What follows belongs to an exercise in optimizing a design on an open flow for small area and a short achievable clock period; a production flow would make more cautious choices.
RTL that was checked went through simulation tests only; none was proved equivalent to the original.
The series may have gaps, and a smaller design here may also do less where the tests do not look.
For runs 2 to 8, only the layout was checked, not whether the RTL still works.

--- design.v ---
module fullAdder (A, B, cin, sum, cout);
	input logic A, B, cin;
	output logic sum, cout;
	assign sum = A ^ B ^ cin;
	assign cout = (A&B) | cin & (A^B);
endmodule
module ttLogic(a, b, sum, ctrl, cout);
	input logic [31:0] a, b;
	input logic ctrl;
	output logic [31:0] sum;
	output logic cout;
	logic [32:0] cry;
	assign cry[0] = ctrl;
	logic [31:0] btemp;
	assign btemp = ctrl ? ~b : b;
	genvar i;
	generate 
		for (i = 0; i < 32; i++) begin : logi
			fullAdder adder(.A(a[i]), .B(btemp[i]), .cin(cry[i]), .sum(sum[i]), .cout(cry[i+1]));
		end
	endgenerate
	assign cout = cry[32];
endmodule
module ALU(a, b, ALUControl, Result, ALUFlags);
	input logic [31:0] a, b;
	input logic [1:0] ALUControl;
	output logic [31:0] Result;
	output logic [3:0] ALUFlags;
	logic cout;
	logic sub;
	logic [31:0] orbus, andbus, mathbus;
	assign sub = ALUControl[0];
	ttLogic addsub (.a(a), .b(b), .sum(mathbus), .ctrl(sub), .cout(cout));
	genvar i;
	generate
		for (i = 0; i < 32; i++ ) begin : Logic
			assign andbus[i] = (a[i] & b[i]);
			assign orbus[i] = (a[i] | b[i]);
		end
	endgenerate
	always_comb begin
		case(ALUControl) 
			2'b00 : begin  
				Result = mathbus;
			end
			2'b01 : begin  
				Result = mathbus;
			end
			2'b10 : begin  
				Result = andbus;
			end
			2'b11 : begin  
				Result = orbus;
			end
		endcase
	end
	assign ALUFlags[3] = Result[31];
	logic[32:0] zeroTest;
	assign zeroTest[0] = 1;
	genvar j;
	generate 
		for (j = 0; j < 32; j++) begin : Test_for_zero
			assign zeroTest[j+1] = zeroTest[j] & ~Result[j];
		end
	endgenerate
	assign ALUFlags[2] = zeroTest[32];
	assign ALUFlags[1] = (~ALUControl[1] & cout);
	assign ALUFlags[0] = (~ALUControl[1] & ((a[31] & ~Result[31]) || (~a[31] & Result[31])) &
					((~a[31] & ~b[31] & ~ALUControl[0]) | (a[31] & b[31] & ALUControl[0])));
endmodule
module reg_file(input logic clk, wr_en,
	input logic [31:0] write_data,
	input logic [3:0] write_addr, input logic [3:0]
	read_addr1, read_addr2, output logic [31:0]
	read_data1, read_data2,
	input logic rst);
	logic [31:0] memory [15:0];
	assign read_data1 = memory[read_addr1];
	assign read_data2 = memory[read_addr2];
	genvar i;
	always_ff @(posedge clk) begin
		if (rst) begin
			memory[0] <= '0;
			memory[1] <= '0;
			memory[2] <= '0;
			memory[3] <= '0;
			memory[4] <= '0;
			memory[5] <= '0;
			memory[6] <= '0;
			memory[7] <= '0;
			memory[8] <= '0;
			memory[9] <= '0;
			memory[10] <= '0;
			memory[11] <= '0;
			memory[12] <= '0;
			memory[13] <= '0;
			memory[14] <= '0;
			memory[15] <= '0;
		end else if (wr_en) begin
			memory[write_addr] <= write_data;
		end
	end
endmodule
module Mux2x1(input logic [31:0] RegisterData, Result, ALUOut, input logic [1:0] forward, output logic[31:0] ALUSrc);
	always_comb begin
		if (~forward[0] & ~forward[1])
			ALUSrc <= RegisterData;
		else if (forward[0] & ~forward[1])
			ALUSrc <= Result;
		else 
			ALUSrc <= ALUOut;
	end 
endmodule 
module hazardmodule (
  RA1D, 
  RA2D, 
  RA1E,
  RA2E,
  WA3M, 
  WA3W,
  WA3E, 
  PCSrcD, 
  PCSrcE, 
  PCSrcM, 
  PCSrcW,
  RegWriteM, 
  RegWriteW, 
  RegWriteE,
  MemToRegE,
  BranchTakenE,
  StallF, 
  StallD, 
  FlushD, 
  FlushE, 
  ForwardAE, 
  ForwardBE 
  );
input logic [3:0] WA3M, WA3W;
input logic [3:0] RA1D, RA2D, RA1E, RA2E, WA3E;
input logic PCSrcD, PCSrcE, PCSrcM, PCSrcW;
input logic RegWriteM, RegWriteE, RegWriteW, MemToRegE;
input logic BranchTakenE;
output logic StallF, 
  StallD, 
  FlushD, 
  FlushE; 
output logic [1:0] ForwardAE, ForwardBE;
logic Match_M [1:0];
logic Match_W [1:0];
assign Match_M[0] = (RA1E == WA3M);
assign Match_M[1] = (RA2E == WA3M);
assign Match_W[0] = (RA1E == WA3W);
assign Match_W[1] = (RA2E == WA3W);
always_comb begin
  if(Match_M[0] & RegWriteM) begin
    ForwardAE = 2'b10;
  end 
  else if (Match_W[0] & RegWriteW) begin
    ForwardAE = 2'b01;
  end
  else begin
    ForwardAE = 2'b00;
  end
  if(Match_M[1] & RegWriteM) begin
    ForwardBE = 2'b10;
  end 
  else if (Match_W[1] & RegWriteW) begin
    ForwardBE = 2'b01;
  end 
  else begin
    ForwardBE = 2'b00;
  end
end
  logic Match_12_D_E;
  logic ldrStallD;
  logic PCWrPendingF;
  assign Match_12_D_E = (RA1D == WA3E) | (RA2D == WA3E);
  assign ldrStallD = Match_12_D_E & MemToRegE;
  assign PCWrPendingF = PCSrcD | PCSrcE | PCSrcM;
  assign StallF = ldrStallD | PCWrPendingF;
  assign FlushD = PCWrPendingF | PCSrcW | BranchTakenE;
  assign FlushE = ldrStallD | BranchTakenE;
  assign StallD = ldrStallD;
endmodule 
module arm (
    input  logic        clk, rst,
    input  logic [31:0] InstrF,
    input  logic [31:0] ReadDataM,
    output logic [31:0] WriteDataM, 
    output logic [31:0] PCF, ALUOutM,
    output logic        MemWriteM
);
    logic [31:0] InstrD, PCPrime, PCPrimePrime, PCPlus4F, PCPlus8D;  
    logic [ 3:0] RA1D, RA2D, RA1E, RA2E;                   
    logic [31:0] RD1D, RD2D, RD1E, RD2E;                   
	logic [31:0] RD2EFinal, RD1EFinal;
    logic [ 3:0] ALUFlags;                   
    logic [31:0] ExtImmD, ExtImmE, SrcAE, SrcBE;         
    logic [31:0] ReadDataW, ResultW;                     
	logic [31:0] ALUResultE, ALUOutW;
	logic [31:0] WriteDataE;
    logic BranchD, PCSrcD, MemToRegD, ALUSrcD, RegWriteD;
	logic BranchE, PCSrcE, MemToRegE, MemWriteE, ALUSrcE, RegWriteE;
	logic PCSrcM, MemToRegM, MemWriteD, RegWriteM;
	logic PCSrcW, MemToRegW, RegWriteW;
	logic [1:0] RegSrcD, ImmSrcD, ALUControlD;
    logic [1:0] RegSrcE, ALUControlE;
	logic FlagWriteD, FlagWriteE;
	logic [3:0] FlagsPrime, FlagsE, CondE;
    logic StallD, StallF, FlushD, FlushE;
    logic [1:0] ForwardAE, ForwardBE;
	logic [3:0] WA3E, WA3M, WA3W;
	logic CondExE;  
	logic BranchTakenE;
	assign BranchTakenE = (CondExE & BranchE);
    hazardmodule hz (RA1D, RA2D, RA1E, RA2E, WA3M, WA3W, WA3E, PCSrcD, PCSrcE, PCSrcM, PCSrcW, RegWriteM,
        RegWriteW, RegWriteE, MemToRegE, BranchTakenE, StallF, StallD, FlushD, FlushE, ForwardAE, ForwardBE);
    assign PCPrimePrime = PCSrcW ? ResultW : PCPlus4F;   
    assign PCPrime = BranchTakenE ? ALUResultE : PCPrimePrime;
    assign PCPlus4F = PCF + 'd4;                   
    assign PCPlus8D = PCPlus4F;              
    always_ff @(posedge clk) begin
        if (rst) begin 
			   PCF <= 0;
		  end else if (StallF) begin 
            PCF <= PCF; 
		  end else begin
            PCF <= PCPrime;
			end
    end
	always_ff @(posedge clk) begin
        if (rst | FlushD) begin 
            InstrD <= '0;
        end else if (StallD) begin
            InstrD <= InstrD;
        end else begin
            InstrD <= InstrF;
        end
	end
    assign RA1D = RegSrcD[0] ? 4'd15        : InstrD[19:16];
    assign RA2D = RegSrcD[1] ? InstrD[15:12] : InstrD[ 3: 0];
    reg_file u_reg_file (
        .clk       (clk), 
        .wr_en     (RegWriteW),
        .write_data(ResultW),
        .write_addr(WA3W),
        .read_addr1(RA1D), 
        .read_addr2(RA2D),
        .read_data1(RD1D), 
        .read_data2(RD2D),
		  .rst(rst)
    );
    always_comb begin
    if      (ImmSrcD == 'b00 | ImmSrcD == 'b01) begin
			if (ImmSrcD == 'b00) begin   
				ExtImmD = {{24{InstrD[7]}},InstrD[7:0]};
			end else begin  
				ExtImmD = {20'b0, InstrD[11:0]}; 
			end
		end else begin
			ExtImmD = {{6{InstrD[23]}}, InstrD[23:0], 2'b00};  
		end
    end
    always_ff @(posedge clk) begin
        if (rst | FlushE) begin 
            ExtImmE <= '0;
            WA3E <= '0;
            PCSrcE <= '0;
            RA1E <= '0;
            RA2E <= '0;
				RD1E <= '0;
				RD2E <= '0;
            MemToRegE <= '0;
            MemWriteE <= '0;
            RegWriteE <= '0;
            BranchE <= '0;
            ALUControlE <= '0;
            ALUSrcE <= '0;
            FlagsE <= '0;
            FlagWriteE <= '0;
            CondE <= '0;
        end 
		  else begin
            WA3E <= InstrD[15:12];
            PCSrcE <= PCSrcD;
            RA1E <= RA1D;
            RA2E <= RA2D;
				RD1E <= RD1D;
				RD2E <= RD2D;
            MemToRegE <= MemToRegD;
            MemWriteE <= MemWriteD;
            RegWriteE <= RegWriteD;
            BranchE <= BranchD;
            ALUControlE <= ALUControlD;
            ALUSrcE <= ALUSrcD;
				FlagsE <= FlagWriteE ? ALUFlags : FlagsE;
				FlagWriteE <= FlagWriteD;
            CondE <= InstrD[31:28];
				ExtImmE <= ExtImmD;
        end
    end
    assign RD2EFinal = (RA2E == 'd15) ? PCPlus8D : RD2E;            
	 assign RD1EFinal = (RA1E == 'd15) ? PCPlus8D : RD1E;
	logic [31:0] SrcBEPrime;
    Mux2x1 alusrc1 (.RegisterData(RD1EFinal), .Result(ResultW), .ALUOut(ALUOutM), .forward(ForwardAE), .ALUSrc(SrcAE));
	Mux2x1 alusrc2 (.RegisterData(RD2EFinal), .Result(ResultW), .ALUOut(ALUOutM), .forward(ForwardBE), .ALUSrc(WriteDataE));
	assign SrcBE = ALUSrcE ? ExtImmE : WriteDataE;
    ALU u_alu (
        .a          (SrcAE), 
        .b          (SrcBE),
        .ALUControl (ALUControlE),
        .Result     (ALUResultE),
        .ALUFlags   (ALUFlags)
    );
    assign ResultW = MemToRegW ? ReadDataW : ALUOutW;     
    always_ff @(posedge clk) begin
        if (rst) begin
            PCSrcM <= 1'b0;
            RegWriteM <= 1'b0;
            MemWriteM <= 1'b0;
            MemToRegM <= 1'b0;
        end else begin
            PCSrcM <= CondExE & PCSrcE;
            RegWriteM <= CondExE & RegWriteE;
            MemWriteM <= CondExE & MemWriteE;
            MemToRegM <= MemToRegE;
        end
    end
    always_ff @(posedge clk) begin
        WA3M <= WA3E;
		  ALUOutM <= ALUResultE;
		  WriteDataM <= WriteDataE;
    end
    always_ff @(posedge clk) begin
        if (rst) begin
            PCSrcW <= 1'b0;
            RegWriteW <= 1'b0;
            MemToRegW <= 1'b0;
        end else begin
            PCSrcW <= PCSrcM;
            RegWriteW <= RegWriteM;
            MemToRegW <= MemToRegM;
        end
    end
    always_ff @(posedge clk) begin
        WA3W <= WA3M;
        ALUOutW <= ALUOutM;
        ReadDataW <= ReadDataM;
    end
    always_comb begin
        casez (InstrD[27:20])
            8'b00?_0100_0 : begin    
                PCSrcD    = 0;
                MemToRegD = 0; 
                MemWriteD = 0; 
                ALUSrcD   = InstrD[25];  
                RegWriteD = 1;
					 BranchD   = 0;
                RegSrcD   = 'b00;
                ImmSrcD   = 'b00; 
                ALUControlD = 'b00;
				    FlagWriteD = 1'b0;
            end
            8'b00?_0010_? : begin    
                PCSrcD    = 0; 
                MemToRegD = 0; 
                MemWriteD = 0; 
                ALUSrcD   = InstrD[25];  
                RegWriteD = 1;
					 BranchD   = 0;
		   		 RegSrcD   = 'b00;
                ImmSrcD   = 'b00; 
                ALUControlD = 'b01;
			       FlagWriteD   = InstrD[20];
            end
            8'b000_0000_0 : begin
                PCSrcD    = 0; 
                MemToRegD = 0; 
                MemWriteD = 0; 
                ALUSrcD   = 0; 
                RegWriteD = 1;
					 BranchD   = 0;
					 RegSrcD   = 'b00;
                ImmSrcD   = 'b00;     
                ALUControlD = 'b10;  
				    FlagWriteD = 1'b0;
            end
            8'b000_1100_0 : begin
                PCSrcD    = 0; 
                MemToRegD = 0; 
                MemWriteD = 0; 
                ALUSrcD   = 0; 
                RegWriteD = 1;
					 BranchD   = 0;
					 RegSrcD   = 'b00;
                ImmSrcD   = 'b00;     
                ALUControlD = 'b11;
				    FlagWriteD = 1'b0;
            end
            8'b010_1100_1 : begin
                PCSrcD    = 0; 
                MemToRegD = 1; 
                MemWriteD = 0; 
                ALUSrcD   = 1;
                RegWriteD = 1;
					 BranchD   = 0;
					 RegSrcD   = 'b10;     
                ImmSrcD   = 'b01; 
                ALUControlD = 'b00;   
				    FlagWriteD = 1'b0;
            end
            8'b010_1100_0 : begin
                PCSrcD    = 0; 
                MemToRegD = 0;  
                MemWriteD = 1; 
                ALUSrcD   = 1;
                RegWriteD = 0;
  				    BranchD   = 0;
					 RegSrcD   = 'b10;     
                ImmSrcD   = 'b01; 
                ALUControlD = 'b00;   
				    FlagWriteD = 1'b0;
            end
            8'b1010_???? : begin
                    PCSrcD    = 1; 
                    MemToRegD = 0;
                    MemWriteD = 0; 
                    ALUSrcD   = 1;
						  BranchD 	= 1;
                    RegWriteD = 1;
                    RegSrcD   = 'b01;
                    ImmSrcD   = 'b10; 
                    ALUControlD = 'b00;   
					     FlagWriteD = 1'b0;
            end
			default: begin
					PCSrcD    = 0; 
				   MemToRegD = 0;  
				   MemWriteD = 0; 
				   ALUSrcD   = 0;
				   RegWriteD = 0;
				   BranchD 	= 0;
				   RegSrcD   = 'b00;
			  	   ImmSrcD   = 'b00; 
				   ALUControlD = 'b00;   
				   FlagWriteD = 1'b0;
			end
        endcase
    end
	always_comb begin  
		case (CondE) 
			4'b1110 : CondExE = 1;  
			4'b0000 : begin  
				CondExE = FlagsE[2]; 
			end
			4'b0001 : begin  
				CondExE = ~FlagsE[2];
			end
			4'b1010 : begin  
				CondExE = ~FlagsE[3];
			end
			4'b1100 : begin  
				CondExE = ~FlagsE[3] & ~FlagsE[2];
			end
			4'b1101 : begin  
				CondExE = FlagsE[3] | FlagsE[2];
			end
			4'b1011 : begin  
				CondExE = FlagsE[3];
			end
			default : begin
				CondExE = 1'b0;
			end
		endcase
	end
endmodule 
--- run.sh ---
#!/bin/bash
# synth_recipe.tcl (not shown) runs the flow's synth.tcl, then flattens the netlist and writes it again
# the make line also repeats each setting of config.mk as NAME=value (left out here)
make -C /OpenROAD-flow-scripts/flow DESIGN_CONFIG=/design/flow/config.mk WORK_HOME=/design/flow/orfs CLKGATE_MAP_FILE= SYNTH_SCRIPT=/design/flow/synth_recipe.tcl finish
--- config.mk ---
export PLATFORM = sky130hd
export DESIGN_NAME = arm
export DESIGN_NICKNAME = arm
export VERILOG_FILES = /design/flow/design.v
export SDC_FILE = /design/flow/constraint.sdc
export NUM_CORES = 4
export LEC_CHECK = 0
export CAP_MARGIN = 20
export CORE_MARGIN = 2
export CORE_UTILIZATION = 40
export PLACE_DENSITY = 0.6
export SLEW_MARGIN = 20
--- constraint.sdc ---
create_clock -name core_clock -period 16.0 [get_ports {clk}]
set_input_delay 3.2000 -clock core_clock [delete_from_list [all_inputs] [get_ports {clk}]]
set_output_delay 3.2000 -clock core_clock [all_outputs]
set_load 0.01 [all_outputs]
Figure 1. The routed nets (run 1).
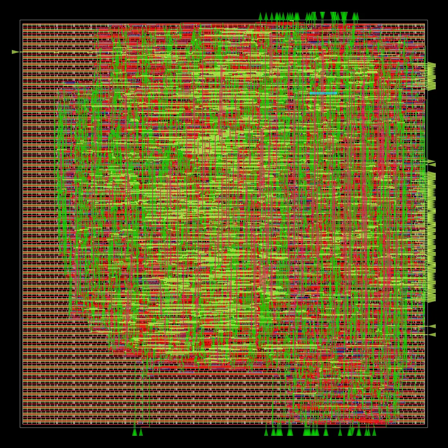
M1 WL: 66.18 mm
final WL: 169.6 mm

Figure 2. Cell placement (run 1).
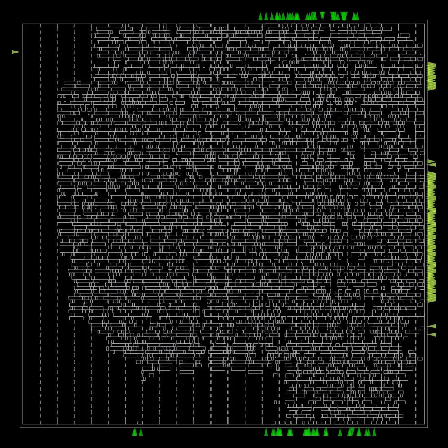
Rows: 119
tap cells: 1391
seq_cells: 835

==> impl_metrics.py, run 1 <==
metrics = {
    "yosys": {
        "synthAdderAreaFrac_pct": 1.636,
        "netlist.area_leader.share_pct": 36.29,
        "synth_seq_cells": 835,
        "yosysWarnings": 7,
        "netlist_instances": 4410,
        "synth_mux_area_share_pct": 6.538,
        "synth_edf_count": 512,
        "avgSynthCellArea_um2": 9.608,
        "synth_xor_area_share_pct": 1.385,
        "syn-num-nets": 4507,
        "yosysSeqAreaShare_pct": 51.55,
    },
    "clock_tree": {
        "clk_path_buf_depth": 3,
        "cts.clk_slew.worst_paths_ns": 0.06,
    },
    "critical_path": {
        "crit_type": "reg2reg",
        "cp-endpoint": "FlagsE[2]$_SDFFE_PP0P_",
        "r2r-start": "RA2E[2]$_SDFF_PP0_",
        "max_stage_delay_ns": 0.49,
        "reg2regPathDepth": 47,
        "reg2reg_setup_slack_ns": 0.51,
        "crit_path_end_kind": "register",
        "crit_path_max_fanout": 4,
    },
    "cells_and_area": {
        "area_growth_syn_to_layout_pct": 16.33,
        "n_fill_cell": 9720,
        "final_util_pct": 46.89,
        "largest_register_ffs": 512,
    },
    "route": {
        "drt-vias-per-instance": 6.254,
        "firstDrtPassIters": 6,
        "wl_per_cell_um": 28.68,
    },
    "floorplanning": {
        "die_h_um": 329.5,
        "initial_core_util_pct": 40.31,
        "core-area_um2": 105100,
    },
    "global_routing": {
        "grtUsageTotal_pct": 30.51,
        "grt_pass1_vias": 35160,
        "antenna_found_initial": 12,
        "grt_use_met2_pct": 46.46,
        "grt_max_degree": 158,
    },
    "job": {
        "max-cap-violations": 0,
    },
    "sta": {
        "slew_violations": 0,
        "worst_slew_pin_slew_ns": 1.224,
        "fin_crit_sh_pct": 96.78,
        "final-hold-violation-count": 0,
    },
    "run_status": {
        "outcome": "timing/DRC/antenna clean",
    },
}
Figure 3. Port wiring (run 1).
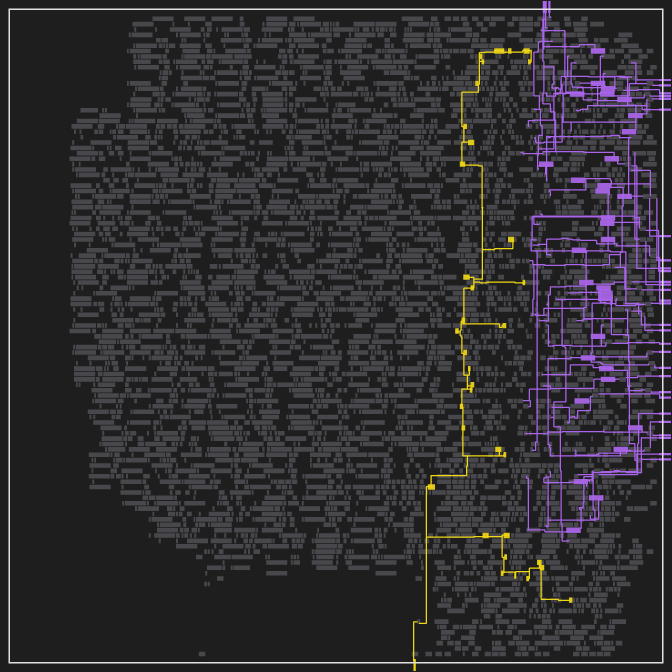
legend:
  ALUOutM:
    color: purple
    bits: 32
    direction: output
    end_cells: 32
    buffers: 34
    wire: 3640 µm
  rst:
    color: yellow
    bits: 1
    direction: input
    end_cells: 36
    buffers: 1
    wire: 660 µm
IO buf count: 162
IO Pins: 163

## run 1: kinds of logic after synthesis
group,after synthesis
simple gates,1680
compound gates,1049
flops,835
buf+inv,468
mux,272
xor+xnor,67
fa+ha+maj,39
## run 1: cells in the final DEF, fill, tap and decap left out, types with 115 or more instances in the layout
master           count
a211oi_1           215
a21oi_1            204
and2_1             152
buf_4              191
clkdlybuf4s50_1    161
dfxtp_1            313
edfxtp_1           512
mux2i_1            200
nand2_1            433
nor2_1             789
o21ai_0            115
## run 1: through the flow
| stage | std cells | setup WS (ns) |
|---|---|---|
| 5_1_grt | 5910 | -0.02443 |
| 3_5_place_dp | 5739 | -0.5949 |
| 3_3_place_gp | 5739 | -0.4451 |
| 4_1_cts | 5909 | 0.005677 |
| 6_report | 5912 | 0.5145 |
| 2_1_floorplan | 4410 | 0.002247 |
## run 1: synth_stat cells, drive strengths merged (44+ instances only)
library cell	count
nor2	795
and2	152
and3	55
nand3	60
a221oi	44
nand2	464
a21oi	207
edfxtp	512
o221ai	70
o21ai	125
buf	46
a31oi	85
a211oi	216
dfxtp	323
a311oi	74
inv	47
clkbuf	372
mux2i	234
xnor2	58
o22ai	48
## run 1: routing by layer
layer  vias to the layer above  wire length [µm]
li1                      16150                 -
met1                     17970             66180
met2                      2347             74060
met3                       500             18750
met4                         2             10560
met5                         -                20
## run 1: area by class of cell
type / instances / area (µm²) / share of cell area, %
flip-flops and latches: 835 / 21860 / 44.35
multi-input cells: 3107 / 19290 / 39.15
repair buffers: 357 / 3122 / 6.333
clock buffers: 123 / 2604 / 5.283
well taps: 1391 / 1740 / 3.531
clock inverters: 47 / 478.0 / 0.9697
inverters: 50 / 187.7 / 0.3808
diodes: 2 / 5.005 / 0.01015
## run 1: repair_timing
| action | 4_1_cts | 5_1_grt |
|---|---|---|
| hold buffers | 0 | 0 |
| setup buffers | 0 | 1 |
| setup endpoints to repair | 2 | 2 |
| pin swaps | 4 | 7 |
| resized for setup | 12 | 26 |
Figure 4. Selected gate families (run 1).
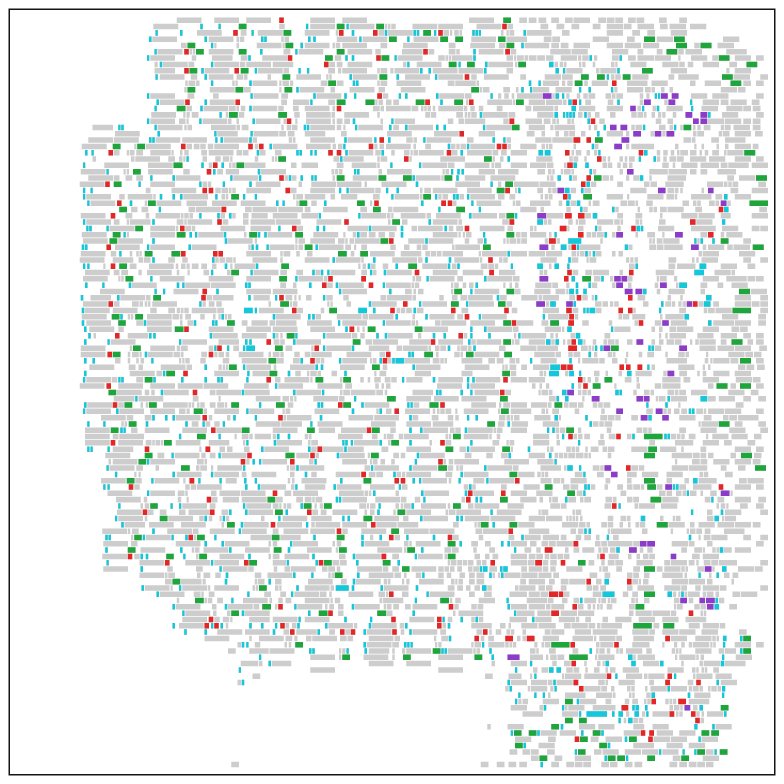

--- run 2 (changed files replaced; the others as in run 1) ---
==> design.v <==
module arm (
    input  logic        clk, rst,
    input  logic [31:0] InstrF,
    input  logic [31:0] ReadDataM,
    output logic [31:0] WriteDataM,
    output logic [31:0] PCF, ALUOutM,
    output logic        MemWriteM
);
    logic [31:0] InstrD;
    logic [31:0] RD1E, RD2E, ImmE;
    logic [3:0]  WA3E, CondE;
    logic        BrE, MemToRegE, MemWriteE, RegWriteE, ALUSrcE, FlagWriteE;
    logic [1:0]  ALUControlE;
    logic [1:0]  FlagsE;                  
    logic        fAM, fAW, fAP;           
    logic        fBM, fBW, fBP;           
    logic [3:0]  WA3M;
    logic        PCSrcM, RegWriteM, MemToRegM;
    logic [31:0] ResultW;
    logic [3:0]  WA3W;
    logic        PCSrcW, RegWriteW;
    logic [31:0] rf [0:14];
    logic [7:0] op;
    assign op = InstrD[27:20];
    logic isADD, isSUB, isAND, isORR, isLDR, isSTR, isB;
    assign isADD = (op[7:6] == 2'b00) & (op[4:0] == 5'b01000);
    assign isSUB = (op[7:6] == 2'b00) & (op[4:1] == 4'b0010);
    assign isAND = (op == 8'b0000_0000);
    assign isORR = (op == 8'b0001_1000);
    assign isLDR = (op == 8'b0101_1001);
    assign isSTR = (op == 8'b0101_1000);
    assign isB   = (op[7:4] == 4'b1010);
    logic RegWriteD, MemWriteD, MemToRegD, ALUSrcD, FlagWriteD;
    logic [1:0] ALUControlD;
    assign RegWriteD   = isADD | isSUB | isAND | isORR | isLDR | isB;
    assign MemWriteD   = isSTR;
    assign MemToRegD   = isLDR;
    assign ALUSrcD     = ((isADD | isSUB) & InstrD[25]) | isLDR | isSTR | isB;
    assign FlagWriteD  = isSUB & InstrD[20];
    assign ALUControlD = {isAND | isORR, isSUB | isORR};
    logic [3:0] RA1D, RA2D;
    assign RA1D = isB ? 4'd15 : InstrD[19:16];
    assign RA2D = (isLDR | isSTR) ? InstrD[15:12] : InstrD[3:0];
    logic [31:0] ExtImmD;
    always_comb begin
        if (isLDR | isSTR)   ExtImmD = {20'b0, InstrD[11:0]};
        else if (isB)        ExtImmD = {{6{InstrD[23]}}, InstrD[23:0], 2'b00};
        else                 ExtImmD = {{24{InstrD[7]}}, InstrD[7:0]};
    end
    logic CondExE;
    always_comb begin
        case (CondE)
            4'b1110: CondExE = 1'b1;
            4'b0000: CondExE = FlagsE[0];
            4'b0001: CondExE = ~FlagsE[0];
            4'b1010: CondExE = ~FlagsE[1];
            4'b1100: CondExE = ~FlagsE[1] & ~FlagsE[0];
            4'b1101: CondExE = FlagsE[1] | FlagsE[0];
            4'b1011: CondExE = FlagsE[1];
            default: CondExE = 1'b0;
        endcase
    end
    logic BranchTakenE, ldrStallD, StallF, FlushD, FlushE;
    assign BranchTakenE = CondExE & BrE;
    assign ldrStallD = MemToRegE & ((RA1D == WA3E) | (RA2D == WA3E));
    assign StallF    = ldrStallD | isB | BrE | PCSrcM;
    assign FlushD    = isB | BrE | PCSrcM | PCSrcW;
    assign FlushE    = ldrStallD | BranchTakenE;
    logic RegWriteMn;
    assign RegWriteMn = CondExE & RegWriteE;
    logic nAM, nAW, nAP, nBM, nBW, nBP;
    assign nAM = RegWriteMn & (RA1D == WA3E);
    assign nAW = ~nAM & RegWriteM & (RA1D == WA3M);
    assign nAP = ~nAM & ~nAW & (RA1D == 4'd15);
    assign nBM = RegWriteMn & (RA2D == WA3E);
    assign nBW = ~nBM & RegWriteM & (RA2D == WA3M);
    assign nBP = ~nBM & ~nBW & (RA2D == 4'd15);
    logic [31:0] RD1D, RD2D;
    always_comb begin
        RD1D = '0;
        RD2D = '0;
        for (int i = 0; i < 15; i++) begin
            if (RA1D == i[3:0] && !nAM && !nAW) RD1D = RD1D | rf[i];
            if (RA2D == i[3:0] && !nBM && !nBW) RD2D = RD2D | rf[i];
        end
    end
    logic [31:0] PCPlus4F;
    assign PCPlus4F = PCF + 32'd4;
    always_ff @(posedge clk) begin
        if (rst)            PCF <= '0;
        else if (!StallF)   PCF <= PCSrcW ? ResultW : PCPlus4F;
    end
    always_ff @(posedge clk) begin
        if (rst | FlushD)       InstrD <= '0;
        else if (!ldrStallD)    InstrD <= InstrF;
    end
    always_ff @(posedge clk) begin
        if (rst | FlushE) begin
            BrE        <= 1'b0;
            MemToRegE  <= 1'b0;
            MemWriteE  <= 1'b0;
            RegWriteE  <= 1'b0;
            FlagWriteE <= 1'b0;
            FlagsE     <= 2'b00;
        end else begin
            BrE        <= isB;
            MemToRegE  <= MemToRegD;
            MemWriteE  <= MemWriteD;
            RegWriteE  <= RegWriteD;
            FlagWriteE <= FlagWriteD;
            if (FlagWriteE) FlagsE <= {ALUResultE[31], EqE};
        end
    end
    always_ff @(posedge clk) begin
        RD1E        <= RD1D;
        RD2E        <= RD2D;
        ImmE        <= ExtImmD;
        WA3E        <= InstrD[15:12];
        CondE       <= InstrD[31:28];
        ALUSrcE     <= ALUSrcD;
        ALUControlE <= ALUControlD;
        fAM <= nAM; fAW <= nAW; fAP <= nAP;
        fBM <= nBM; fBW <= nBW; fBP <= nBP;
    end
    logic [31:0] SrcAE, WriteDataE, SrcBE, ALUResultE;
    logic EqE;
    assign SrcAE = RD1E | ({32{fAM}} & ALUOutM) | ({32{fAW}} & ResultW) | ({32{fAP}} & PCPlus4F);
    assign WriteDataE = RD2E | ({32{fBM}} & ALUOutM) | ({32{fBW}} & ResultW) | ({32{fBP}} & PCPlus4F);
    assign SrcBE = ALUSrcE ? ImmE : WriteDataE;
    assign EqE = (SrcAE == SrcBE);
    always_comb begin
        case (ALUControlE)
            2'b00: ALUResultE = SrcAE + SrcBE;
            2'b01: ALUResultE = SrcAE - SrcBE;
            2'b10: ALUResultE = SrcAE & SrcBE;
            default: ALUResultE = SrcAE | SrcBE;
        endcase
    end
    always_ff @(posedge clk) begin
        if (rst) begin
            PCSrcM    <= 1'b0;
            RegWriteM <= 1'b0;
            MemWriteM <= 1'b0;
        end else begin
            PCSrcM    <= BranchTakenE;
            RegWriteM <= RegWriteMn;
            MemWriteM <= CondExE & MemWriteE;
        end
    end
    always_ff @(posedge clk) begin
        MemToRegM  <= MemToRegE;
        WA3M       <= WA3E;
        ALUOutM    <= ALUResultE;
        WriteDataM <= WriteDataE;
    end
    always_ff @(posedge clk) begin
        if (rst) begin
            PCSrcW    <= 1'b0;
            RegWriteW <= 1'b0;
        end else begin
            PCSrcW    <= PCSrcM;
            RegWriteW <= RegWriteM;
        end
    end
    always_ff @(posedge clk) begin
        WA3W    <= WA3M;
        ResultW <= MemToRegM ? ReadDataM : ALUOutM;
    end
    always_ff @(posedge clk) begin
        for (int i = 0; i < 15; i++) begin
            if (rst)                                  rf[i] <= '0;
            else if (RegWriteW && WA3W == i[3:0])     rf[i] <= ResultW;
        end
    end
endmodule
Figure 5. Selected gate families (run 2).
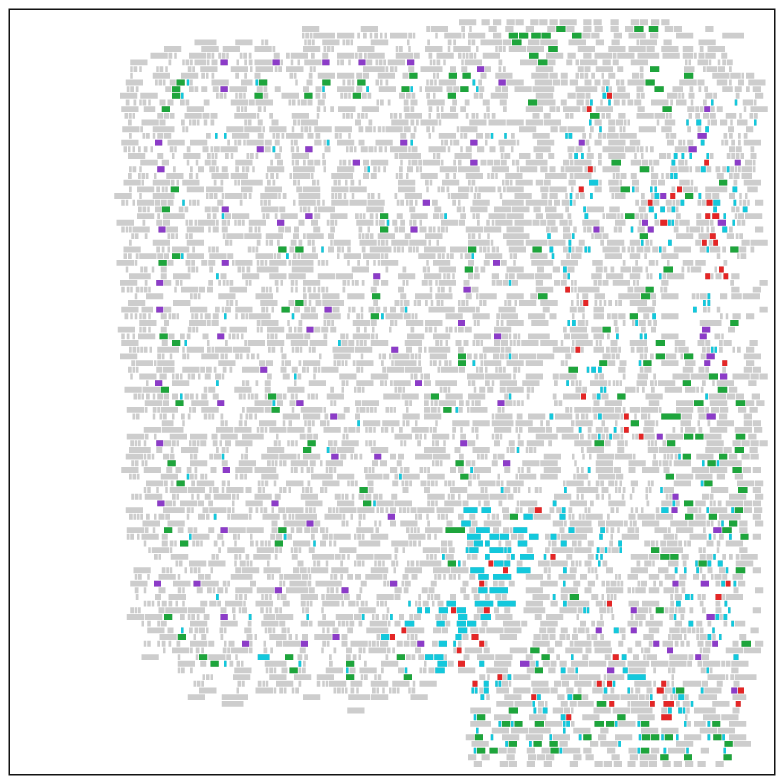
legend:
  non-inverting ao/oa cells:
    color: purple
    cells: 95
    most_used: a22o_1
    where: all over the die
  mux cells:
    color: green
    cells: 175
    most_used: mux2i_1
    where: all over the die
  nor cells:
    color: cyan
    cells: 337
    most_used: nor2_1
  and/or cells:
    color: red
    cells: 57
    most_used: and2_1
fraction of area in multi-input gates: 47.79%
Finished Layout Cells: 6037
commonest non-fill, non-tap cell in the layout: nand2_1

Figure 6. The routed nets (run 2).
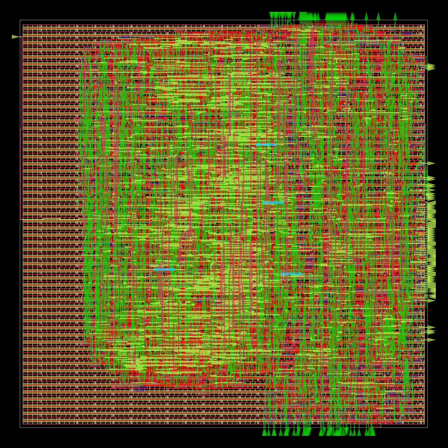
DR vias: 37230
M1 WL: 62.73 mm
met3 WL: 17.28 mm

==> impl_metrics.py, run 2 <==
metrics = {
    "run_status": {
        "outcome": "timing/DRC/antenna clean",
    },
    "route": {
        "wl_per_cell_um": 26.58,
        "wl_met2_mm": 70.90,
        "dr.max_layer_used": "met5",
        "drtIter0Drc": 5406,
        "firstDrtPassIters": 6,
        "drt-vias-per-instance": 6.168,
        "wirelength_mm": 160.5,
    },
    "yosys": {
        "synth_compound_area_share_pct": 23.29,
        "synth_mux_area_share_pct": 4.885,
        "netlist_instances": 4812,
        "synth_most_common_cell": "nand2_1",
        "synthAdderAreaFrac_pct": 3.292,
        "synth_seq_cells": 768,
        "yosysWarnings": 2,
        "synth_edf_count": 0,
        "synth_xor_area_share_pct": 1.719,
        "avgSynthCellArea_um2": 7.835,
        "netlist.area_leader.share_pct": 40.78,
        "yosysSeqAreaShare_pct": 40.78,
        "synth_top_cells_by_count": "nand2_1, dfxtp_1, a21oi_1, clkbuf_1, a22oi_1",
        "yosysTopAreaCell": "dfxtp_1",
    },
    "clock_tree": {
        "cts_hold_buf": 0,
        "postCtsResizedCells": 0,
        "cts.clk_slew.worst_paths_ns": 0.06,
        "clk_path_buf_depth": 3,
        "post_cts_buffers": 0,
    },
    "sta": {
        "fin_crit_sh_pct": 34.25,
        "slew_violations": 0,
        "worst_slew_pin_slew_ns": 1.262,
        "fmax_ghz": 0.1825,
        "final-hold-violation-count": 0,
    },
    "floorplanning": {
        "die_h_um": 311.0,
        "rows": 112,
        "core-area_um2": 93330,
    },
    "cells_and_area": {
        "mostFrequentLayoutCells": "nand2_1, dfxtp_1, a21oi_1",
        "n_fill_cell": 9311,
        "area_growth_syn_to_layout_pct": 13.77,
        "area.sequential_um2": 15390,
        "largest_register_ffs": 480,
        "multiInputGateArea_um2": 20500,
    },
    "global_routing": {
        "use_met1_pct": 40.38,
        "grtUsageTotal_pct": 31.72,
        "grt_overflow": 0,
        "grt_max_degree": 210,
        "antenna_found_initial": 7,
    },
    "job": {
        "max-cap-violations": 0,
    },
    "critical_path": {
        "r2r-start": "PCF[4]$_SDFFE_PP0N_",
        "max_stage_delay_ns": 0.59,
        "crit_type": "reg2reg",
        "crit_path_end_kind": "register",
        "crit_path_max_fanout": 7,
        "cp-startpoint": "PCF[4]$_SDFFE_PP0N_",
        "worstPathCellList": "nand3_1 -> nor2_1 -> nand4_1 -> inv_1 -> nand3_1 -> nor2_1 -> xnor2_1 -> o21ai_0 -> mux2_2 -> ha_1 -> or3_1 -> or3_1 -> a311oi_2 -> nor3_1 -> o31ai_2 -> a21boi_1 -> o21ai_1 -> a211oi_1 -> xnor2_1 -> o221ai_1",
    },
    "placed_design": {
        "dp.cells": 5886,
        "numPortBuffers": 162,
    },
}
Figure 7. Zoomed window (run 2).
Region (136, 198) to (176, 238) µm. Cells in gray, sequential cells in the stronger gray; small squares are vias.
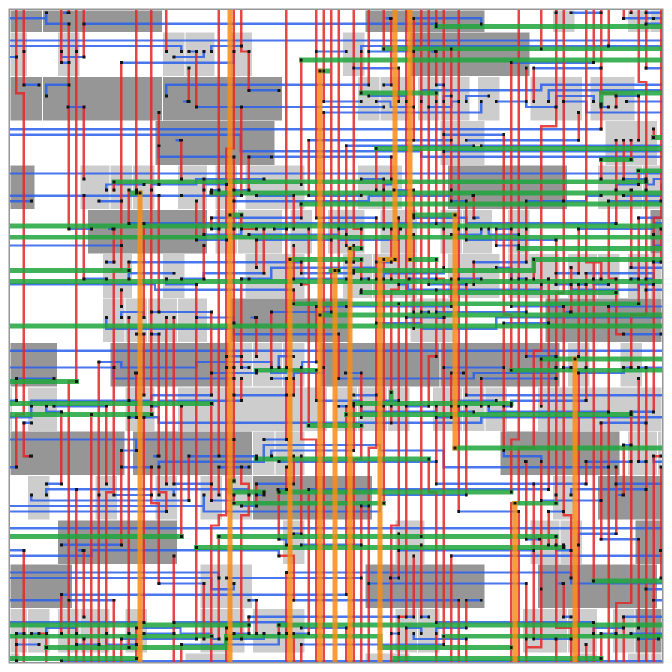
legend:
  M1:
    color: blue
  M3:
    color: green
  M2:
    color: red
  M4:
    color: orange
netlist names of flops here include: rf (20)
sequential cells in the window: 20
cells with their middle in the window: 108
most frequent: nand2_1 (42), a21oi_1 (23), dfxtp_1 (20)

==> run 2: path summary, 6_finish.rpt <==
kind / endpoint / slack, ns / depth (start not counted)
setup / recovery: ALUOutM[29]$_DFF_P_ / 10.52 / 20
hold / removal: CondE[0]$_DFF_P_ / 0.35 / 0
setup reg to reg: ALUOutM[29]$_DFF_P_ / 10.52 / 20
hold reg to reg: CondE[0]$_DFF_P_ / 0.35 / 0
==> run 2: final cells by class <==
type,count,area share [%]
inverter,108,0.9451
timing repair buffer,245,5.274
clock buffer,119,5.676
clock inverter,30,0.7730
tap,1254,3.658
multi-input combinational,3511,47.79
sequential,768,35.87
antenna,2,0.01167
==> run 2: worst register-to-register path: stages, from the launching register on <==
cell	delay (ns)
dfxtp_1	0.45
nand3_1	0.14
nor2_1	0.22
nand4_1	0.29
inv_1	0.16
nand3_1	0.19
nor2_1	0.19
xnor2_1	0.19
o21ai_0	0.17
mux2_2	0.31
ha_1	0.39
or3_1	0.47
or3_1	0.35
a311oi_2	0.23
nor3_1	0.12
o31ai_2	0.60
a21boi_1	0.21
o21ai_1	0.26
a211oi_1	0.13
xnor2_1	0.15
o221ai_1	0.12
==> run 2: stage by stage <==
stage | util (%) | instance area, µm² | hold slack, ns | worst slack (ns)
final | 45.96 | 42890 | 0.3539 | 10.52
after global routing | 45.96 | 42890 | 0.3598 | 10.08
after CTS | 45.96 | 42890 | 0.3560 | 10.62
after detailed placement | 42.99 | 40120 | 0.3456 | 9.971
after global placement | 42.99 | 40120 | 0.3395 | 9.992
after floorplan | - | 37700 | 0.3250 | 11.60
==> run 2: logic make-up (layout without fill, tap and decap cells) <==
| group | after synthesis | after routing |
|---|---|---|
| xor+xnor | 74 | 74 |
| fa+ha+maj | 98 | 98 |
| simple gates | 1772 | 1772 |
| mux | 175 | 175 |
| buf+inv | 533 | 502 |
| flops | 768 | 768 |
| other cells | 0 | 2 |
| compound gates | 1392 | 1392 |
Figure 8. Local utilization (run 2).
31 x 31 tiles, from dark blue (low) to red (high), 0 to 100% covered.
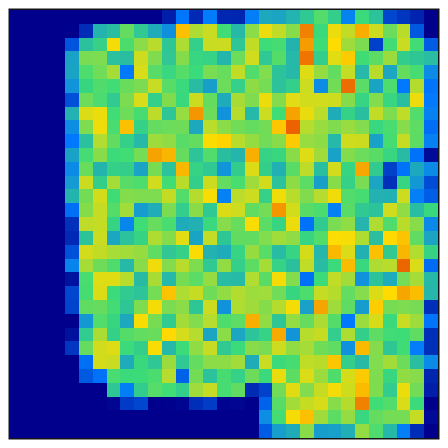

--- run 3 (changed files replaced; the others as in run 2) ---
==> design.v <==
module arm (
    input  logic        clk, rst,
    input  logic [31:0] InstrF,
    input  logic [31:0] ReadDataM,
    output logic [31:0] WriteDataM,
    output logic [31:0] PCF, ALUOutM,
    output logic        MemWriteM
);
    logic        rst_q;
    logic [31:0] InstrD;
    logic [31:0] RD1E, RD2E;
    logic [11:0] Imm12E;
    logic [3:0]  WA3E, CondE;
    logic        BrE, MemToRegE, MemWriteE, RegWriteE, FlagWriteE, StrE;
    logic [1:0]  ALUControlE;
    logic [1:0]  FlagsE;                  
    logic        fAM, fAW;                
    logic        fBM, fBW;                
    logic        fBMs, fBWs;              
    logic [3:0]  WA3M;
    logic        PCSrcM, RegWriteM, MemToRegM;
    logic [31:0] ResultW;
    logic [3:0]  WA3W;
    logic        PCSrcW, RegWriteW;
    logic [31:0] rf [0:14];
    logic [7:0] op;
    assign op = InstrD[27:20];
    logic isADD, isSUB, isAND, isORR, isLDR, isSTR, isB;
    assign isADD = (op[7:6] == 2'b00) & (op[4:0] == 5'b01000);
    assign isSUB = (op[7:6] == 2'b00) & (op[4:1] == 4'b0010);
    assign isAND = (op == 8'b0000_0000);
    assign isORR = (op == 8'b0001_1000);
    assign isLDR = (op == 8'b0101_1001);
    assign isSTR = (op == 8'b0101_1000);
    assign isB   = (op[7:4] == 4'b1010);
    logic RegWriteD, FlagWriteD, ImmD;
    logic [1:0] ALUControlD;
    assign RegWriteD   = isADD | isSUB | isAND | isORR | isLDR | isB;
    assign FlagWriteD  = isSUB & InstrD[20];
    assign ALUControlD = {isAND | isORR, isSUB | isORR};
    assign ImmD        = ((isADD | isSUB) & InstrD[25]) | isLDR | isB;
    logic [3:0] RA1D, RA2D;
    assign RA1D = isB ? 4'd15 : InstrD[19:16];
    assign RA2D = (isLDR | isSTR) ? InstrD[15:12] : InstrD[3:0];
    logic [31:0] ExtImmD;
    always_comb begin
        if (isLDR)           ExtImmD = {20'b0, InstrD[11:0]};
        else if (isB)        ExtImmD = {{6{InstrD[23]}}, InstrD[23:0], 2'b00};
        else                 ExtImmD = {{24{InstrD[7]}}, InstrD[7:0]};
    end
    logic CondExE;
    always_comb begin
        case (CondE)
            4'b1110: CondExE = 1'b1;
            4'b0000: CondExE = FlagsE[0];
            4'b0001: CondExE = ~FlagsE[0];
            4'b1010: CondExE = ~FlagsE[1];
            4'b1100: CondExE = ~FlagsE[1] & ~FlagsE[0];
            4'b1101: CondExE = FlagsE[1] | FlagsE[0];
            4'b1011: CondExE = FlagsE[1];
            default: CondExE = 1'b0;
        endcase
    end
    logic BranchTakenE, ldrStallD, StallF, FlushD, FlushE;
    assign BranchTakenE = CondExE & BrE;
    assign ldrStallD = MemToRegE & ((RA1D == WA3E) | (RA2D == WA3E));
    assign StallF    = ldrStallD | isB | BrE | PCSrcM;
    assign FlushD    = isB | BrE | PCSrcM | PCSrcW;
    assign FlushE    = ldrStallD | BranchTakenE;
    logic RegWriteMn;
    assign RegWriteMn = CondExE & RegWriteE;
    logic nAM, nAW, nAP, nBM, nBW, nBP;
    assign nAM = RegWriteMn & (RA1D == WA3E);
    assign nAW = ~nAM & RegWriteM & (RA1D == WA3M);
    assign nAP = ~nAM & ~nAW & (RA1D == 4'd15);
    assign nBM = RegWriteMn & (RA2D == WA3E);
    assign nBW = ~nBM & RegWriteM & (RA2D == WA3M);
    assign nBP = ~nBM & ~nBW & (RA2D == 4'd15);
    logic [31:0] PCPlus4F, PCNext, PCNext4;
    assign PCPlus4F = PCF + 32'd4;
    assign PCNext   = StallF ? PCF : (PCSrcW ? ResultW : PCPlus4F);
    assign PCNext4  = PCNext + 32'd4;
    logic [14:0] dA, dB;
    logic [31:0] RD1D, RD2D;
    always_comb begin
        RD1D = {32{nAP}} & PCNext4;
        RD2D = ImmD ? ExtImmD : ({32{nBP}} & PCNext4);
        for (int i = 0; i < 15; i++) begin
            dA[i] = (RA1D == i[3:0]) & ~nAM & ~nAW;
            dB[i] = (RA2D == i[3:0]) & ~nBM & ~nBW & ~ImmD;
            RD1D = RD1D | ({32{dA[i]}} & rf[i]);
            RD2D = RD2D | ({32{dB[i]}} & rf[i]);
        end
    end
    always_ff @(posedge clk) begin
        rst_q <= rst;
        PCF   <= rst ? '0 : PCNext;
    end
    always_ff @(posedge clk) begin
        if (rst | FlushD)       InstrD <= '0;
        else if (!ldrStallD)    InstrD <= InstrF;
    end
    always_ff @(posedge clk) begin
        if (rst | FlushE) begin
            BrE        <= 1'b0;
            MemToRegE  <= 1'b0;
            MemWriteE  <= 1'b0;
            RegWriteE  <= 1'b0;
            FlagWriteE <= 1'b0;
            FlagsE     <= 2'b00;
        end else begin
            BrE        <= isB;
            MemToRegE  <= isLDR;
            MemWriteE  <= isSTR;
            RegWriteE  <= RegWriteD;
            FlagWriteE <= FlagWriteD;
            if (FlagWriteE) FlagsE <= {SumE[31], EqE};
        end
    end
    always_ff @(posedge clk) begin
        RD1E        <= RD1D;
        RD2E        <= RD2D;
        Imm12E      <= InstrD[11:0];
        StrE        <= isSTR;
        WA3E        <= InstrD[15:12];
        CondE       <= InstrD[31:28];
        ALUControlE <= ALUControlD;
        fAM  <= nAM; fAW  <= nAW;
        fBM  <= nBM; fBW  <= nBW;
        fBMs <= nBM & ~ImmD & ~isSTR;
        fBWs <= nBW & ~ImmD & ~isSTR;
    end
    logic [31:0] SrcAE, WriteDataE, SrcBE, SumE, ALUResultE;
    logic EqE, SubE;
    assign SrcAE      = RD1E | ({32{fAM}} & ALUOutM) | ({32{fAW}} & ResultW);
    assign WriteDataE = RD2E | ({32{fBM}} & ALUOutM) | ({32{fBW}} & ResultW);
    assign SrcBE      = ({32{~StrE}} & RD2E) | ({32{fBMs}} & ALUOutM) | ({32{fBWs}} & ResultW)
                      | ({32{StrE}} & {20'b0, Imm12E});
    assign EqE = (SrcAE == SrcBE);
    assign SubE = ALUControlE == 2'b01;
    logic [32:0] sum33;
    assign sum33 = {SrcAE, 1'b1} + {SrcBE ^ {32{SubE}}, SubE};
    assign SumE  = sum33[32:1];
    always_comb begin
        case (ALUControlE)
            2'b10:   ALUResultE = SrcAE & SrcBE;
            2'b11:   ALUResultE = SrcAE | SrcBE;
            default: ALUResultE = SumE;
        endcase
    end
    always_ff @(posedge clk) begin
        if (rst) begin
            PCSrcM    <= 1'b0;
            RegWriteM <= 1'b0;
            MemWriteM <= 1'b0;
        end else begin
            PCSrcM    <= BranchTakenE;
            RegWriteM <= RegWriteMn;
            MemWriteM <= CondExE & MemWriteE;
        end
    end
    always_ff @(posedge clk) begin
        MemToRegM  <= MemToRegE;
        WA3M       <= WA3E;
        ALUOutM    <= ALUResultE;
        WriteDataM <= WriteDataE;
    end
    always_ff @(posedge clk) begin
        if (rst) begin
            PCSrcW    <= 1'b0;
            RegWriteW <= 1'b0;
        end else begin
            PCSrcW    <= PCSrcM;
            RegWriteW <= RegWriteM;
        end
    end
    always_ff @(posedge clk) begin
        WA3W    <= WA3M;
        ResultW <= MemToRegM ? ReadDataM : ALUOutM;
    end
    logic [31:0] wdg;
    logic [14:0] we;
    assign wdg = ResultW & {32{~rst_q}};
    always_comb
        for (int i = 0; i < 15; i++)
            we[i] = rst_q | (RegWriteW & (WA3W == i[3:0]));
    always_ff @(posedge clk)
        for (int i = 0; i < 15; i++)
            if (we[i]) rf[i] <= wdg;
endmodule
Figure 9. Local utilization (run 3).
30 x 30 tiles, from dark blue (low) to red (high), 0 to 100% covered.
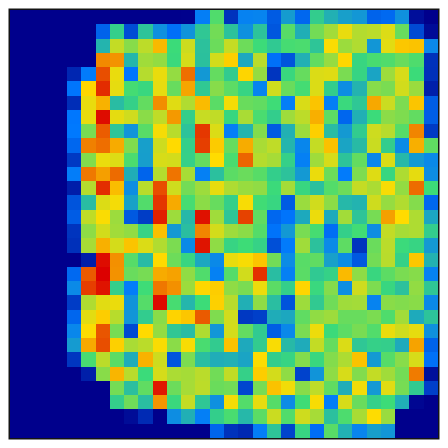
tiles over 75% full: 11%
emptiest ninth of the die: lower left
mean over tiles: 44%
densest ninth of the die: center
fullest tile: 100%
nearly empty tiles: 19%
Core Util, Final: 47.03%
starting density of the core: 40.53%
CORE AREA: 87020 µm²

Figure 10. Cell placement (run 3).
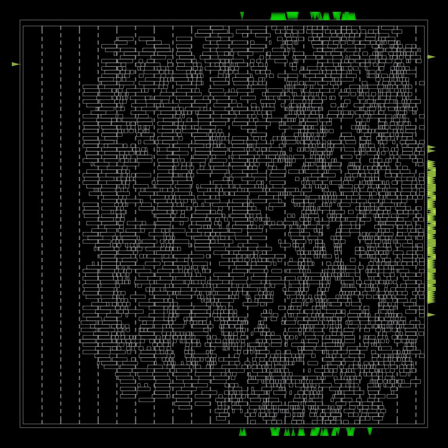
seq_cells: 755
Finished Layout Cells: 4416
tap cells: 1155
Seq area share: 48.68%

==> impl_metrics.py, run 3 <==
metrics = {
    "run_status": {
        "outcome": "timing/DRC/antenna clean",
    },
    "global_routing": {
        "grt_overflow": 0,
        "grt_pass1_vias": 28430,
        "antenna_found_initial": 22,
        "grtUsageTotal_pct": 30.76,
        "grt_max_degree": 66,
    },
    "clock_tree": {
        "clk_path_buf_depth": 3,
        "postCtsResizedCells": 0,
        "cts.clk_slew.worst_paths_ns": 0.06,
    },
    "yosys": {
        "yosysSeqAreaShare_pct": 56.48,
        "netlist_instances": 3090,
        "synth_seq_cells": 755,
        "synthAdderAreaFrac_pct": 3.441,
        "yosysTopAreaCell": "edfxtp_1",
        "avgSynthCellArea_um2": 11.41,
        "synth_compound_area_share_pct": 21.01,
        "synth_edf_count": 480,
        "synth_most_common_cell": "edfxtp_1",
        "synth_xor_area_share_pct": 2.607,
    },
    "critical_path": {
        "reg2regPathDepth": 12,
        "max_stage_delay_ns": 0.96,
        "crit_path_end_kind": "register",
        "reg2reg_setup_slack_ns": 10.53,
        "crit_type": "reg2reg",
        "r2r-start": "InstrD[22]$_SDFFE_PP0N_",
        "timing.rr.end": "RD2E[31]$_DFF_P_",
    },
    "cells_and_area": {
        "mostFrequentLayoutCells": "edfxtp_1, dfxtp_1, a22oi_1",
        "multiInputGateArea_um2": 14280,
        "mostFrequentLayoutCell": "edfxtp_1",
        "n_fill_cell": 7814,
        "area_growth_syn_to_layout_pct": 16.05,
        "largest_register_ffs": 480,
        "area.sequential_um2": 19920,
    },
    "route": {
        "drt-vias-per-instance": 6.752,
        "wirelength_mm": 143.8,
        "drtIter0Drc": 5407,
    },
    "floorplanning": {
        "die_h_um": 300.9,
        "ios": 163,
        "rows": 108,
    },
    "hold_path": {
        "holdPathEnd": "CondE[2]$_DFF_P_",
        "holdPathStages": 0,
    },
    "sta": {
        "slew_violations": 0,
        "fin_crit_sh_pct": 34.18,
        "final-hold-violation-count": 0,
        "worst_slew_pin_slew_ns": 1.131,
        "fin_ws_ns": 10.53,
    },
    "placed_design": {
        "dp.cells": 4264,
        "dpl_worst_slack_ns": 10.77,
        "numPortBuffers": 162,
    },
}
Figure 11. The routed nets (run 3).
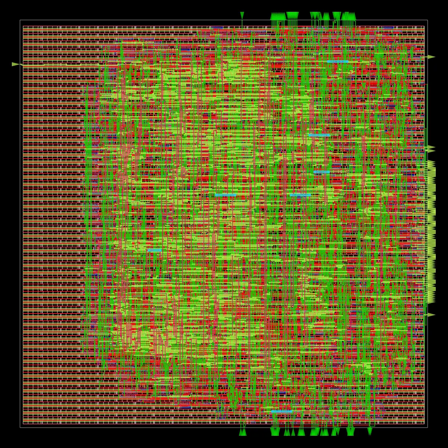
met2 routed WL: 63.41 mm
Top Metal Used: met5
met3 WL: 18.90 mm
per-cell routed wire length: 32.56 µm
DR vias: 29820

==> run 3: cell types whose count changed after synthesis, moves of 85 or more <==
| cell | previous run | this run |
|---|---|---|
| a21oi_1 | 639 | 116 |
| nand2_1 | 1188 | 222 |
| dfxtp_1 | 768 | 275 |
| clkbuf_1 | 336 | 182 |
| edfxtp_1 | 0 | 480 |
| a222oi_1 | 1 | 86 |
==> run 3: worst max path at each step <==
| stage | startpoint | end | slack, ns | cells after the start |
|---|---|---|---|---|
| 2_1_floorplan | rst | InstrD[10]$_SDFFE_PP0N_ | 11.79 | 5 |
| 3_3_place_gp | InstrD[22]$_SDFFE_PP0N_ | RD2E[31]$_DFF_P_ | 10.47 | 12 |
| 3_5_place_dp | InstrD[22]$_SDFFE_PP0N_ | RD2E[31]$_DFF_P_ | 10.77 | 12 |
| 4_1_cts | InstrD[22]$_SDFFE_PP0N_ | RD2E[31]$_DFF_P_ | 10.74 | 12 |
| 5_1_grt | InstrD[22]$_SDFFE_PP0N_ | RD2E[31]$_DFF_P_ | 10.42 | 12 |
| 6_report | InstrD[22]$_SDFFE_PP0N_ | RD2E[31]$_DFF_P_ | 10.53 | 12 |
==> run 3: routing by layer <==
layer  track usage (%)  up-vias  wire, µm
met3             8.463      566     18900
met5                 0        -        87
met1             39.55    14460     53480
li1                  -    12340         -
met2             47.61     2438     63410
met4             15.52       14      7911
==> run 3: through the flow <==
step | util, % | hold slack, ns
after floorplan | - | 0.3290
after CTS | 47.01 | 0.3540
final | 47.03 | 0.3505
after detailed placement | 43.97 | 0.3461
after global placement | 43.97 | 0.3450
after global routing | 47.02 | 0.3623
==> run 3: cell type report <==
class / count / share of cell area, %
diodes: 6 / 0.03668
clock buffers: 102 / 5.322
clock inverters: 44 / 1.146
inverters: 118 / 1.082
multi-input cells: 2000 / 34.89
flip-flops and latches: 755 / 48.68
well taps: 1155 / 3.531
repair buffers: 236 / 5.319
Figure 12. Selected gate families (run 3).
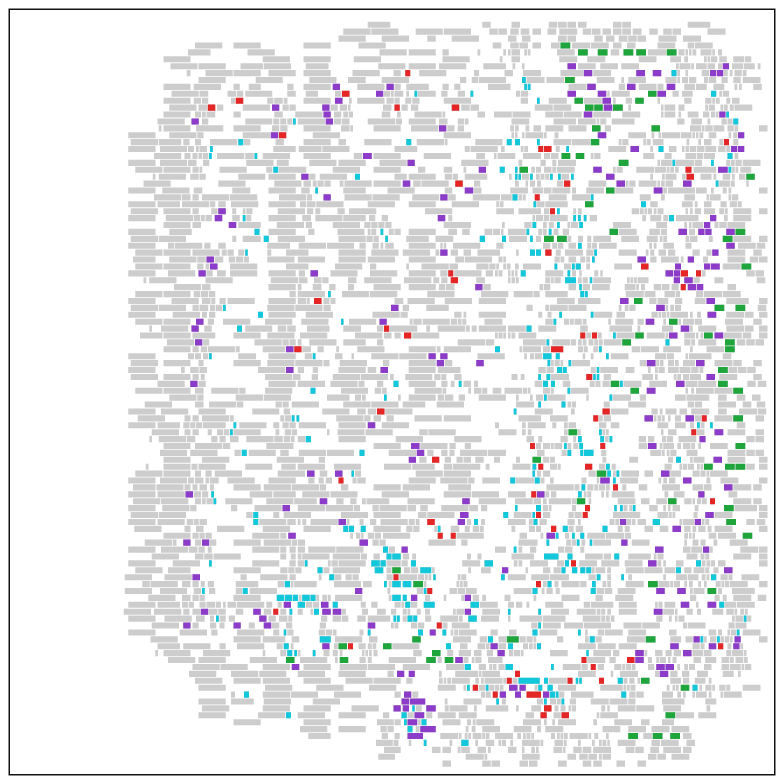

==> inputs of run 4 (changes only) <==
--- a/design.v
+++ b/design.v
@@ -76,15 +76,16 @@
     assign nBM = RegWriteMn & (RA2D == WA3E);
     assign nBW = ~nBM & RegWriteM & (RA2D == WA3M);
     assign nBP = ~nBM & ~nBW & (RA2D == 4'd15);
-    logic [31:0] PCPlus4F, PCNext, PCNext4;
+    logic [31:0] PCPlus4F, PCPlus8F, PCNext, R15D;
     assign PCPlus4F = PCF + 32'd4;
+    assign PCPlus8F = PCF + 32'd8;
     assign PCNext   = StallF ? PCF : (PCSrcW ? ResultW : PCPlus4F);
-    assign PCNext4  = PCNext + 32'd4;
+    assign R15D     = isB ? PCPlus4F : PCPlus8F;
     logic [14:0] dA, dB;
     logic [31:0] RD1D, RD2D;
     always_comb begin
-        RD1D = {32{nAP}} & PCNext4;
-        RD2D = ImmD ? ExtImmD : ({32{nBP}} & PCNext4);
+        RD1D = {32{nAP}} & R15D;
+        RD2D = ImmD ? ExtImmD : ({32{nBP}} & R15D);
         for (int i = 0; i < 15; i++) begin
             dA[i] = (RA1D == i[3:0]) & ~nAM & ~nAW;
             dB[i] = (RA2D == i[3:0]) & ~nBM & ~nBW & ~ImmD;
==> flow/run.sh (new file) <==
#!/bin/bash
# Own flow: the standard layout (standard.sh, unchanged synthesis and
# steps), with timing repair asked to keep a setup margin, so that the
# resizer works on the paths that set the achieved period. The SDC and the
# clock period are the design's.
set -o pipefail
bash standard.sh SETUP_SLACK_MARGIN=11.8 finish > standard.log 2>&1
==> standard.sh (new file) <==
#!/bin/bash
# synth_recipe.tcl (not shown) runs the flow's synth.tcl, then flattens the netlist and writes it again
# the make line also repeats each setting of config.mk as NAME=value (left out here)
make -C /OpenROAD-flow-scripts/flow DESIGN_CONFIG=/design/flow/config.mk WORK_HOME=/design/flow/orfs CLKGATE_MAP_FILE= SYNTH_SCRIPT=/design/flow/synth_recipe.tcl "${@:-finish}"
removed: run.sh
Figure 13. Selected gate families (run 4).
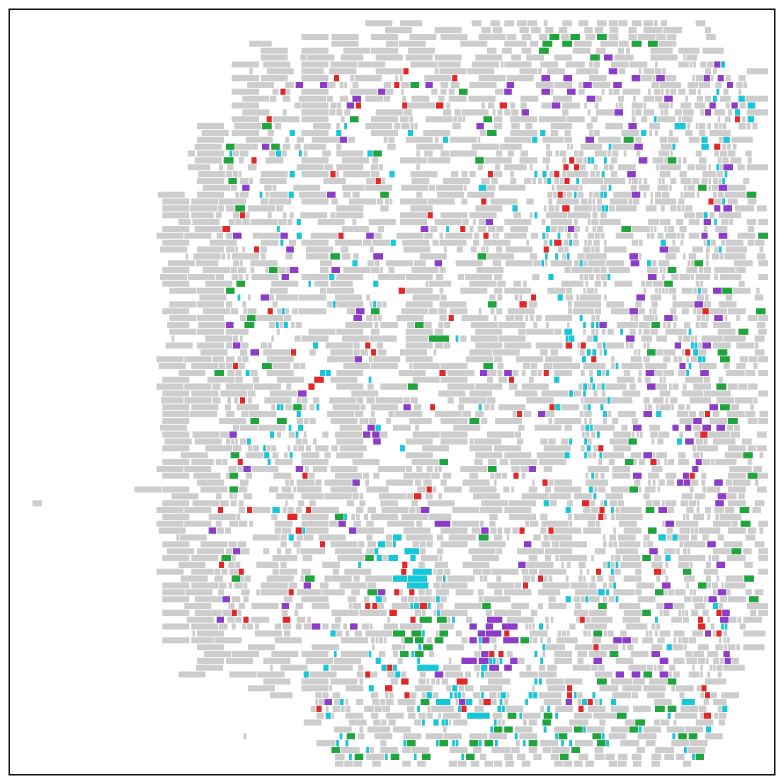
legend:
  mux cells:
    color: green
    cells: 140
    most_used: mux2i_1
    where: all over the die
  nor cells:
    color: cyan
    cells: 298
    most_used: nor2_1
  and/or cells:
    color: red
    cells: 123
    most_used: and3_1
  non-inverting ao/oa cells:
    color: purple
    cells: 175
    most_used: a221o_1
commonest non-fill, non-tap cell in the layout: edfxtp_1
fraction of area in multi-input gates: 34.92%

Figure 14. Zoomed window (run 4).
Region (132, 192) to (172, 232) µm. Cells in gray, sequential cells in the stronger gray; small squares are vias.
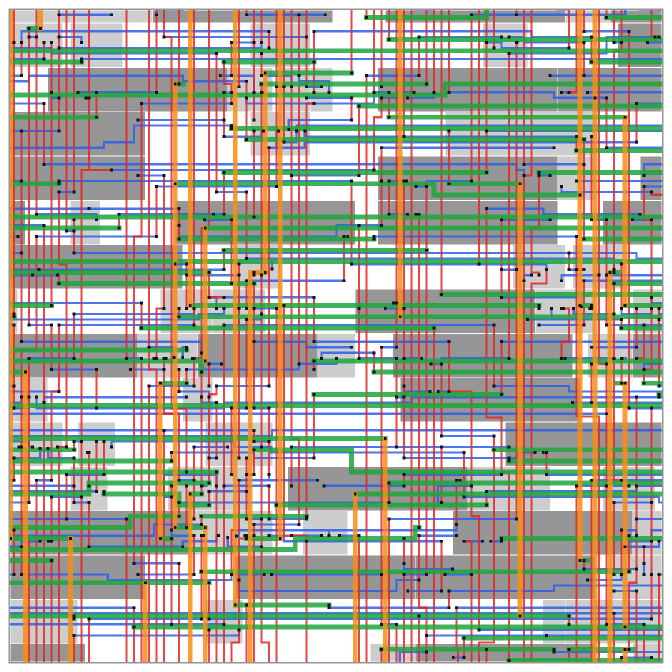
legend:
  M2:
    color: red
  M1:
    color: blue
  M4:
    color: orange
  M3:
    color: green
sequential cells in the window: 21
cells with their middle in the window: 60
netlist names of flops here include: rf (20), RD2E (1)
most frequent: edfxtp_1 (20), a22oi_1 (7)

Figure 15. Local utilization (run 4).
30 x 30 tiles, from dark blue (low) to red (high), 0 to 100% covered.
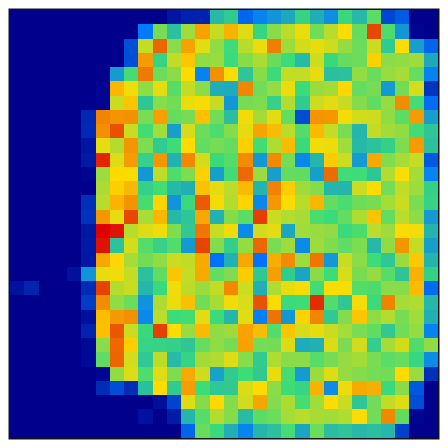
nearly empty tiles: 23%
fullest tile: 100%
tiles over 75% full: 14%
starting density of the core: 40.43%
CORE AREA: 88510 µm²

==> impl_metrics.py, run 4 <==
metrics = {
    "run_status": {
        "outcome": "timing/DRC/antenna clean",
    },
    "sta": {
        "fmax_ghz": 0.2277,
    },
    "yosys": {
        "avgSynthCellArea_um2": 11.45,
        "synth_seq_cells": 755,
        "synth_mux_area_share_pct": 4.129,
        "synth_xor_area_share_pct": 2.619,
        "netlist_instances": 3125,
        "yosysSeqAreaShare_pct": 55.66,
        "yosysTopAreaCell": "edfxtp_1",
    },
    "critical_path": {
        "crit_type": "reg2out",
        "crit_path_max_fanout": 2,
    },
    "clock_tree": {
        "cts.clk_slew.worst_paths_ns": 0.06,
    },
    "route": {
        "wirelength_mm": 146.9,
        "firstDrtPassIters": 14,
    },
    "global_routing": {
        "grtUsageTotal_pct": 31.20,
        "grt_max_degree": 60,
        "grt_pass1_vias": 28460,
        "antenna_found_initial": 9,
    },
    "cells_and_area": {
        "area_growth_syn_to_layout_pct": 19.21,
        "mostFrequentLayoutCells": "edfxtp_1, dfxtp_1, a22oi_1",
    },
    "job": {
        "max-cap-violations": 0,
    },
}
## run 4: cell count changes after synthesis, moves of 21 or more
cell / change
a222oi_1: +37
nand4_1: -21
a22oi_1: -39
a22o_1: -21
nand3_1: +37
mux2i_1: +49
a221oi_1: -22
nor2_1: +27
buf_2: +34
nand2_1: -38
and3_1: +27
## run 4: stage by stage
| step | worst slack, ns | hold slack, ns | cell area [µm²] | cells |
|---|---|---|---|---|
| 3_5_place_dp | 10.94 | 0.3436 | 38820 | 4301 |
| 6_report | 11.61 | 0.3541 | 42660 | 4532 |
| 3_3_place_gp | 10.97 | 0.3399 | 38810 | 4301 |
| 2_1_floorplan | 11.80 | 0.3276 | 35800 | 3125 |
| 5_1_grt | 11.61 | 0.3672 | 42660 | 4531 |
| 4_1_cts | 11.60 | 0.3549 | 42390 | 4515 |
## run 4: cell families (layout without fill, tap and decap cells)
family,after synthesis,in the layout
AO/OA/AOI/OAI,904,904
AND/OR/NAND/NOR,774,775
flip-flops,755,755
buffers and inverters,348,588
multiplexers,140,140
XOR/XNOR,107,107
adder cells (fa/ha/maj),97,97
other,0,1
## run 4: final timing paths
kind              slack [ns]          endpoint  cells after the start                     from
setup reg to reg       11.87   RD1E[0]$_DFF_P_                     13  InstrD[16]$_SDFFE_PP0N_
hold reg to reg         0.35  CondE[3]$_DFF_P_                      0  InstrD[31]$_SDFFE_PP0N_
setup / recovery       11.61            PCF[0]                      1      PCF[0]$_SDFFE_PP0P_
hold / removal          0.35  CondE[3]$_DFF_P_                      0  InstrD[31]$_SDFFE_PP0N_
## run 4: layout make-up
class	instances	area [µm²]
multi-input cells	2023	14900
repair buffers	326	2919
flip-flops and latches	755	20190
fillers	7805	45850
clock inverters	41	534.3
clock buffers	105	2221
diodes	1	2.502
well taps	1165	1458
inverters	116	439.2
## run 4: layer usage
metal	part of all wire [%]	global-route usage, %	vias to the layer above
met2	43	46.80	2581
met4	6.9	18.19	2
met3	14	8.867	571
met5	0.0075	0	-
met1	36	40.27	14550
li1	-	-	12580
## run 4: what timing repair did
item                       in CTS  in global routing
gates resized for setup       629                 39
hold buffers                    0                  0
setup buffers                  68                 15
setup endpoints to repair     162                154
gates cloned                    0                  1
pin swaps                       6                  5
Figure 16. Port wiring (run 4).
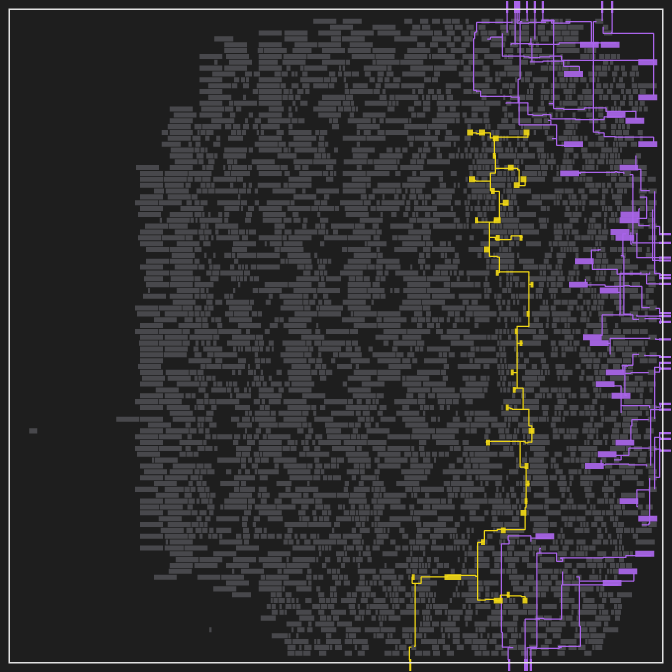

==> inputs of run 5 (changes only) <==
--- a/flow/run.sh
+++ b/flow/run.sh
@@ -4,4 +4,4 @@
 # resizer works on the paths that set the achieved period. The SDC and the
 # clock period are the design's.
 set -o pipefail
-bash standard.sh SETUP_SLACK_MARGIN=11.8 finish > standard.log 2>&1
+bash standard.sh SETUP_SLACK_MARGIN=11.3 finish > standard.log 2>&1
Figure 17. Port wiring (run 5).
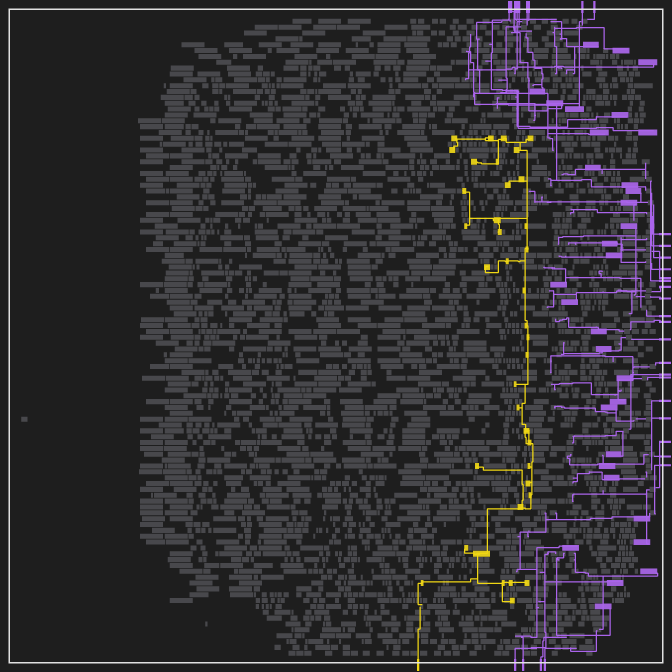
legend:
  rst:
    color: yellow
    bits: 1
    direction: input
    end_cells: 38
    buffers: 1
    wire: 594 µm
  ALUOutM:
    color: purple
    bits: 32
    direction: output
    end_cells: 32
    buffers: 32
    wire: 2990 µm

Figure 18. Local utilization (run 5).
30 x 30 tiles, from dark blue (low) to red (high), 0 to 100% covered.
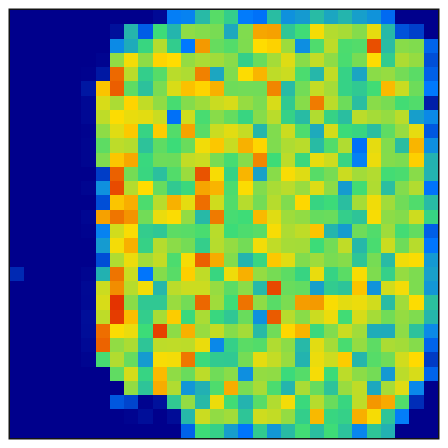
nearly empty tiles: 23%
fullest tile: 94%
tiles over 75% full: 9.1%
mean over tiles: 44%
emptiest ninth of the die: lower left

Figure 19. Selected gate families (run 5).
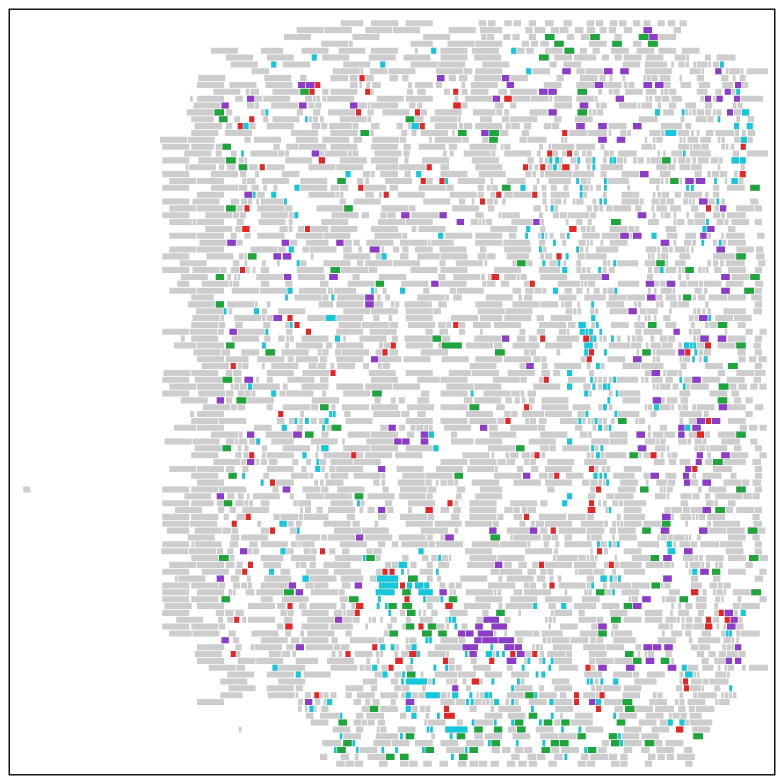
legend:
  and/or cells:
    color: red
    cells: 122
    most_used: and3_1
  nor cells:
    color: cyan
    cells: 298
    most_used: nor2_1
  mux cells:
    color: green
    cells: 140
    most_used: mux2i_1
    where: all over the die
  non-inverting ao/oa cells:
    color: purple
    cells: 175
    most_used: a221o_1
Finished Layout Cells: 4460
fraction of area in multi-input gates: 35.49%

==> impl_metrics.py, run 5 <==
metrics = {
    "clock_tree": {
        "clk_path_buf_depth": 3,
        "cts.clk_slew.worst_paths_ns": 0.07,
    },
    "floorplanning": {
        "rows": 109,
        "initial_core_util_pct": 40.43,
        "core-area_um2": 88510,
        "ios": 163,
    },
    "yosys": {
        "synth_top_cells_by_count": "edfxtp_1, dfxtp_1, a22oi_1, nand2_1, nor2_1",
        "avgSynthCellArea_um2": 11.45,
        "synth_seq_cells": 755,
        "netlist.area_leader.share_pct": 40.28,
        "syn-num-nets": 3288,
        "synth_edf_count": 480,
        "yosysSeqAreaShare_pct": 55.66,
        "yosysWarnings": 2,
    },
    "global_routing": {
        "grt_overflow": 0,
        "antenna_found_initial": 11,
        "grt_pass1_vias": 27900,
        "grt_max_degree": 60,
    },
    "critical_path": {
        "max_stage_delay_ns": 0.46,
        "crit_type": "reg2out",
        "r2r-start": "CondE[1]$_DFF_P_",
        "crit_path_max_fanout": 4,
    },
    "sta": {
        "worst_slew_pin_slew_ns": 1.271,
        "final-hold-violation-count": 0,
        "fin_crit_sh_pct": 29.21,
    },
    "hold_path": {
        "min_from": "InstrD[28]$_SDFFE_PP0N_",
    },
    "run_status": {
        "outcome": "timing/DRC/antenna clean",
    },
    "placed_design": {
        "dpl_worst_slack_ns": 10.95,
    },
    "route": {
        "wirelength_mm": 144.5,
        "drtIter0Drc": 5453,
    },
    "cells_and_area": {
        "n_fill_cell": 7961,
        "mostFrequentLayoutCells": "edfxtp_1, dfxtp_1, a22oi_1, nand2_1, nor2_1",
    },
}
## run 5: cell types whose count changed in the layout (fill, tap and decap cells not counted), sizes merged
cell          before  now
diode              1    5
dlygate4sd2        0   94
buf              262   93
and3              45   44
clkinv            23   22
clkbuf           105  103
dlymetal6s2s       0    3
## run 5: final timing paths
| check | to | slack, ns | cells after the start |
|---|---|---|---|
| max | PCF[31] | 11.33 | 1 |
| min | CondE[0]$_DFF_P_ | 0.36 | 0 |
| max reg2reg | RD2E[5]$_DFF_P_ | 11.34 | 14 |
| min reg2reg | CondE[0]$_DFF_P_ | 0.36 | 0 |
## run 5: timing repair
action | 4_1_cts | 5_1_grt
setup buffers | 1 | 3
cloned | 0 | 0
gates resized for setup | 177 | 7
pin swaps | 1 | 0
endpoints found under the setup margin | 97 | 9
## run 5: kinds of logic (layout without fill, tap and decap cells)
group | count (synthesis) | after routing | share of synthesized area (%)
AND/OR/NAND/NOR | 774 | 774 | 10.99
other | 0 | 5 | 0
flip-flops | 755 | 755 | 55.66
buffers and inverters | 348 | 513 | 3.850
multiplexers | 140 | 140 | 4.129
adder cells (fa/ha/maj) | 97 | 97 | 3.391
XOR/XNOR | 107 | 107 | 2.619
AO/OA/AOI/OAI | 904 | 904 | 19.36
## run 5: per-stage QoR
stage / cells / cell area [µm²]
floorplan: 3125 / 35790
global placement: 4307 / 38850
detailed placement: 4307 / 38860
CTS: 4451 / 41550
global route: 4455 / 41610
finish: 4460 / 41620
## run 5: layout make-up
class | count | area, µm² | share of cell area [%]
inverters | 116 | 439.2 | 1.055
clock inverters | 40 | 535.5 | 1.287
diodes | 5 | 12.51 | 0.03006
flip-flops and latches | 755 | 20070 | 48.21
repair buffers | 254 | 2205 | 5.297
multi-input cells | 2022 | 14770 | 35.49
well taps | 1165 | 1458 | 3.502
clock buffers | 103 | 2136 | 5.131
## run 5: metal layers
| layer | global-route usage (%) | vias to the layer above |
|---|---|---|
| met5 | 0 | - |
| met4 | 16.30 | 6 |
| met3 | 9.895 | 562 |
| met2 | 46.36 | 2399 |
| met1 | 39.03 | 14160 |
| li1 | - | 12440 |
Figure 20. Cell placement (run 5).
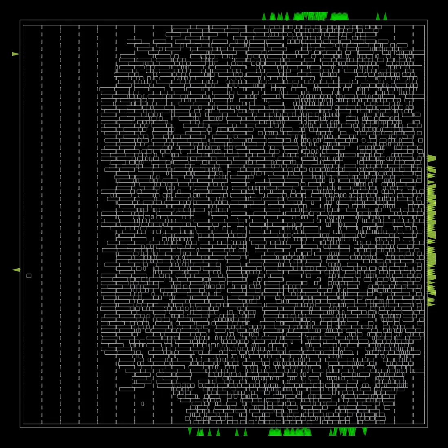

==> inputs of run 6 (changes only) <==
==> flow/run.sh (replaced) <==
#!/bin/bash
set -o pipefail
bash standard.sh SETUP_SLACK_MARGIN=11.8 "BUFFER_PORTS_ARGS=-buffer_cell sky130_fd_sc_hd__buf_2" finish > standard.log 2>&1
--- a/config.mk
+++ b/config.mk
@@ -7,6 +7,6 @@
 export LEC_CHECK = 0
 export CAP_MARGIN = 20
 export CORE_MARGIN = 2
-export CORE_UTILIZATION = 40
-export PLACE_DENSITY = 0.6
+export CORE_UTILIZATION = 60
+export PLACE_DENSITY = 0.72
 export SLEW_MARGIN = 20
Figure 21. Cell placement (run 6).
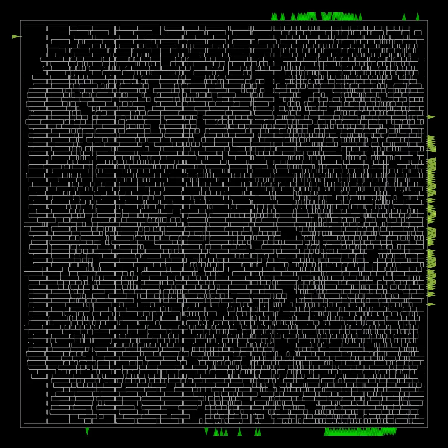
CORE AREA: 59020 µm²
tap cells: 773
Seq area share: 48.24%
fillers: 4153
Core Util, Final: 70.84%

Figure 22. Local utilization (run 6).
25 x 25 tiles, from dark blue (low) to red (high), 0 to 100% covered.
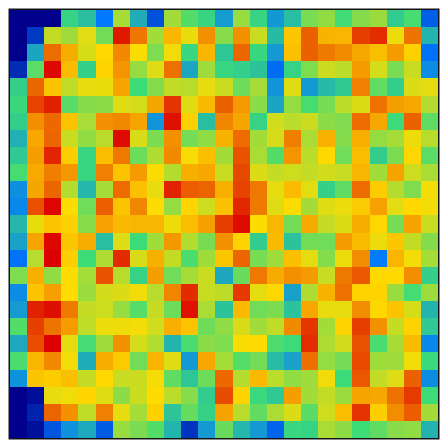
fullest tile: 100%
tiles over 75% full: 38%
mean over tiles: 66%
nearly empty tiles: 1.3%
starting density of the core: 60.63%

Figure 23. The routed nets (run 6).
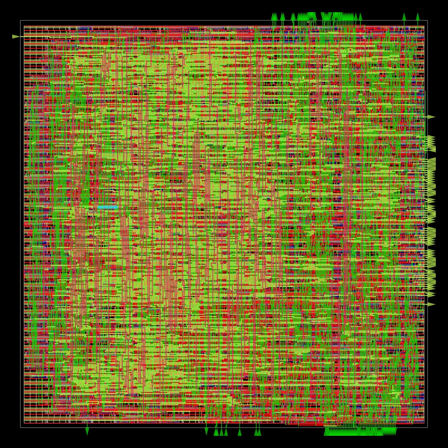
GRT Overall Usage: 46.38%
M1 WL: 49.45 mm
DR vias: 31280
final WL: 146.7 mm
met2 routed WL: 59.96 mm

==> impl_metrics.py, run 6 <==
metrics = {
    "job": {
        "max-cap-violations": 0,
    },
    "yosys": {
        "netlist.area_leader.share_pct": 40.28,
        "netlist_instances": 3125,
        "syn-num-nets": 3288,
        "yosysTopAreaCell": "edfxtp_1",
        "synth_seq_cells": 755,
        "avgSynthCellArea_um2": 11.45,
        "synth_most_common_cell": "edfxtp_1",
        "synth_edf_count": 480,
        "yosysWarnings": 2,
        "yosysSeqAreaShare_pct": 55.66,
    },
    "clock_tree": {
        "post_cts_buffers": 71,
        "cts.clk_slew.worst_paths_ns": 0.06,
        "postCtsResizedCells": 227,
    },
    "critical_path": {
        "reg2reg_setup_slack_ns": 11.62,
        "timing.rr.end": "RD1E[8]$_DFF_P_",
        "r2r-start": "InstrD[16]$_SDFFE_PP0N_",
        "cp-endpoint": "RD1E[8]$_DFF_P_",
        "cp-startpoint": "InstrD[16]$_SDFFE_PP0N_",
        "worstPathCellList": "buf_6 -> and2_1 -> buf_4 -> nand2_1 -> a31oi_1 -> o22a_1 -> buf_4 -> a211o_1 -> buf_4 -> nor2_2 -> buf_4 -> a221oi_1 -> nand4_1",
        "crit_path_end_kind": "register",
        "crit_path_max_fanout": 36,
    },
    "sta": {
        "fin_ws_ns": 11.62,
        "fmax_ghz": 0.2282,
        "final-hold-violation-count": 0,
        "slew_violations": 0,
        "worst_slew_pin_slew_ns": 1.200,
        "fin_crit_sh_pct": 27.39,
    },
    "global_routing": {
        "antenna_found_initial": 6,
        "grt_max_degree": 73,
        "grt_overflow": 0,
    },
    "floorplanning": {
        "ios": 163,
        "die_h_um": 248.2,
        "die_area_um2": 61610,
        "rows": 89,
    },
    "run_status": {
        "outcome": "timing/DRC/antenna clean",
    },
    "cells_and_area": {
        "mostFrequentLayoutCell": "edfxtp_1",
        "largest_register_ffs": 480,
        "area_growth_syn_to_layout_pct": 16.84,
        "mostFrequentLayoutCells": "edfxtp_1, dfxtp_1, a22oi_1",
    },
    "route": {
        "wl_per_cell_um": 35.35,
        "firstDrtPassIters": 13,
        "drt-vias-per-instance": 7.539,
        "drtIter0Drc": 6314,
    },
    "placed_design": {
        "dpl_worst_slack_ns": 11.08,
        "numPortBuffers": 162,
    },
    "hold_path": {
        "min_from": "InstrD[28]$_SDFFE_PP0N_",
    },
}
[run 6: routing by layer]
metal | global-route usage (%) | vias up | share of wire (%)
li1 | - | 12590 | -
met1 | 57.70 | 14810 | 34
met2 | 65.88 | 3103 | 41
met3 | 21.50 | 776 | 18
met4 | 27.80 | 2 | 7.3
met5 | 0.07949 | - | 0.0068
[run 6: stage by stage]
stage	cell area, µm²	std cells	hold slack, ns
2_1_floorplan	35800	3125	0.3276
3_3_place_gp	37460	3907	0.3403
3_5_place_dp	37470	3907	0.3396
4_1_cts	41520	4127	0.3550
5_1_grt	41800	4144	0.3604
6_report	41810	4149	0.3559
[run 6: cell families after synthesis]
family / Yosys count / synth area share, %
and+or+nand+nor: 774 / 10.99
xor gates and xnor gates: 107 / 2.619
AOI/OAI and AO/OA: 904 / 19.36
adders and majority gates: 97 / 3.391
DFF: 755 / 55.66
muxes: 140 / 4.129
buffers and inverters: 348 / 3.850
[run 6: worst min-delay path by stage]
stage                        end  slack [ns]  cells after the start
2_1_floorplan  MemToRegM$_DFF_P_        0.33                      0
3_3_place_gp    CondE[0]$_DFF_P_        0.34                      0
3_5_place_dp    CondE[0]$_DFF_P_        0.34                      0
4_1_cts         CondE[0]$_DFF_P_        0.36                      0
5_1_grt         CondE[1]$_DFF_P_        0.36                      0
6_report        CondE[0]$_DFF_P_        0.36                      0
[run 6: final cells by class]
type | count | area, µm² | area share [%]
inverter | 116 | 439.2 | 1.050
clock inverter | 48 | 608.1 | 1.454
timing repair buffer | 329 | 2594 | 6.204
clock buffer | 101 | 2212 | 5.291
tap | 773 | 967.2 | 2.313
multi-input combinational | 2022 | 14810 | 35.42
antenna | 5 | 12.51 | 0.02993
sequential | 755 | 20170 | 48.24
[run 6: worst max-delay path: cells and delay by family, from the launching register on]
kind / cells / cell delay (ns)
AOI/OAI and AO/OA: 4 / 0.86
buffers and inverters: 5 / 1.59
DFF: 1 / 0.57
and+or+nand+nor: 4 / 0.95
Figure 24. Zoomed window (run 6).
Region (104, 154) to (144, 194) µm. Cells in gray, sequential cells in the stronger gray; small squares are vias.
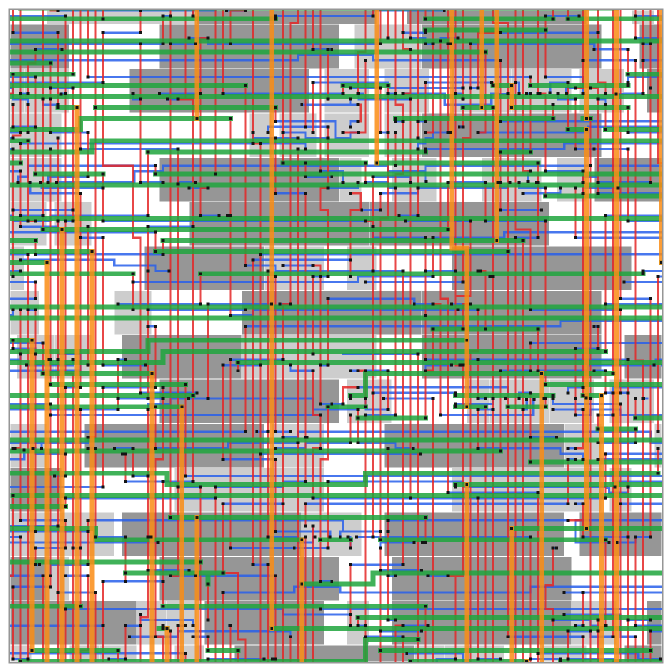

==> inputs of run 7 (changes only) <==
--- a/design.v
+++ b/design.v
@@ -17,6 +17,7 @@
     logic        fAM, fAW;                
     logic        fBM, fBW;                
     logic        fBMs, fBWs;              
+    logic        kB;                      
     logic [3:0]  WA3M;
     logic        PCSrcM, RegWriteM, MemToRegM;
     logic [31:0] ResultW;
@@ -69,13 +70,15 @@
     assign FlushE    = ldrStallD | BranchTakenE;
     logic RegWriteMn;
     assign RegWriteMn = CondExE & RegWriteE;
-    logic nAM, nAW, nAP, nBM, nBW, nBP;
-    assign nAM = RegWriteMn & (RA1D == WA3E);
-    assign nAW = ~nAM & RegWriteM & (RA1D == WA3M);
-    assign nAP = ~nAM & ~nAW & (RA1D == 4'd15);
-    assign nBM = RegWriteMn & (RA2D == WA3E);
-    assign nBW = ~nBM & RegWriteM & (RA2D == WA3M);
-    assign nBP = ~nBM & ~nBW & (RA2D == 4'd15);
+    logic mEA, mMA, mEB, mMB, nAM, nAW, nBM, nBW;
+    assign mEA = RegWriteE & (RA1D == WA3E);
+    assign mMA = RegWriteM & (RA1D == WA3M);
+    assign mEB = RegWriteE & (RA2D == WA3E);
+    assign mMB = RegWriteM & (RA2D == WA3M);
+    assign nAM = CondExE & mEA;
+    assign nAW = ~nAM & mMA;
+    assign nBM = CondExE & mEB;
+    assign nBW = ~nBM & mMB;
     logic [31:0] PCPlus4F, PCPlus8F, PCNext, R15D;
     assign PCPlus4F = PCF + 32'd4;
     assign PCPlus8F = PCF + 32'd8;
@@ -84,11 +87,11 @@
     logic [14:0] dA, dB;
     logic [31:0] RD1D, RD2D;
     always_comb begin
-        RD1D = {32{nAP}} & R15D;
-        RD2D = ImmD ? ExtImmD : ({32{nBP}} & R15D);
+        RD1D = {32{(RA1D == 4'd15) & ~mMA}} & R15D;
+        RD2D = ImmD ? ExtImmD : ({32{(RA2D == 4'd15) & ~mMB}} & R15D);
         for (int i = 0; i < 15; i++) begin
-            dA[i] = (RA1D == i[3:0]) & ~nAM & ~nAW;
-            dB[i] = (RA2D == i[3:0]) & ~nBM & ~nBW & ~ImmD;
+            dA[i] = (RA1D == i[3:0]) & ~mMA;
+            dB[i] = (RA2D == i[3:0]) & ~mMB & ~ImmD;
             RD1D = RD1D | ({32{dA[i]}} & rf[i]);
             RD2D = RD2D | ({32{dB[i]}} & rf[i]);
         end
@@ -130,12 +133,13 @@
         fBM  <= nBM; fBW  <= nBW;
         fBMs <= nBM & ~ImmD & ~isSTR;
         fBWs <= nBW & ~ImmD & ~isSTR;
+        kB   <= ImmD | (~isSTR & ~nBM);
     end
     logic [31:0] SrcAE, WriteDataE, SrcBE, SumE, ALUResultE;
     logic EqE, SubE;
-    assign SrcAE      = RD1E | ({32{fAM}} & ALUOutM) | ({32{fAW}} & ResultW);
-    assign WriteDataE = RD2E | ({32{fBM}} & ALUOutM) | ({32{fBW}} & ResultW);
-    assign SrcBE      = ({32{~StrE}} & RD2E) | ({32{fBMs}} & ALUOutM) | ({32{fBWs}} & ResultW)
+    assign SrcAE      = ({32{~fAM}} & RD1E) | ({32{fAM}} & ALUOutM) | ({32{fAW}} & ResultW);
+    assign WriteDataE = ({32{~fBM}} & RD2E) | ({32{fBM}} & ALUOutM) | ({32{fBW}} & ResultW);
+    assign SrcBE      = ({32{kB}} & RD2E) | ({32{fBMs}} & ALUOutM) | ({32{fBWs}} & ResultW)
                       | ({32{StrE}} & {20'b0, Imm12E});
     assign EqE = (SrcAE == SrcBE);
     assign SubE = ALUControlE == 2'b01;
Figure 25. Zoomed window (run 7).
Region (104, 153) to (144, 193) µm. Cells in gray, sequential cells in the stronger gray; small squares are vias.
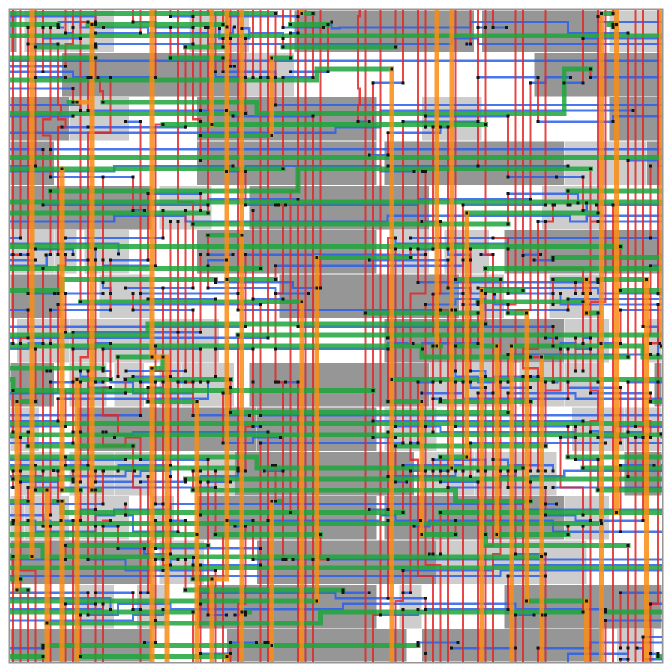
legend:
  M2:
    color: red
  M1:
    color: blue
  M4:
    color: orange
  M3:
    color: green
sequential cells in the window: 26
cells with their middle in the window: 75
most frequent: edfxtp_1 (24), a22oi_1 (15), a221oi_1 (6)
netlist names of flops here include: rf (24)

Figure 26. The routed nets (run 7).
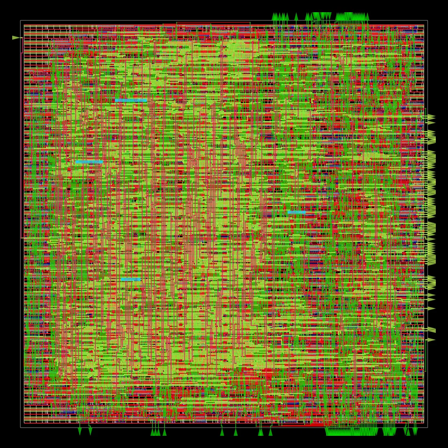
final WL: 145.5 mm
met3 WL: 25.55 mm

==> impl_metrics.py, run 7 <==
metrics = {
    "sta": {
        "whs_ns": 0.3598,
        "rsz0062_at_grt": "true",
        "final-hold-violation-count": 0,
        "fmax_ghz": 0.2292,
        "slew_violations": 0,
        "relSlewSlack_pct": 13.00,
        "finalCriticalPeriod_ns": 4.364,
        "fin_crit_sh_pct": 27.27,
        "worst_slew_pin_slew_ns": 1.295,
    },
    "run_status": {
        "outcome": "timing/DRC/antenna clean",
    },
    "critical_path": {
        "path_buf_inv": 1,
        "crit_path_max_fanout": 2,
        "cp_top_family": "flip-flops",
        "crit_path_end_kind": "primary output",
        "max_stage_delay_ns": 0.40,
        "reg2reg_setup_slack_ns": 11.75,
    },
    "yosys": {
        "yosysTopAreaCell": "edfxtp_1",
        "synth_top_cells_by_count": "edfxtp_1, dfxtp_1, a22oi_1, nand2_1, clkbuf_1",
        "synth_most_common_cell": "edfxtp_1",
        "syn-num-nets": 3250,
        "synth_edf_count": 480,
        "yosysWarnings": 2,
        "avgSynthCellArea_um2": 11.52,
        "netlist_instances": 3087,
        "netlist.area_leader.share_pct": 40.52,
        "synth_seq_cells": 756,
        "yosysSeqAreaShare_pct": 56.05,
    },
    "global_routing": {
        "grt_max_degree": 68,
        "grt_overflow": 0,
        "antenna_found_initial": 9,
        "grtUsageTotal_pct": 46.53,
        "grt_pass1_vias": 29290,
    },
    "route": {
        "wl_per_cell_um": 35.10,
        "met1_length_mm": 49.56,
        "drt-vias-per-instance": 7.546,
        "firstDrtPassIters": 11,
        "dr.max_layer_used": "met5",
        "drtIter0Drc": 6086,
        "vias": 31290,
    },
    "floorplanning": {
        "core-area_um2": 58800,
        "die_area_um2": 61260,
        "die_h_um": 247.5,
        "ios": 163,
    },
    "clock_tree": {
        "cts.clk_slew.worst_paths_ns": 0.06,
        "clk_path_buf_depth": 3,
        "root_buffer": "clkbuf_16",
        "cts_hold_buf": 0,
    },
    "cells_and_area": {
        "mostFrequentLayoutCells": "edfxtp_1, a22oi_1, nand2_1",
        "mostFrequentLayoutCell": "edfxtp_1",
        "largest-register": "rf",
        "area_growth_syn_to_layout_pct": 17.78,
        "finalNonFillerCells": 4146,
    },
    "job": {
        "max-cap-violations": 0,
    },
    "placed_design": {
        "numPortBuffers": 162,
    },
}
Figure 27. Selected gate families (run 7).
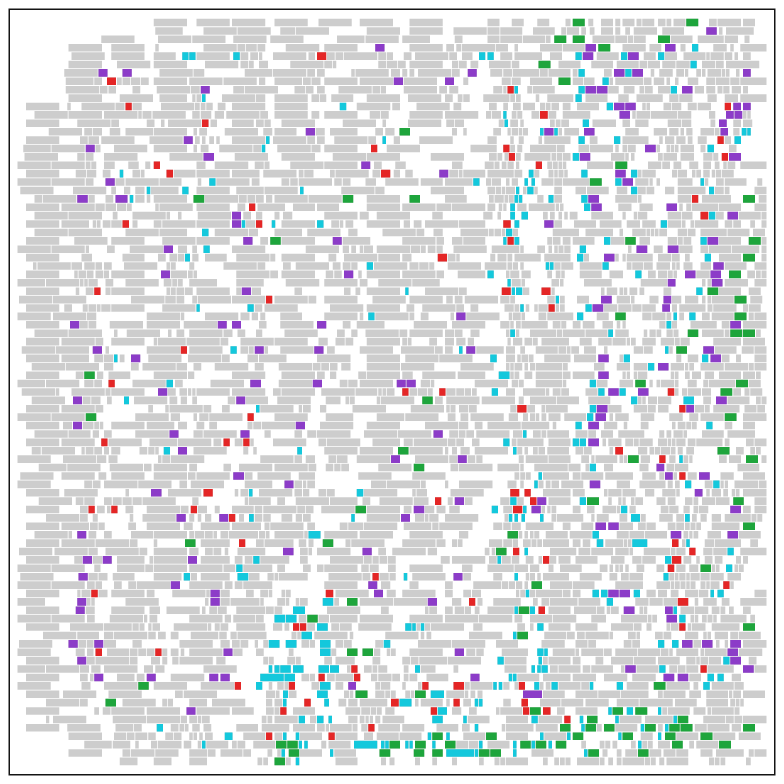
legend:
  mux cells:
    color: green
    cells: 99
    most_used: mux2i_1
  and/or cells:
    color: red
    cells: 93
    most_used: and3_1
    where: all over the die
  nor cells:
    color: cyan
    cells: 284
    most_used: nor2_1
  non-inverting ao/oa cells:
    color: purple
    cells: 171
    most_used: a22o_1
    where: all over the die

-- run 7: area by class of cell --
type | instances | area, µm²
Sequential cell | 756 | 20200
Fill cell | 4071 | 16900
Multi-Input combinational cell | 2025 | 14930
Timing Repair Buffer | 347 | 2753
Clock buffer | 106 | 2235
Tap cell | 773 | 967.2
Clock inverter | 39 | 456.7
Inverter | 92 | 345.3
Antenna cell | 8 | 20.02
-- run 7: routing by layer --
| layer | GRT usage, % | vias to the layer above |
|---|---|---|
| met1 | 58.12 | 14840 |
| met3 | 20.93 | 810 |
| met5 | 0 | - |
| li1 | - | 12580 |
| met4 | 26.86 | 8 |
| met2 | 66.78 | 3047 |
-- run 7: repair_timing --
action | 4_1_cts | 5_1_grt
setup buffers | 71 | 31
endpoints found under the setup margin | 173 | 167
resized for setup | 230 | 38
pin swaps | 4 | 11
-- run 7: worst paths after layout --
kind	start	endpoint	cells past startpoint
max	PCF[0]$_SDFFE_PP0P_	PCF[0]	1
min	InstrD[28]$_SDFFE_PP0N_	CondE[0]$_DFF_P_	0
max reg2reg	InstrD[24]$_SDFFE_PP0N_	RD2E[1]$_DFF_P_	10
min reg2reg	InstrD[28]$_SDFFE_PP0N_	CondE[0]$_DFF_P_	0
-- run 7: logic make-up (layout without fill, tap and decap cells) --
family                   after synthesis  after routing  synth area share (%)
AO/OA/AOI/OAI                        943            943                 20.32
XOR/XNOR                              98             98                 2.413
adder cells (fa/ha/maj)               97             97                 3.412
buffers and inverters                306            584                 3.464
flip-flops                           756            756                 56.05
multiplexers                          99             99                 2.902
other                                  0              8                     0
AND/OR/NAND/NOR                      788            788                 11.44
-- run 7: metrics by stage --
step / worst slack [ns] / instance area, µm² / util [%]
after global placement: 11.06 / 37530 / 63.83
after global routing: 11.61 / 41880 / 71.23
after detailed placement: 10.94 / 37540 / 63.86
final: 11.64 / 41900 / 71.27
after floorplan: 11.82 / 35590 / -
after CTS: 11.62 / 41500 / 70.58
Figure 28. Port wiring (run 7).
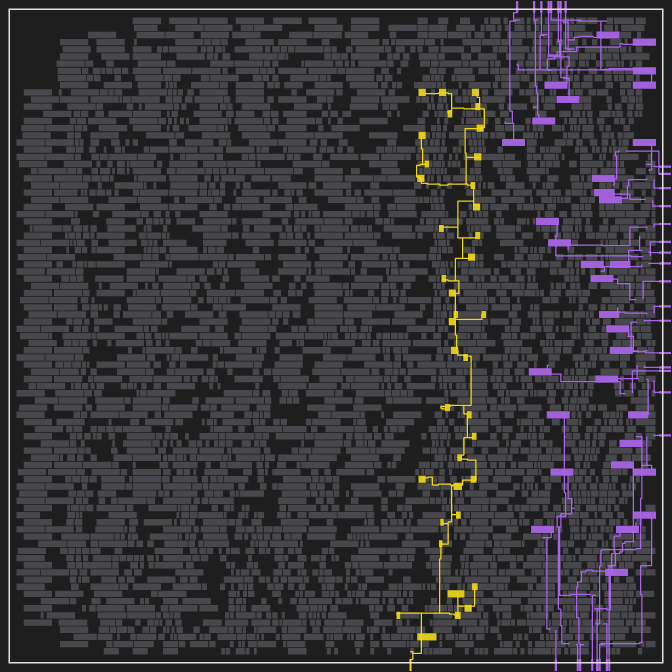

==> inputs of run 8 (changes only) <==
--- a/config.mk
+++ b/config.mk
@@ -8,5 +8,8 @@
 export CAP_MARGIN = 20
 export CORE_MARGIN = 2
 export CORE_UTILIZATION = 60
+export CTS_BUF_LIST = sky130_fd_sc_hd__clkbuf_8
+export CTS_CLUSTER_DIAMETER = 40
+export CTS_CLUSTER_SIZE = 12
 export PLACE_DENSITY = 0.72
 export SLEW_MARGIN = 20
Figure 29. Port wiring (run 8).
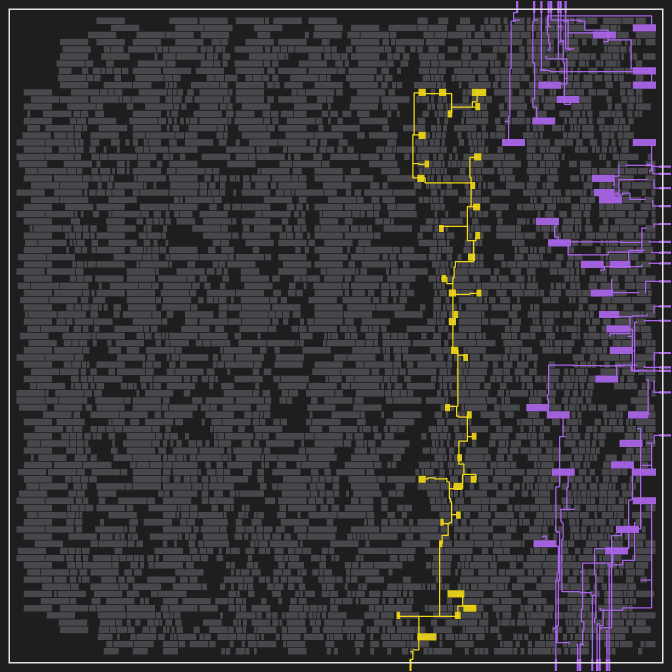
legend:
  ALUOutM:
    color: purple
    bits: 32
    direction: output
    end_cells: 32
    buffers: 32
    wire: 1570 µm
  rst:
    color: yellow
    bits: 1
    direction: input
    end_cells: 38
    buffers: 1
    wire: 456 µm

Figure 30. The routed nets (run 8).
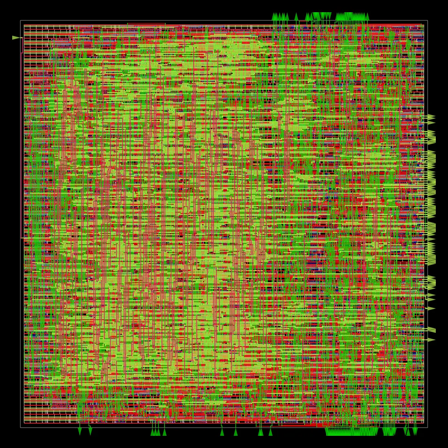
GRT Overall Usage: 46.64%
DR vias: 31380

==> impl_metrics.py, run 8 <==
metrics = {
    "yosys": {
        "netlist_instances": 3087,
        "synth_top_cells_by_count": "edfxtp_1, dfxtp_1, a22oi_1, nand2_1, clkbuf_1",
        "syn-num-nets": 3250,
        "yosysWarnings": 2,
        "yosysTopAreaCell": "edfxtp_1",
        "synth_most_common_cell": "edfxtp_1",
        "synth_seq_cells": 756,
        "yosysSeqAreaShare_pct": 56.05,
    },
    "sta": {
        "worst_slew_pin_slew_ns": 1.196,
        "fmax_ghz": 0.2221,
        "rsz0062_at_grt": "true",
        "final-hold-violation-count": 0,
        "slew_violations": 0,
    },
    "route": {
        "wirelength_mm": 145.7,
        "drtIter0Drc": 6257,
        "firstDrtPassIters": 13,
        "drt-vias-per-instance": 7.479,
    },
    "cells_and_area": {
        "mostFrequentLayoutCell": "edfxtp_1",
        "largest-register": "rf",
        "mostFrequentLayoutCells": "edfxtp_1, a22oi_1, nand2_1",
    },
    "clock_tree": {
        "cts_hold_buf": 0,
        "clk_path_buf_depth": 3,
        "cts.clk_slew.worst_paths_ns": 0.08,
        "post_cts_buffers": 73,
    },
    "critical_path": {
        "path_buf_inv": 1,
        "cp_top_family": "flip-flops",
        "crit_path_max_fanout": 2,
        "max_stage_delay_ns": 0.41,
    },
    "floorplanning": {
        "die_area_um2": 61260,
        "ios": 163,
        "initial_core_util_pct": 60.51,
        "core-area_um2": 58800,
    },
    "global_routing": {
        "antenna_found_initial": 7,
        "grt_overflow": 0,
    },
    "run_status": {
        "outcome": "timing/DRC/antenna clean",
    },
    "job": {
        "max-cap-violations": 0,
    },
    "placed_design": {
        "dpl_worst_slack_ns": 10.94,
    },
}
Figure 31. Local utilization (run 8).
25 x 25 tiles, from dark blue (low) to red (high), 0 to 100% covered.
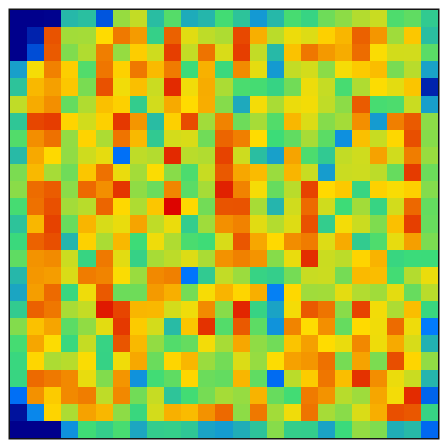
fullest tile: 100%
tiles over 75% full: 37%
mean over tiles: 66%
nearly empty tiles: 1.3%

-- run 8: cell types whose count changed in the layout (fill, tap and decap cells not counted), sizes merged --
cell	change
clkbuf	+3
bufinv	+3
clkinv	+5
inv	+37
clkinvlp	+4
diode	-2
-- run 8: per-layer routing --
metal | global-route usage, % | share of wire [%] | up-vias | wire (µm)
met2 | 67.15 | 41 | 3087 | 59470
met1 | 57.91 | 34 | 14860 | 49150
met4 | 26.03 | 7.2 | 0 | 10490
met5 | 0 | 0 | - | 0
met3 | 21.80 | 18 | 785 | 26590
li1 | - | - | 12650 | -
-- run 8: final cells by class --
cell class	instances	area, µm²	share of cell area (%)
inverters	92	345.3	0.8290
multi-input cells	2025	14950	35.88
clock buffers	113	1555	3.733
flip-flops and latches	756	20200	48.50
repair buffers	343	2766	6.641
well taps	773	967.2	2.322
diodes	6	15.01	0.03604
clock inverters	88	860.8	2.066
-- run 8: cells by family after synthesis --
group / count (synthesis) / share of synthesized area, %
AOI/OAI and AO/OA: 943 / 20.32
and+or+nand+nor: 788 / 11.44
DFF: 756 / 56.05
buffers and inverters: 306 / 3.464
muxes: 99 / 2.902
xor gates and xnor gates: 98 / 2.413
adders and majority gates: 97 / 3.412
-- run 8: final timing paths --
check                                from                to  slack, ns  depth (start not counted)
setup / recovery      PCF[0]$_SDFFE_PP0P_            PCF[0]      11.50                          1
hold reg to reg   InstrD[29]$_SDFFE_PP0N_  CondE[1]$_DFF_P_       0.37                          0
setup reg to reg  InstrD[21]$_SDFFE_PP0N_  RD2E[24]$_DFF_P_      11.70                         10
hold / removal    InstrD[29]$_SDFFE_PP0N_  CondE[1]$_DFF_P_       0.37                          0
-- run 8: worst reg2reg max path, cell delays in order, from the launching register on --
cell and delay, ns:
dfxtp_1 0.38, or3_1 0.54, or4_1 0.55, o31ai_2 0.08
buf_4 0.38, nand2_2 0.26, a311oi_4 0.87, buf_6 0.41
a22oi_1 0.15, and3_1 0.19, nand4_1 0.32
-- run 8: stage by stage --
stage / hold WS, ns / std cells
2_1_floorplan: 0.3250 / 3087
6_report: 0.3670 / 4196
5_1_grt: 0.3725 / 4191
3_5_place_dp: 0.3529 / 3890
3_3_place_gp: 0.3500 / 3889
4_1_cts: 0.3657 / 4164
Figure 32. Selected gate families (run 8).
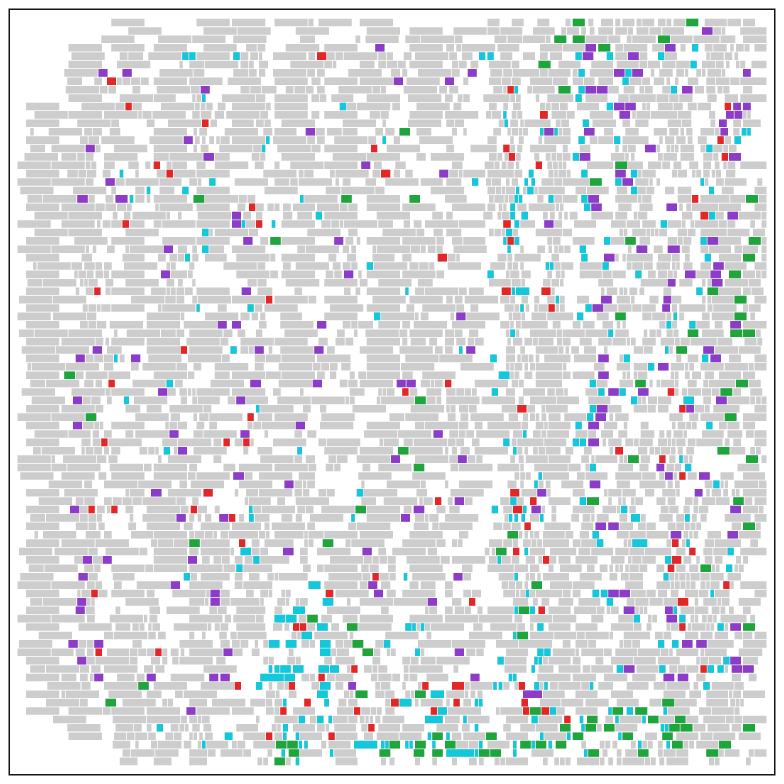

==> inputs of run 9 (changes only) <==
--- a/design.v
+++ b/design.v
@@ -14,6 +14,7 @@
     logic        BrE, MemToRegE, MemWriteE, RegWriteE, FlagWriteE, StrE;
     logic [1:0]  ALUControlE;
     logic [1:0]  FlagsE;                  
+    logic        ZPendE;                  
     logic        fAM, fAW;                
     logic        fBM, fBW;                
     logic        fBMs, fBWs;              
@@ -49,15 +50,17 @@
         else if (isB)        ExtImmD = {{6{InstrD[23]}}, InstrD[23:0], 2'b00};
         else                 ExtImmD = {{24{InstrD[7]}}, InstrD[7:0]};
     end
+    logic ZE;
+    assign ZE = ZPendE ? (ALUOutM == 32'd0) : FlagsE[0];
     logic CondExE;
     always_comb begin
         case (CondE)
             4'b1110: CondExE = 1'b1;
-            4'b0000: CondExE = FlagsE[0];
-            4'b0001: CondExE = ~FlagsE[0];
+            4'b0000: CondExE = ZE;
+            4'b0001: CondExE = ~ZE;
             4'b1010: CondExE = ~FlagsE[1];
-            4'b1100: CondExE = ~FlagsE[1] & ~FlagsE[0];
-            4'b1101: CondExE = FlagsE[1] | FlagsE[0];
+            4'b1100: CondExE = ~FlagsE[1] & ~ZE;
+            4'b1101: CondExE = FlagsE[1] | ZE;
             4'b1011: CondExE = FlagsE[1];
             default: CondExE = 1'b0;
         endcase
@@ -112,13 +115,16 @@
             RegWriteE  <= 1'b0;
             FlagWriteE <= 1'b0;
             FlagsE     <= 2'b00;
+            ZPendE     <= 1'b0;
         end else begin
             BrE        <= isB;
             MemToRegE  <= isLDR;
             MemWriteE  <= isSTR;
             RegWriteE  <= RegWriteD;
             FlagWriteE <= FlagWriteD;
-            if (FlagWriteE) FlagsE <= {SumE[31], EqE};
+            ZPendE     <= FlagWriteE;
+            if (FlagWriteE) FlagsE[1] <= SumE[31];
+            else            FlagsE[0] <= ZE;
         end
     end
     always_ff @(posedge clk) begin
@@ -136,12 +142,11 @@
         kB   <= ImmD | (~isSTR & ~nBM);
     end
     logic [31:0] SrcAE, WriteDataE, SrcBE, SumE, ALUResultE;
-    logic EqE, SubE;
+    logic SubE;
     assign SrcAE      = ({32{~fAM}} & RD1E) | ({32{fAM}} & ALUOutM) | ({32{fAW}} & ResultW);
     assign WriteDataE = ({32{~fBM}} & RD2E) | ({32{fBM}} & ALUOutM) | ({32{fBW}} & ResultW);
     assign SrcBE      = ({32{kB}} & RD2E) | ({32{fBMs}} & ALUOutM) | ({32{fBWs}} & ResultW)
                       | ({32{StrE}} & {20'b0, Imm12E});
-    assign EqE = (SrcAE == SrcBE);
     assign SubE = ALUControlE == 2'b01;
     logic [32:0] sum33;
     assign sum33 = {SrcAE, 1'b1} + {SrcBE ^ {32{SubE}}, SubE};
==> flow/run.sh (replaced) <==
#!/bin/bash
# Own flow: the standard layout (standard.sh: unchanged synthesis and
# steps). Timing repair is asked to keep a setup margin, so that the resizer
# works on the paths that set the achieved period; ports get buf_2 buffers
# instead of delay cells; clock tree synthesis adds no dummy loads. The SDC
# and the clock period are the design's.
set -o pipefail
bash standard.sh SETUP_SLACK_MARGIN=12.1 \
  "BUFFER_PORTS_ARGS=-buffer_cell sky130_fd_sc_hd__buf_2" \
  "CTS_ARGS=-sink_clustering_enable -repair_clock_nets -dont_use_dummy_load" \
  finish > standard.log 2>&1
--- a/config.mk
+++ b/config.mk
@@ -8,8 +8,5 @@
 export CAP_MARGIN = 20
 export CORE_MARGIN = 2
 export CORE_UTILIZATION = 60
-export CTS_BUF_LIST = sky130_fd_sc_hd__clkbuf_8
-export CTS_CLUSTER_DIAMETER = 40
-export CTS_CLUSTER_SIZE = 12
 export PLACE_DENSITY = 0.72
 export SLEW_MARGIN = 20
Figure 33. Selected gate families (run 9).
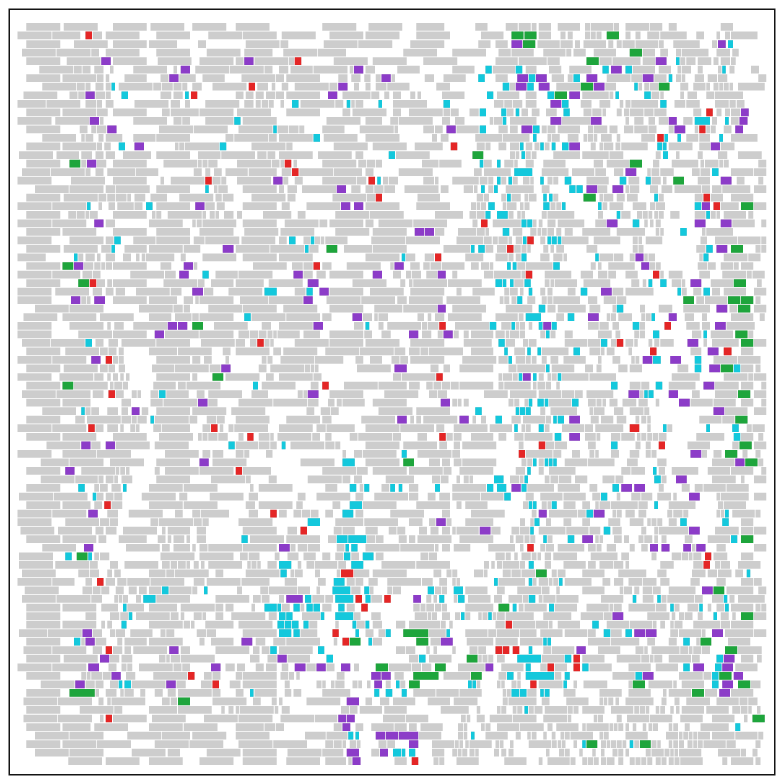
legend:
  nor cells:
    color: cyan
    cells: 342
    most_used: nor2_1
  and/or cells:
    color: red
    cells: 68
    most_used: and3_1
    where: all over the die
  mux cells:
    color: green
    cells: 62
    most_used: mux2_2
    where: all over the die
  non-inverting ao/oa cells:
    color: purple
    cells: 176
    most_used: a221o_1
    where: all over the die

Figure 34. Port wiring (run 9).
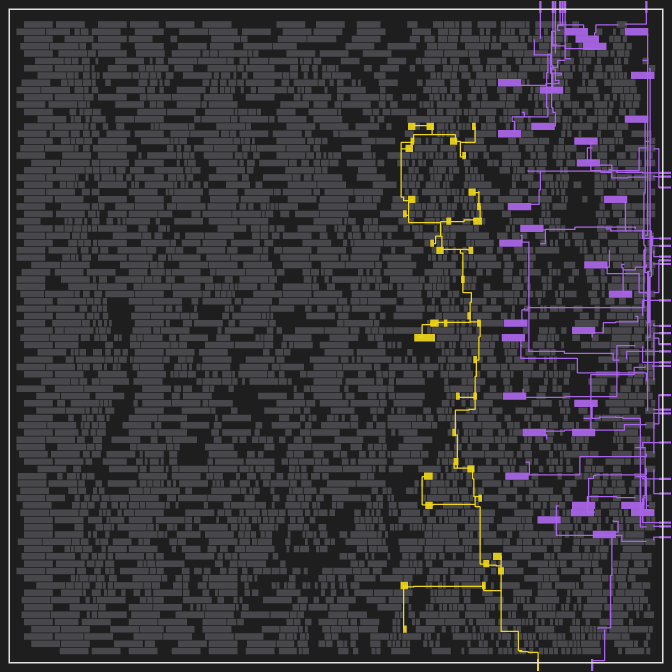
legend:
  rst:
    color: yellow
    bits: 1
    direction: input
    end_cells: 38
    buffers: 1
    wire: 499 µm
  ALUOutM:
    color: purple
    bits: 32
    direction: output
    end_cells: 32
    buffers: 32
    wire: 1850 µm

==> impl_metrics.py, run 9 <==
metrics = {
    "yosys": {
        "yosysTopAreaCell": "edfxtp_1",
        "netlist.area_leader.share_pct": 41.92,
        "synth_seq_cells": 757,
        "yosysWarnings": 2,
        "synth_edf_count": 480,
        "avgSynthCellArea_um2": 11.40,
    },
    "sta": {
        "fmax_ghz": 0.2301,
        "finalCriticalPeriod_ns": 4.345,
        "rsz0062_at_grt": "true",
        "relSlewSlack_pct": 17.32,
    },
    "critical_path": {
        "crit_type": "reg2out",
        "crit_path_max_fanout": 2,
        "path_buf_inv": 1,
        "r2r-start": "InstrD[22]$_SDFFE_PP0N_",
        "timing.rr.end": "RD2E[19]$_DFF_P_",
    },
    "floorplanning": {
        "initial_core_util_pct": 60.87,
        "die_area_um2": 59240,
        "ios": 163,
    },
    "global_routing": {
        "grt_max_degree": 65,
        "grt_pass1_vias": 28860,
        "grtUsageTotal_pct": 47.83,
        "antenna_found_initial": 8,
    },
    "cells_and_area": {
        "largest_register_ffs": 480,
        "largest-register": "rf",
        "mostFrequentLayoutCells": "edfxtp_1, nand2_1, a22oi_1",
    },
    "route": {
        "wl_per_cell_um": 36.63,
        "firstDrtPassIters": 13,
        "vias": 30650,
    },
    "clock_tree": {
        "root_buffer": "clkbuf_16",
        "clk_path_buf_depth": 3,
    },
    "hold_path": {
        "holdPathEnd": "CondE[1]$_DFF_P_",
    },
    "run_status": {
        "outcome": "timing/DRC/antenna clean",
    },
    "placed_design": {
        "numPortBuffers": 162,
    },
}
Figure 35. Cell placement (run 9).
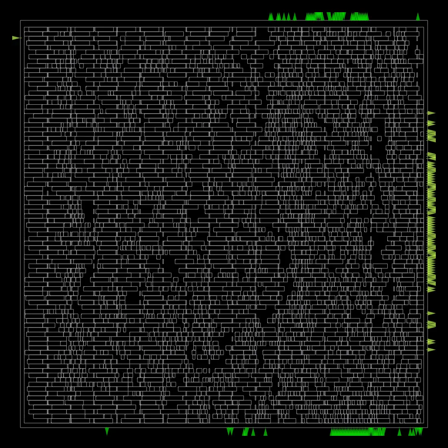
Rows: 87
Seq area share: 50.40%
fillers: 3969
CORE AREA: 56500 µm²
seq_cells: 757

-- run 9: cell type report --
type                            count  area [µm²]
Fill cell                        3969       16350
Tap cell                          756       945.9
Clock buffer                       79        1977
Antenna cell                        5       12.51
Timing Repair Buffer              345        2960
Inverter                           46       177.7
Sequential cell                   757       20230
Timing Repair inverter              1       5.005
Multi-Input combinational cell   2000       13840
-- run 9: timing repair --
| item | 4_1_cts | 5_1_grt |
|---|---|---|
| hold buffers | 0 | 0 |
| pin swaps | 6 | 18 |
| buffers inserted | 78 | 21 |
| gates cloned | 3 | 4 |
| endpoints found under the setup margin | 247 | 234 |
| gates resized for setup | 273 | 80 |
-- run 9: worst max path at each step --
| stage | to | depth (start not counted) | slack (ns) |
|---|---|---|---|
| 2_1_floorplan | ALUOutM[29]$_DFF_P_ | 17 | 12.09 |
| 3_3_place_gp | InstrD[8]$_SDFFE_PP0N_ | 4 | 11.03 |
| 3_5_place_dp | InstrD[13]$_SDFFE_PP0N_ | 4 | 11.03 |
| 4_1_cts | PCF[3] | 1 | 11.65 |
| 5_1_grt | PCF[3] | 1 | 11.64 |
| 6_report | PCF[3] | 1 | 11.65 |
-- run 9: metrics by stage --
stage                     instance area [µm²]  std cells  utilization, %
final                                   40150       3989           71.07
after floorplan                         34400       3016               -
after CTS                               39540       3958           69.98
after global routing                    40140       3985           71.05
after detailed placement                36030       3798           63.78
after global placement                  36030       3798           63.78
-- run 9: cells by family after synthesis --
group           count (synthesis)  share of synthesized area, %
compound gates                953                         20.86
simple gates                  827                         11.52
flops                         757                         58.04
buf+inv                       261                         3.169
xor+xnor                      104                         2.649
mux                            62                         2.005
fa+ha+maj                      52                         1.754
-- run 9: layer usage --
layer	up-vias	routed length (µm)	GRT usage, %
li1	12180	-	-
met1	14480	48620	59.83
met2	3159	59740	68.11
met3	822	26750	22.49
met4	6	10940	27.07
met5	-	48	0

==> layout pictures side by side <==
Port wiring.
image #1
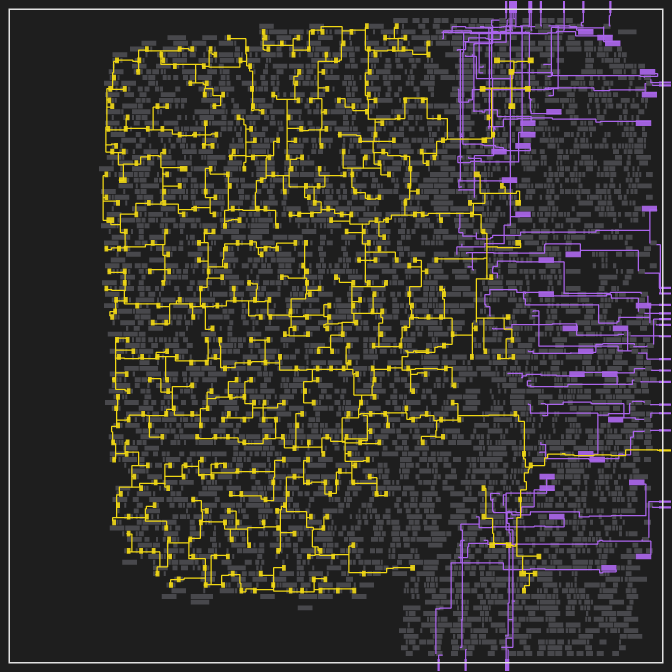
image #2
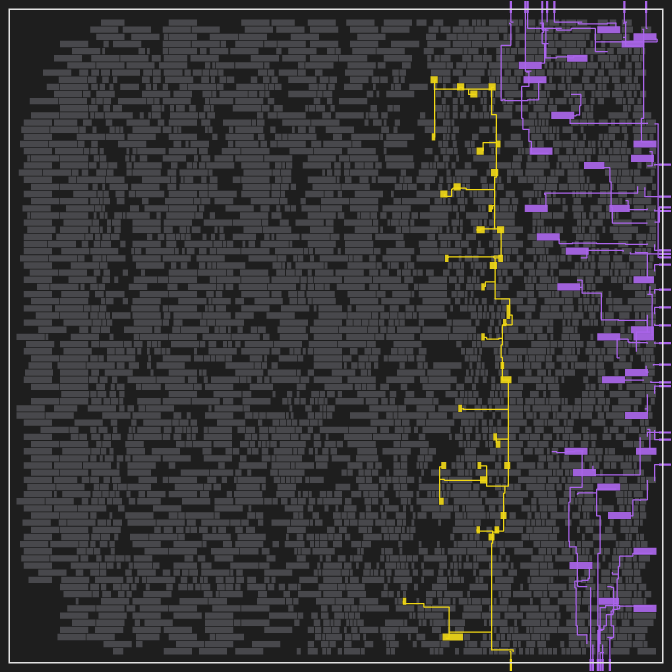
image #3
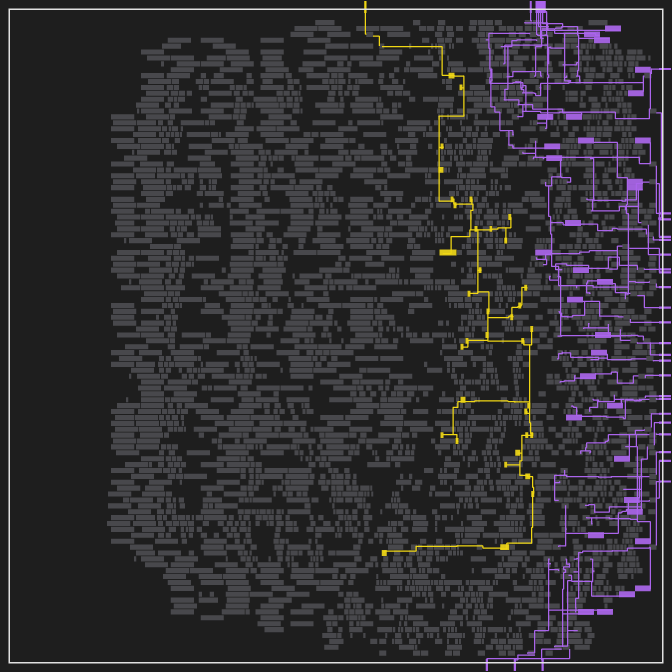
The one with the most cells is image #1.
run 6 -> image #2
run 2 -> image #1
run 3 -> image #3


==> layout pictures side by side <==
Local utilization.
(a)
33 x 33 tiles, from dark blue (low) to red (high), 0 to 100% covered.
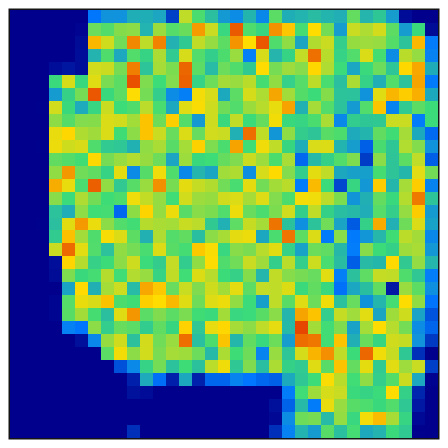
(b)
24 x 24 tiles, from dark blue (low) to red (high), 0 to 100% covered.
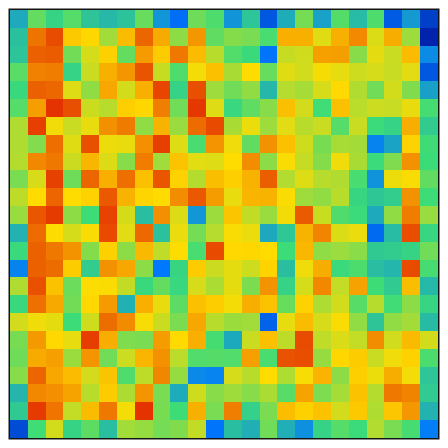
(c)
25 x 25 tiles, from dark blue (low) to red (high), 0 to 100% covered.
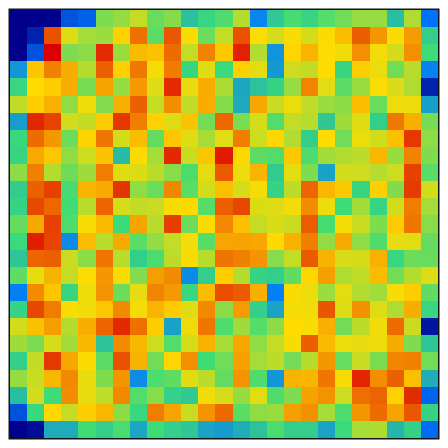
- (a) = run 1
- (b) = run 9
- (c) = run 7
The one with the lowest utilization is (a).

static timing again, ports no longer ideal:
Ports are ideal in the flow. The routed layouts listed here were re-timed in OpenROAD. Step 1, drivers: a clkbuf_16 drives clk and a buf_2 each remaining input, both assumed. Step 2 moves the port delays by t, midway between the first and last clock arrival at a register: inputs arrive t later, outputs are due t later. That takes back most of the time a late clock gives input paths. Three values: ideal ports, drivers, drivers and shift; two values: the first two.
run	shift t [ns]	setup slack, ns	worst hold slack (ns)	latest minus earliest clock arrival (ns)
run 1	0.757	0.515 / 0.515 / 0.515	0.394 / 0.394 / 0.394	0.046 / 0.046
run 2	0.695	10.520 / 10.520 / 9.876	0.354 / 0.354 / 0.354	0.032 / 0.032
run 3	0.714	10.531 / 10.531 / 10.531	0.351 / 0.351 / 0.351	0.033 / 0.033
run 4	0.717	11.608 / 11.533 / 11.313	0.354 / 0.354 / 0.354	0.028 / 0.028
run 5	0.723	11.327 / 11.262 / 10.871	0.359 / 0.359 / 0.359	0.034 / 0.034
run 6	0.714	11.618 / 11.583 / 11.290	0.356 / 0.356 / 0.356	0.039 / 0.039
run 7	0.700	11.636 / 11.575 / 11.227	0.360 / 0.360 / 0.360	0.024 / 0.023
run 8	0.826	11.498 / 11.441 / 11.245	0.367 / 0.367 / 0.367	0.066 / 0.066
run 9	0.696	11.655 / 11.587 / 11.648	0.358 / 0.358 / 0.358	0.068 / 0.069
After both steps setup and hold are still met in every run listed. For run 2, which loses most, drivers alone change the setup slack by 0.000 ns; drivers and shift together by -0.644 ns.
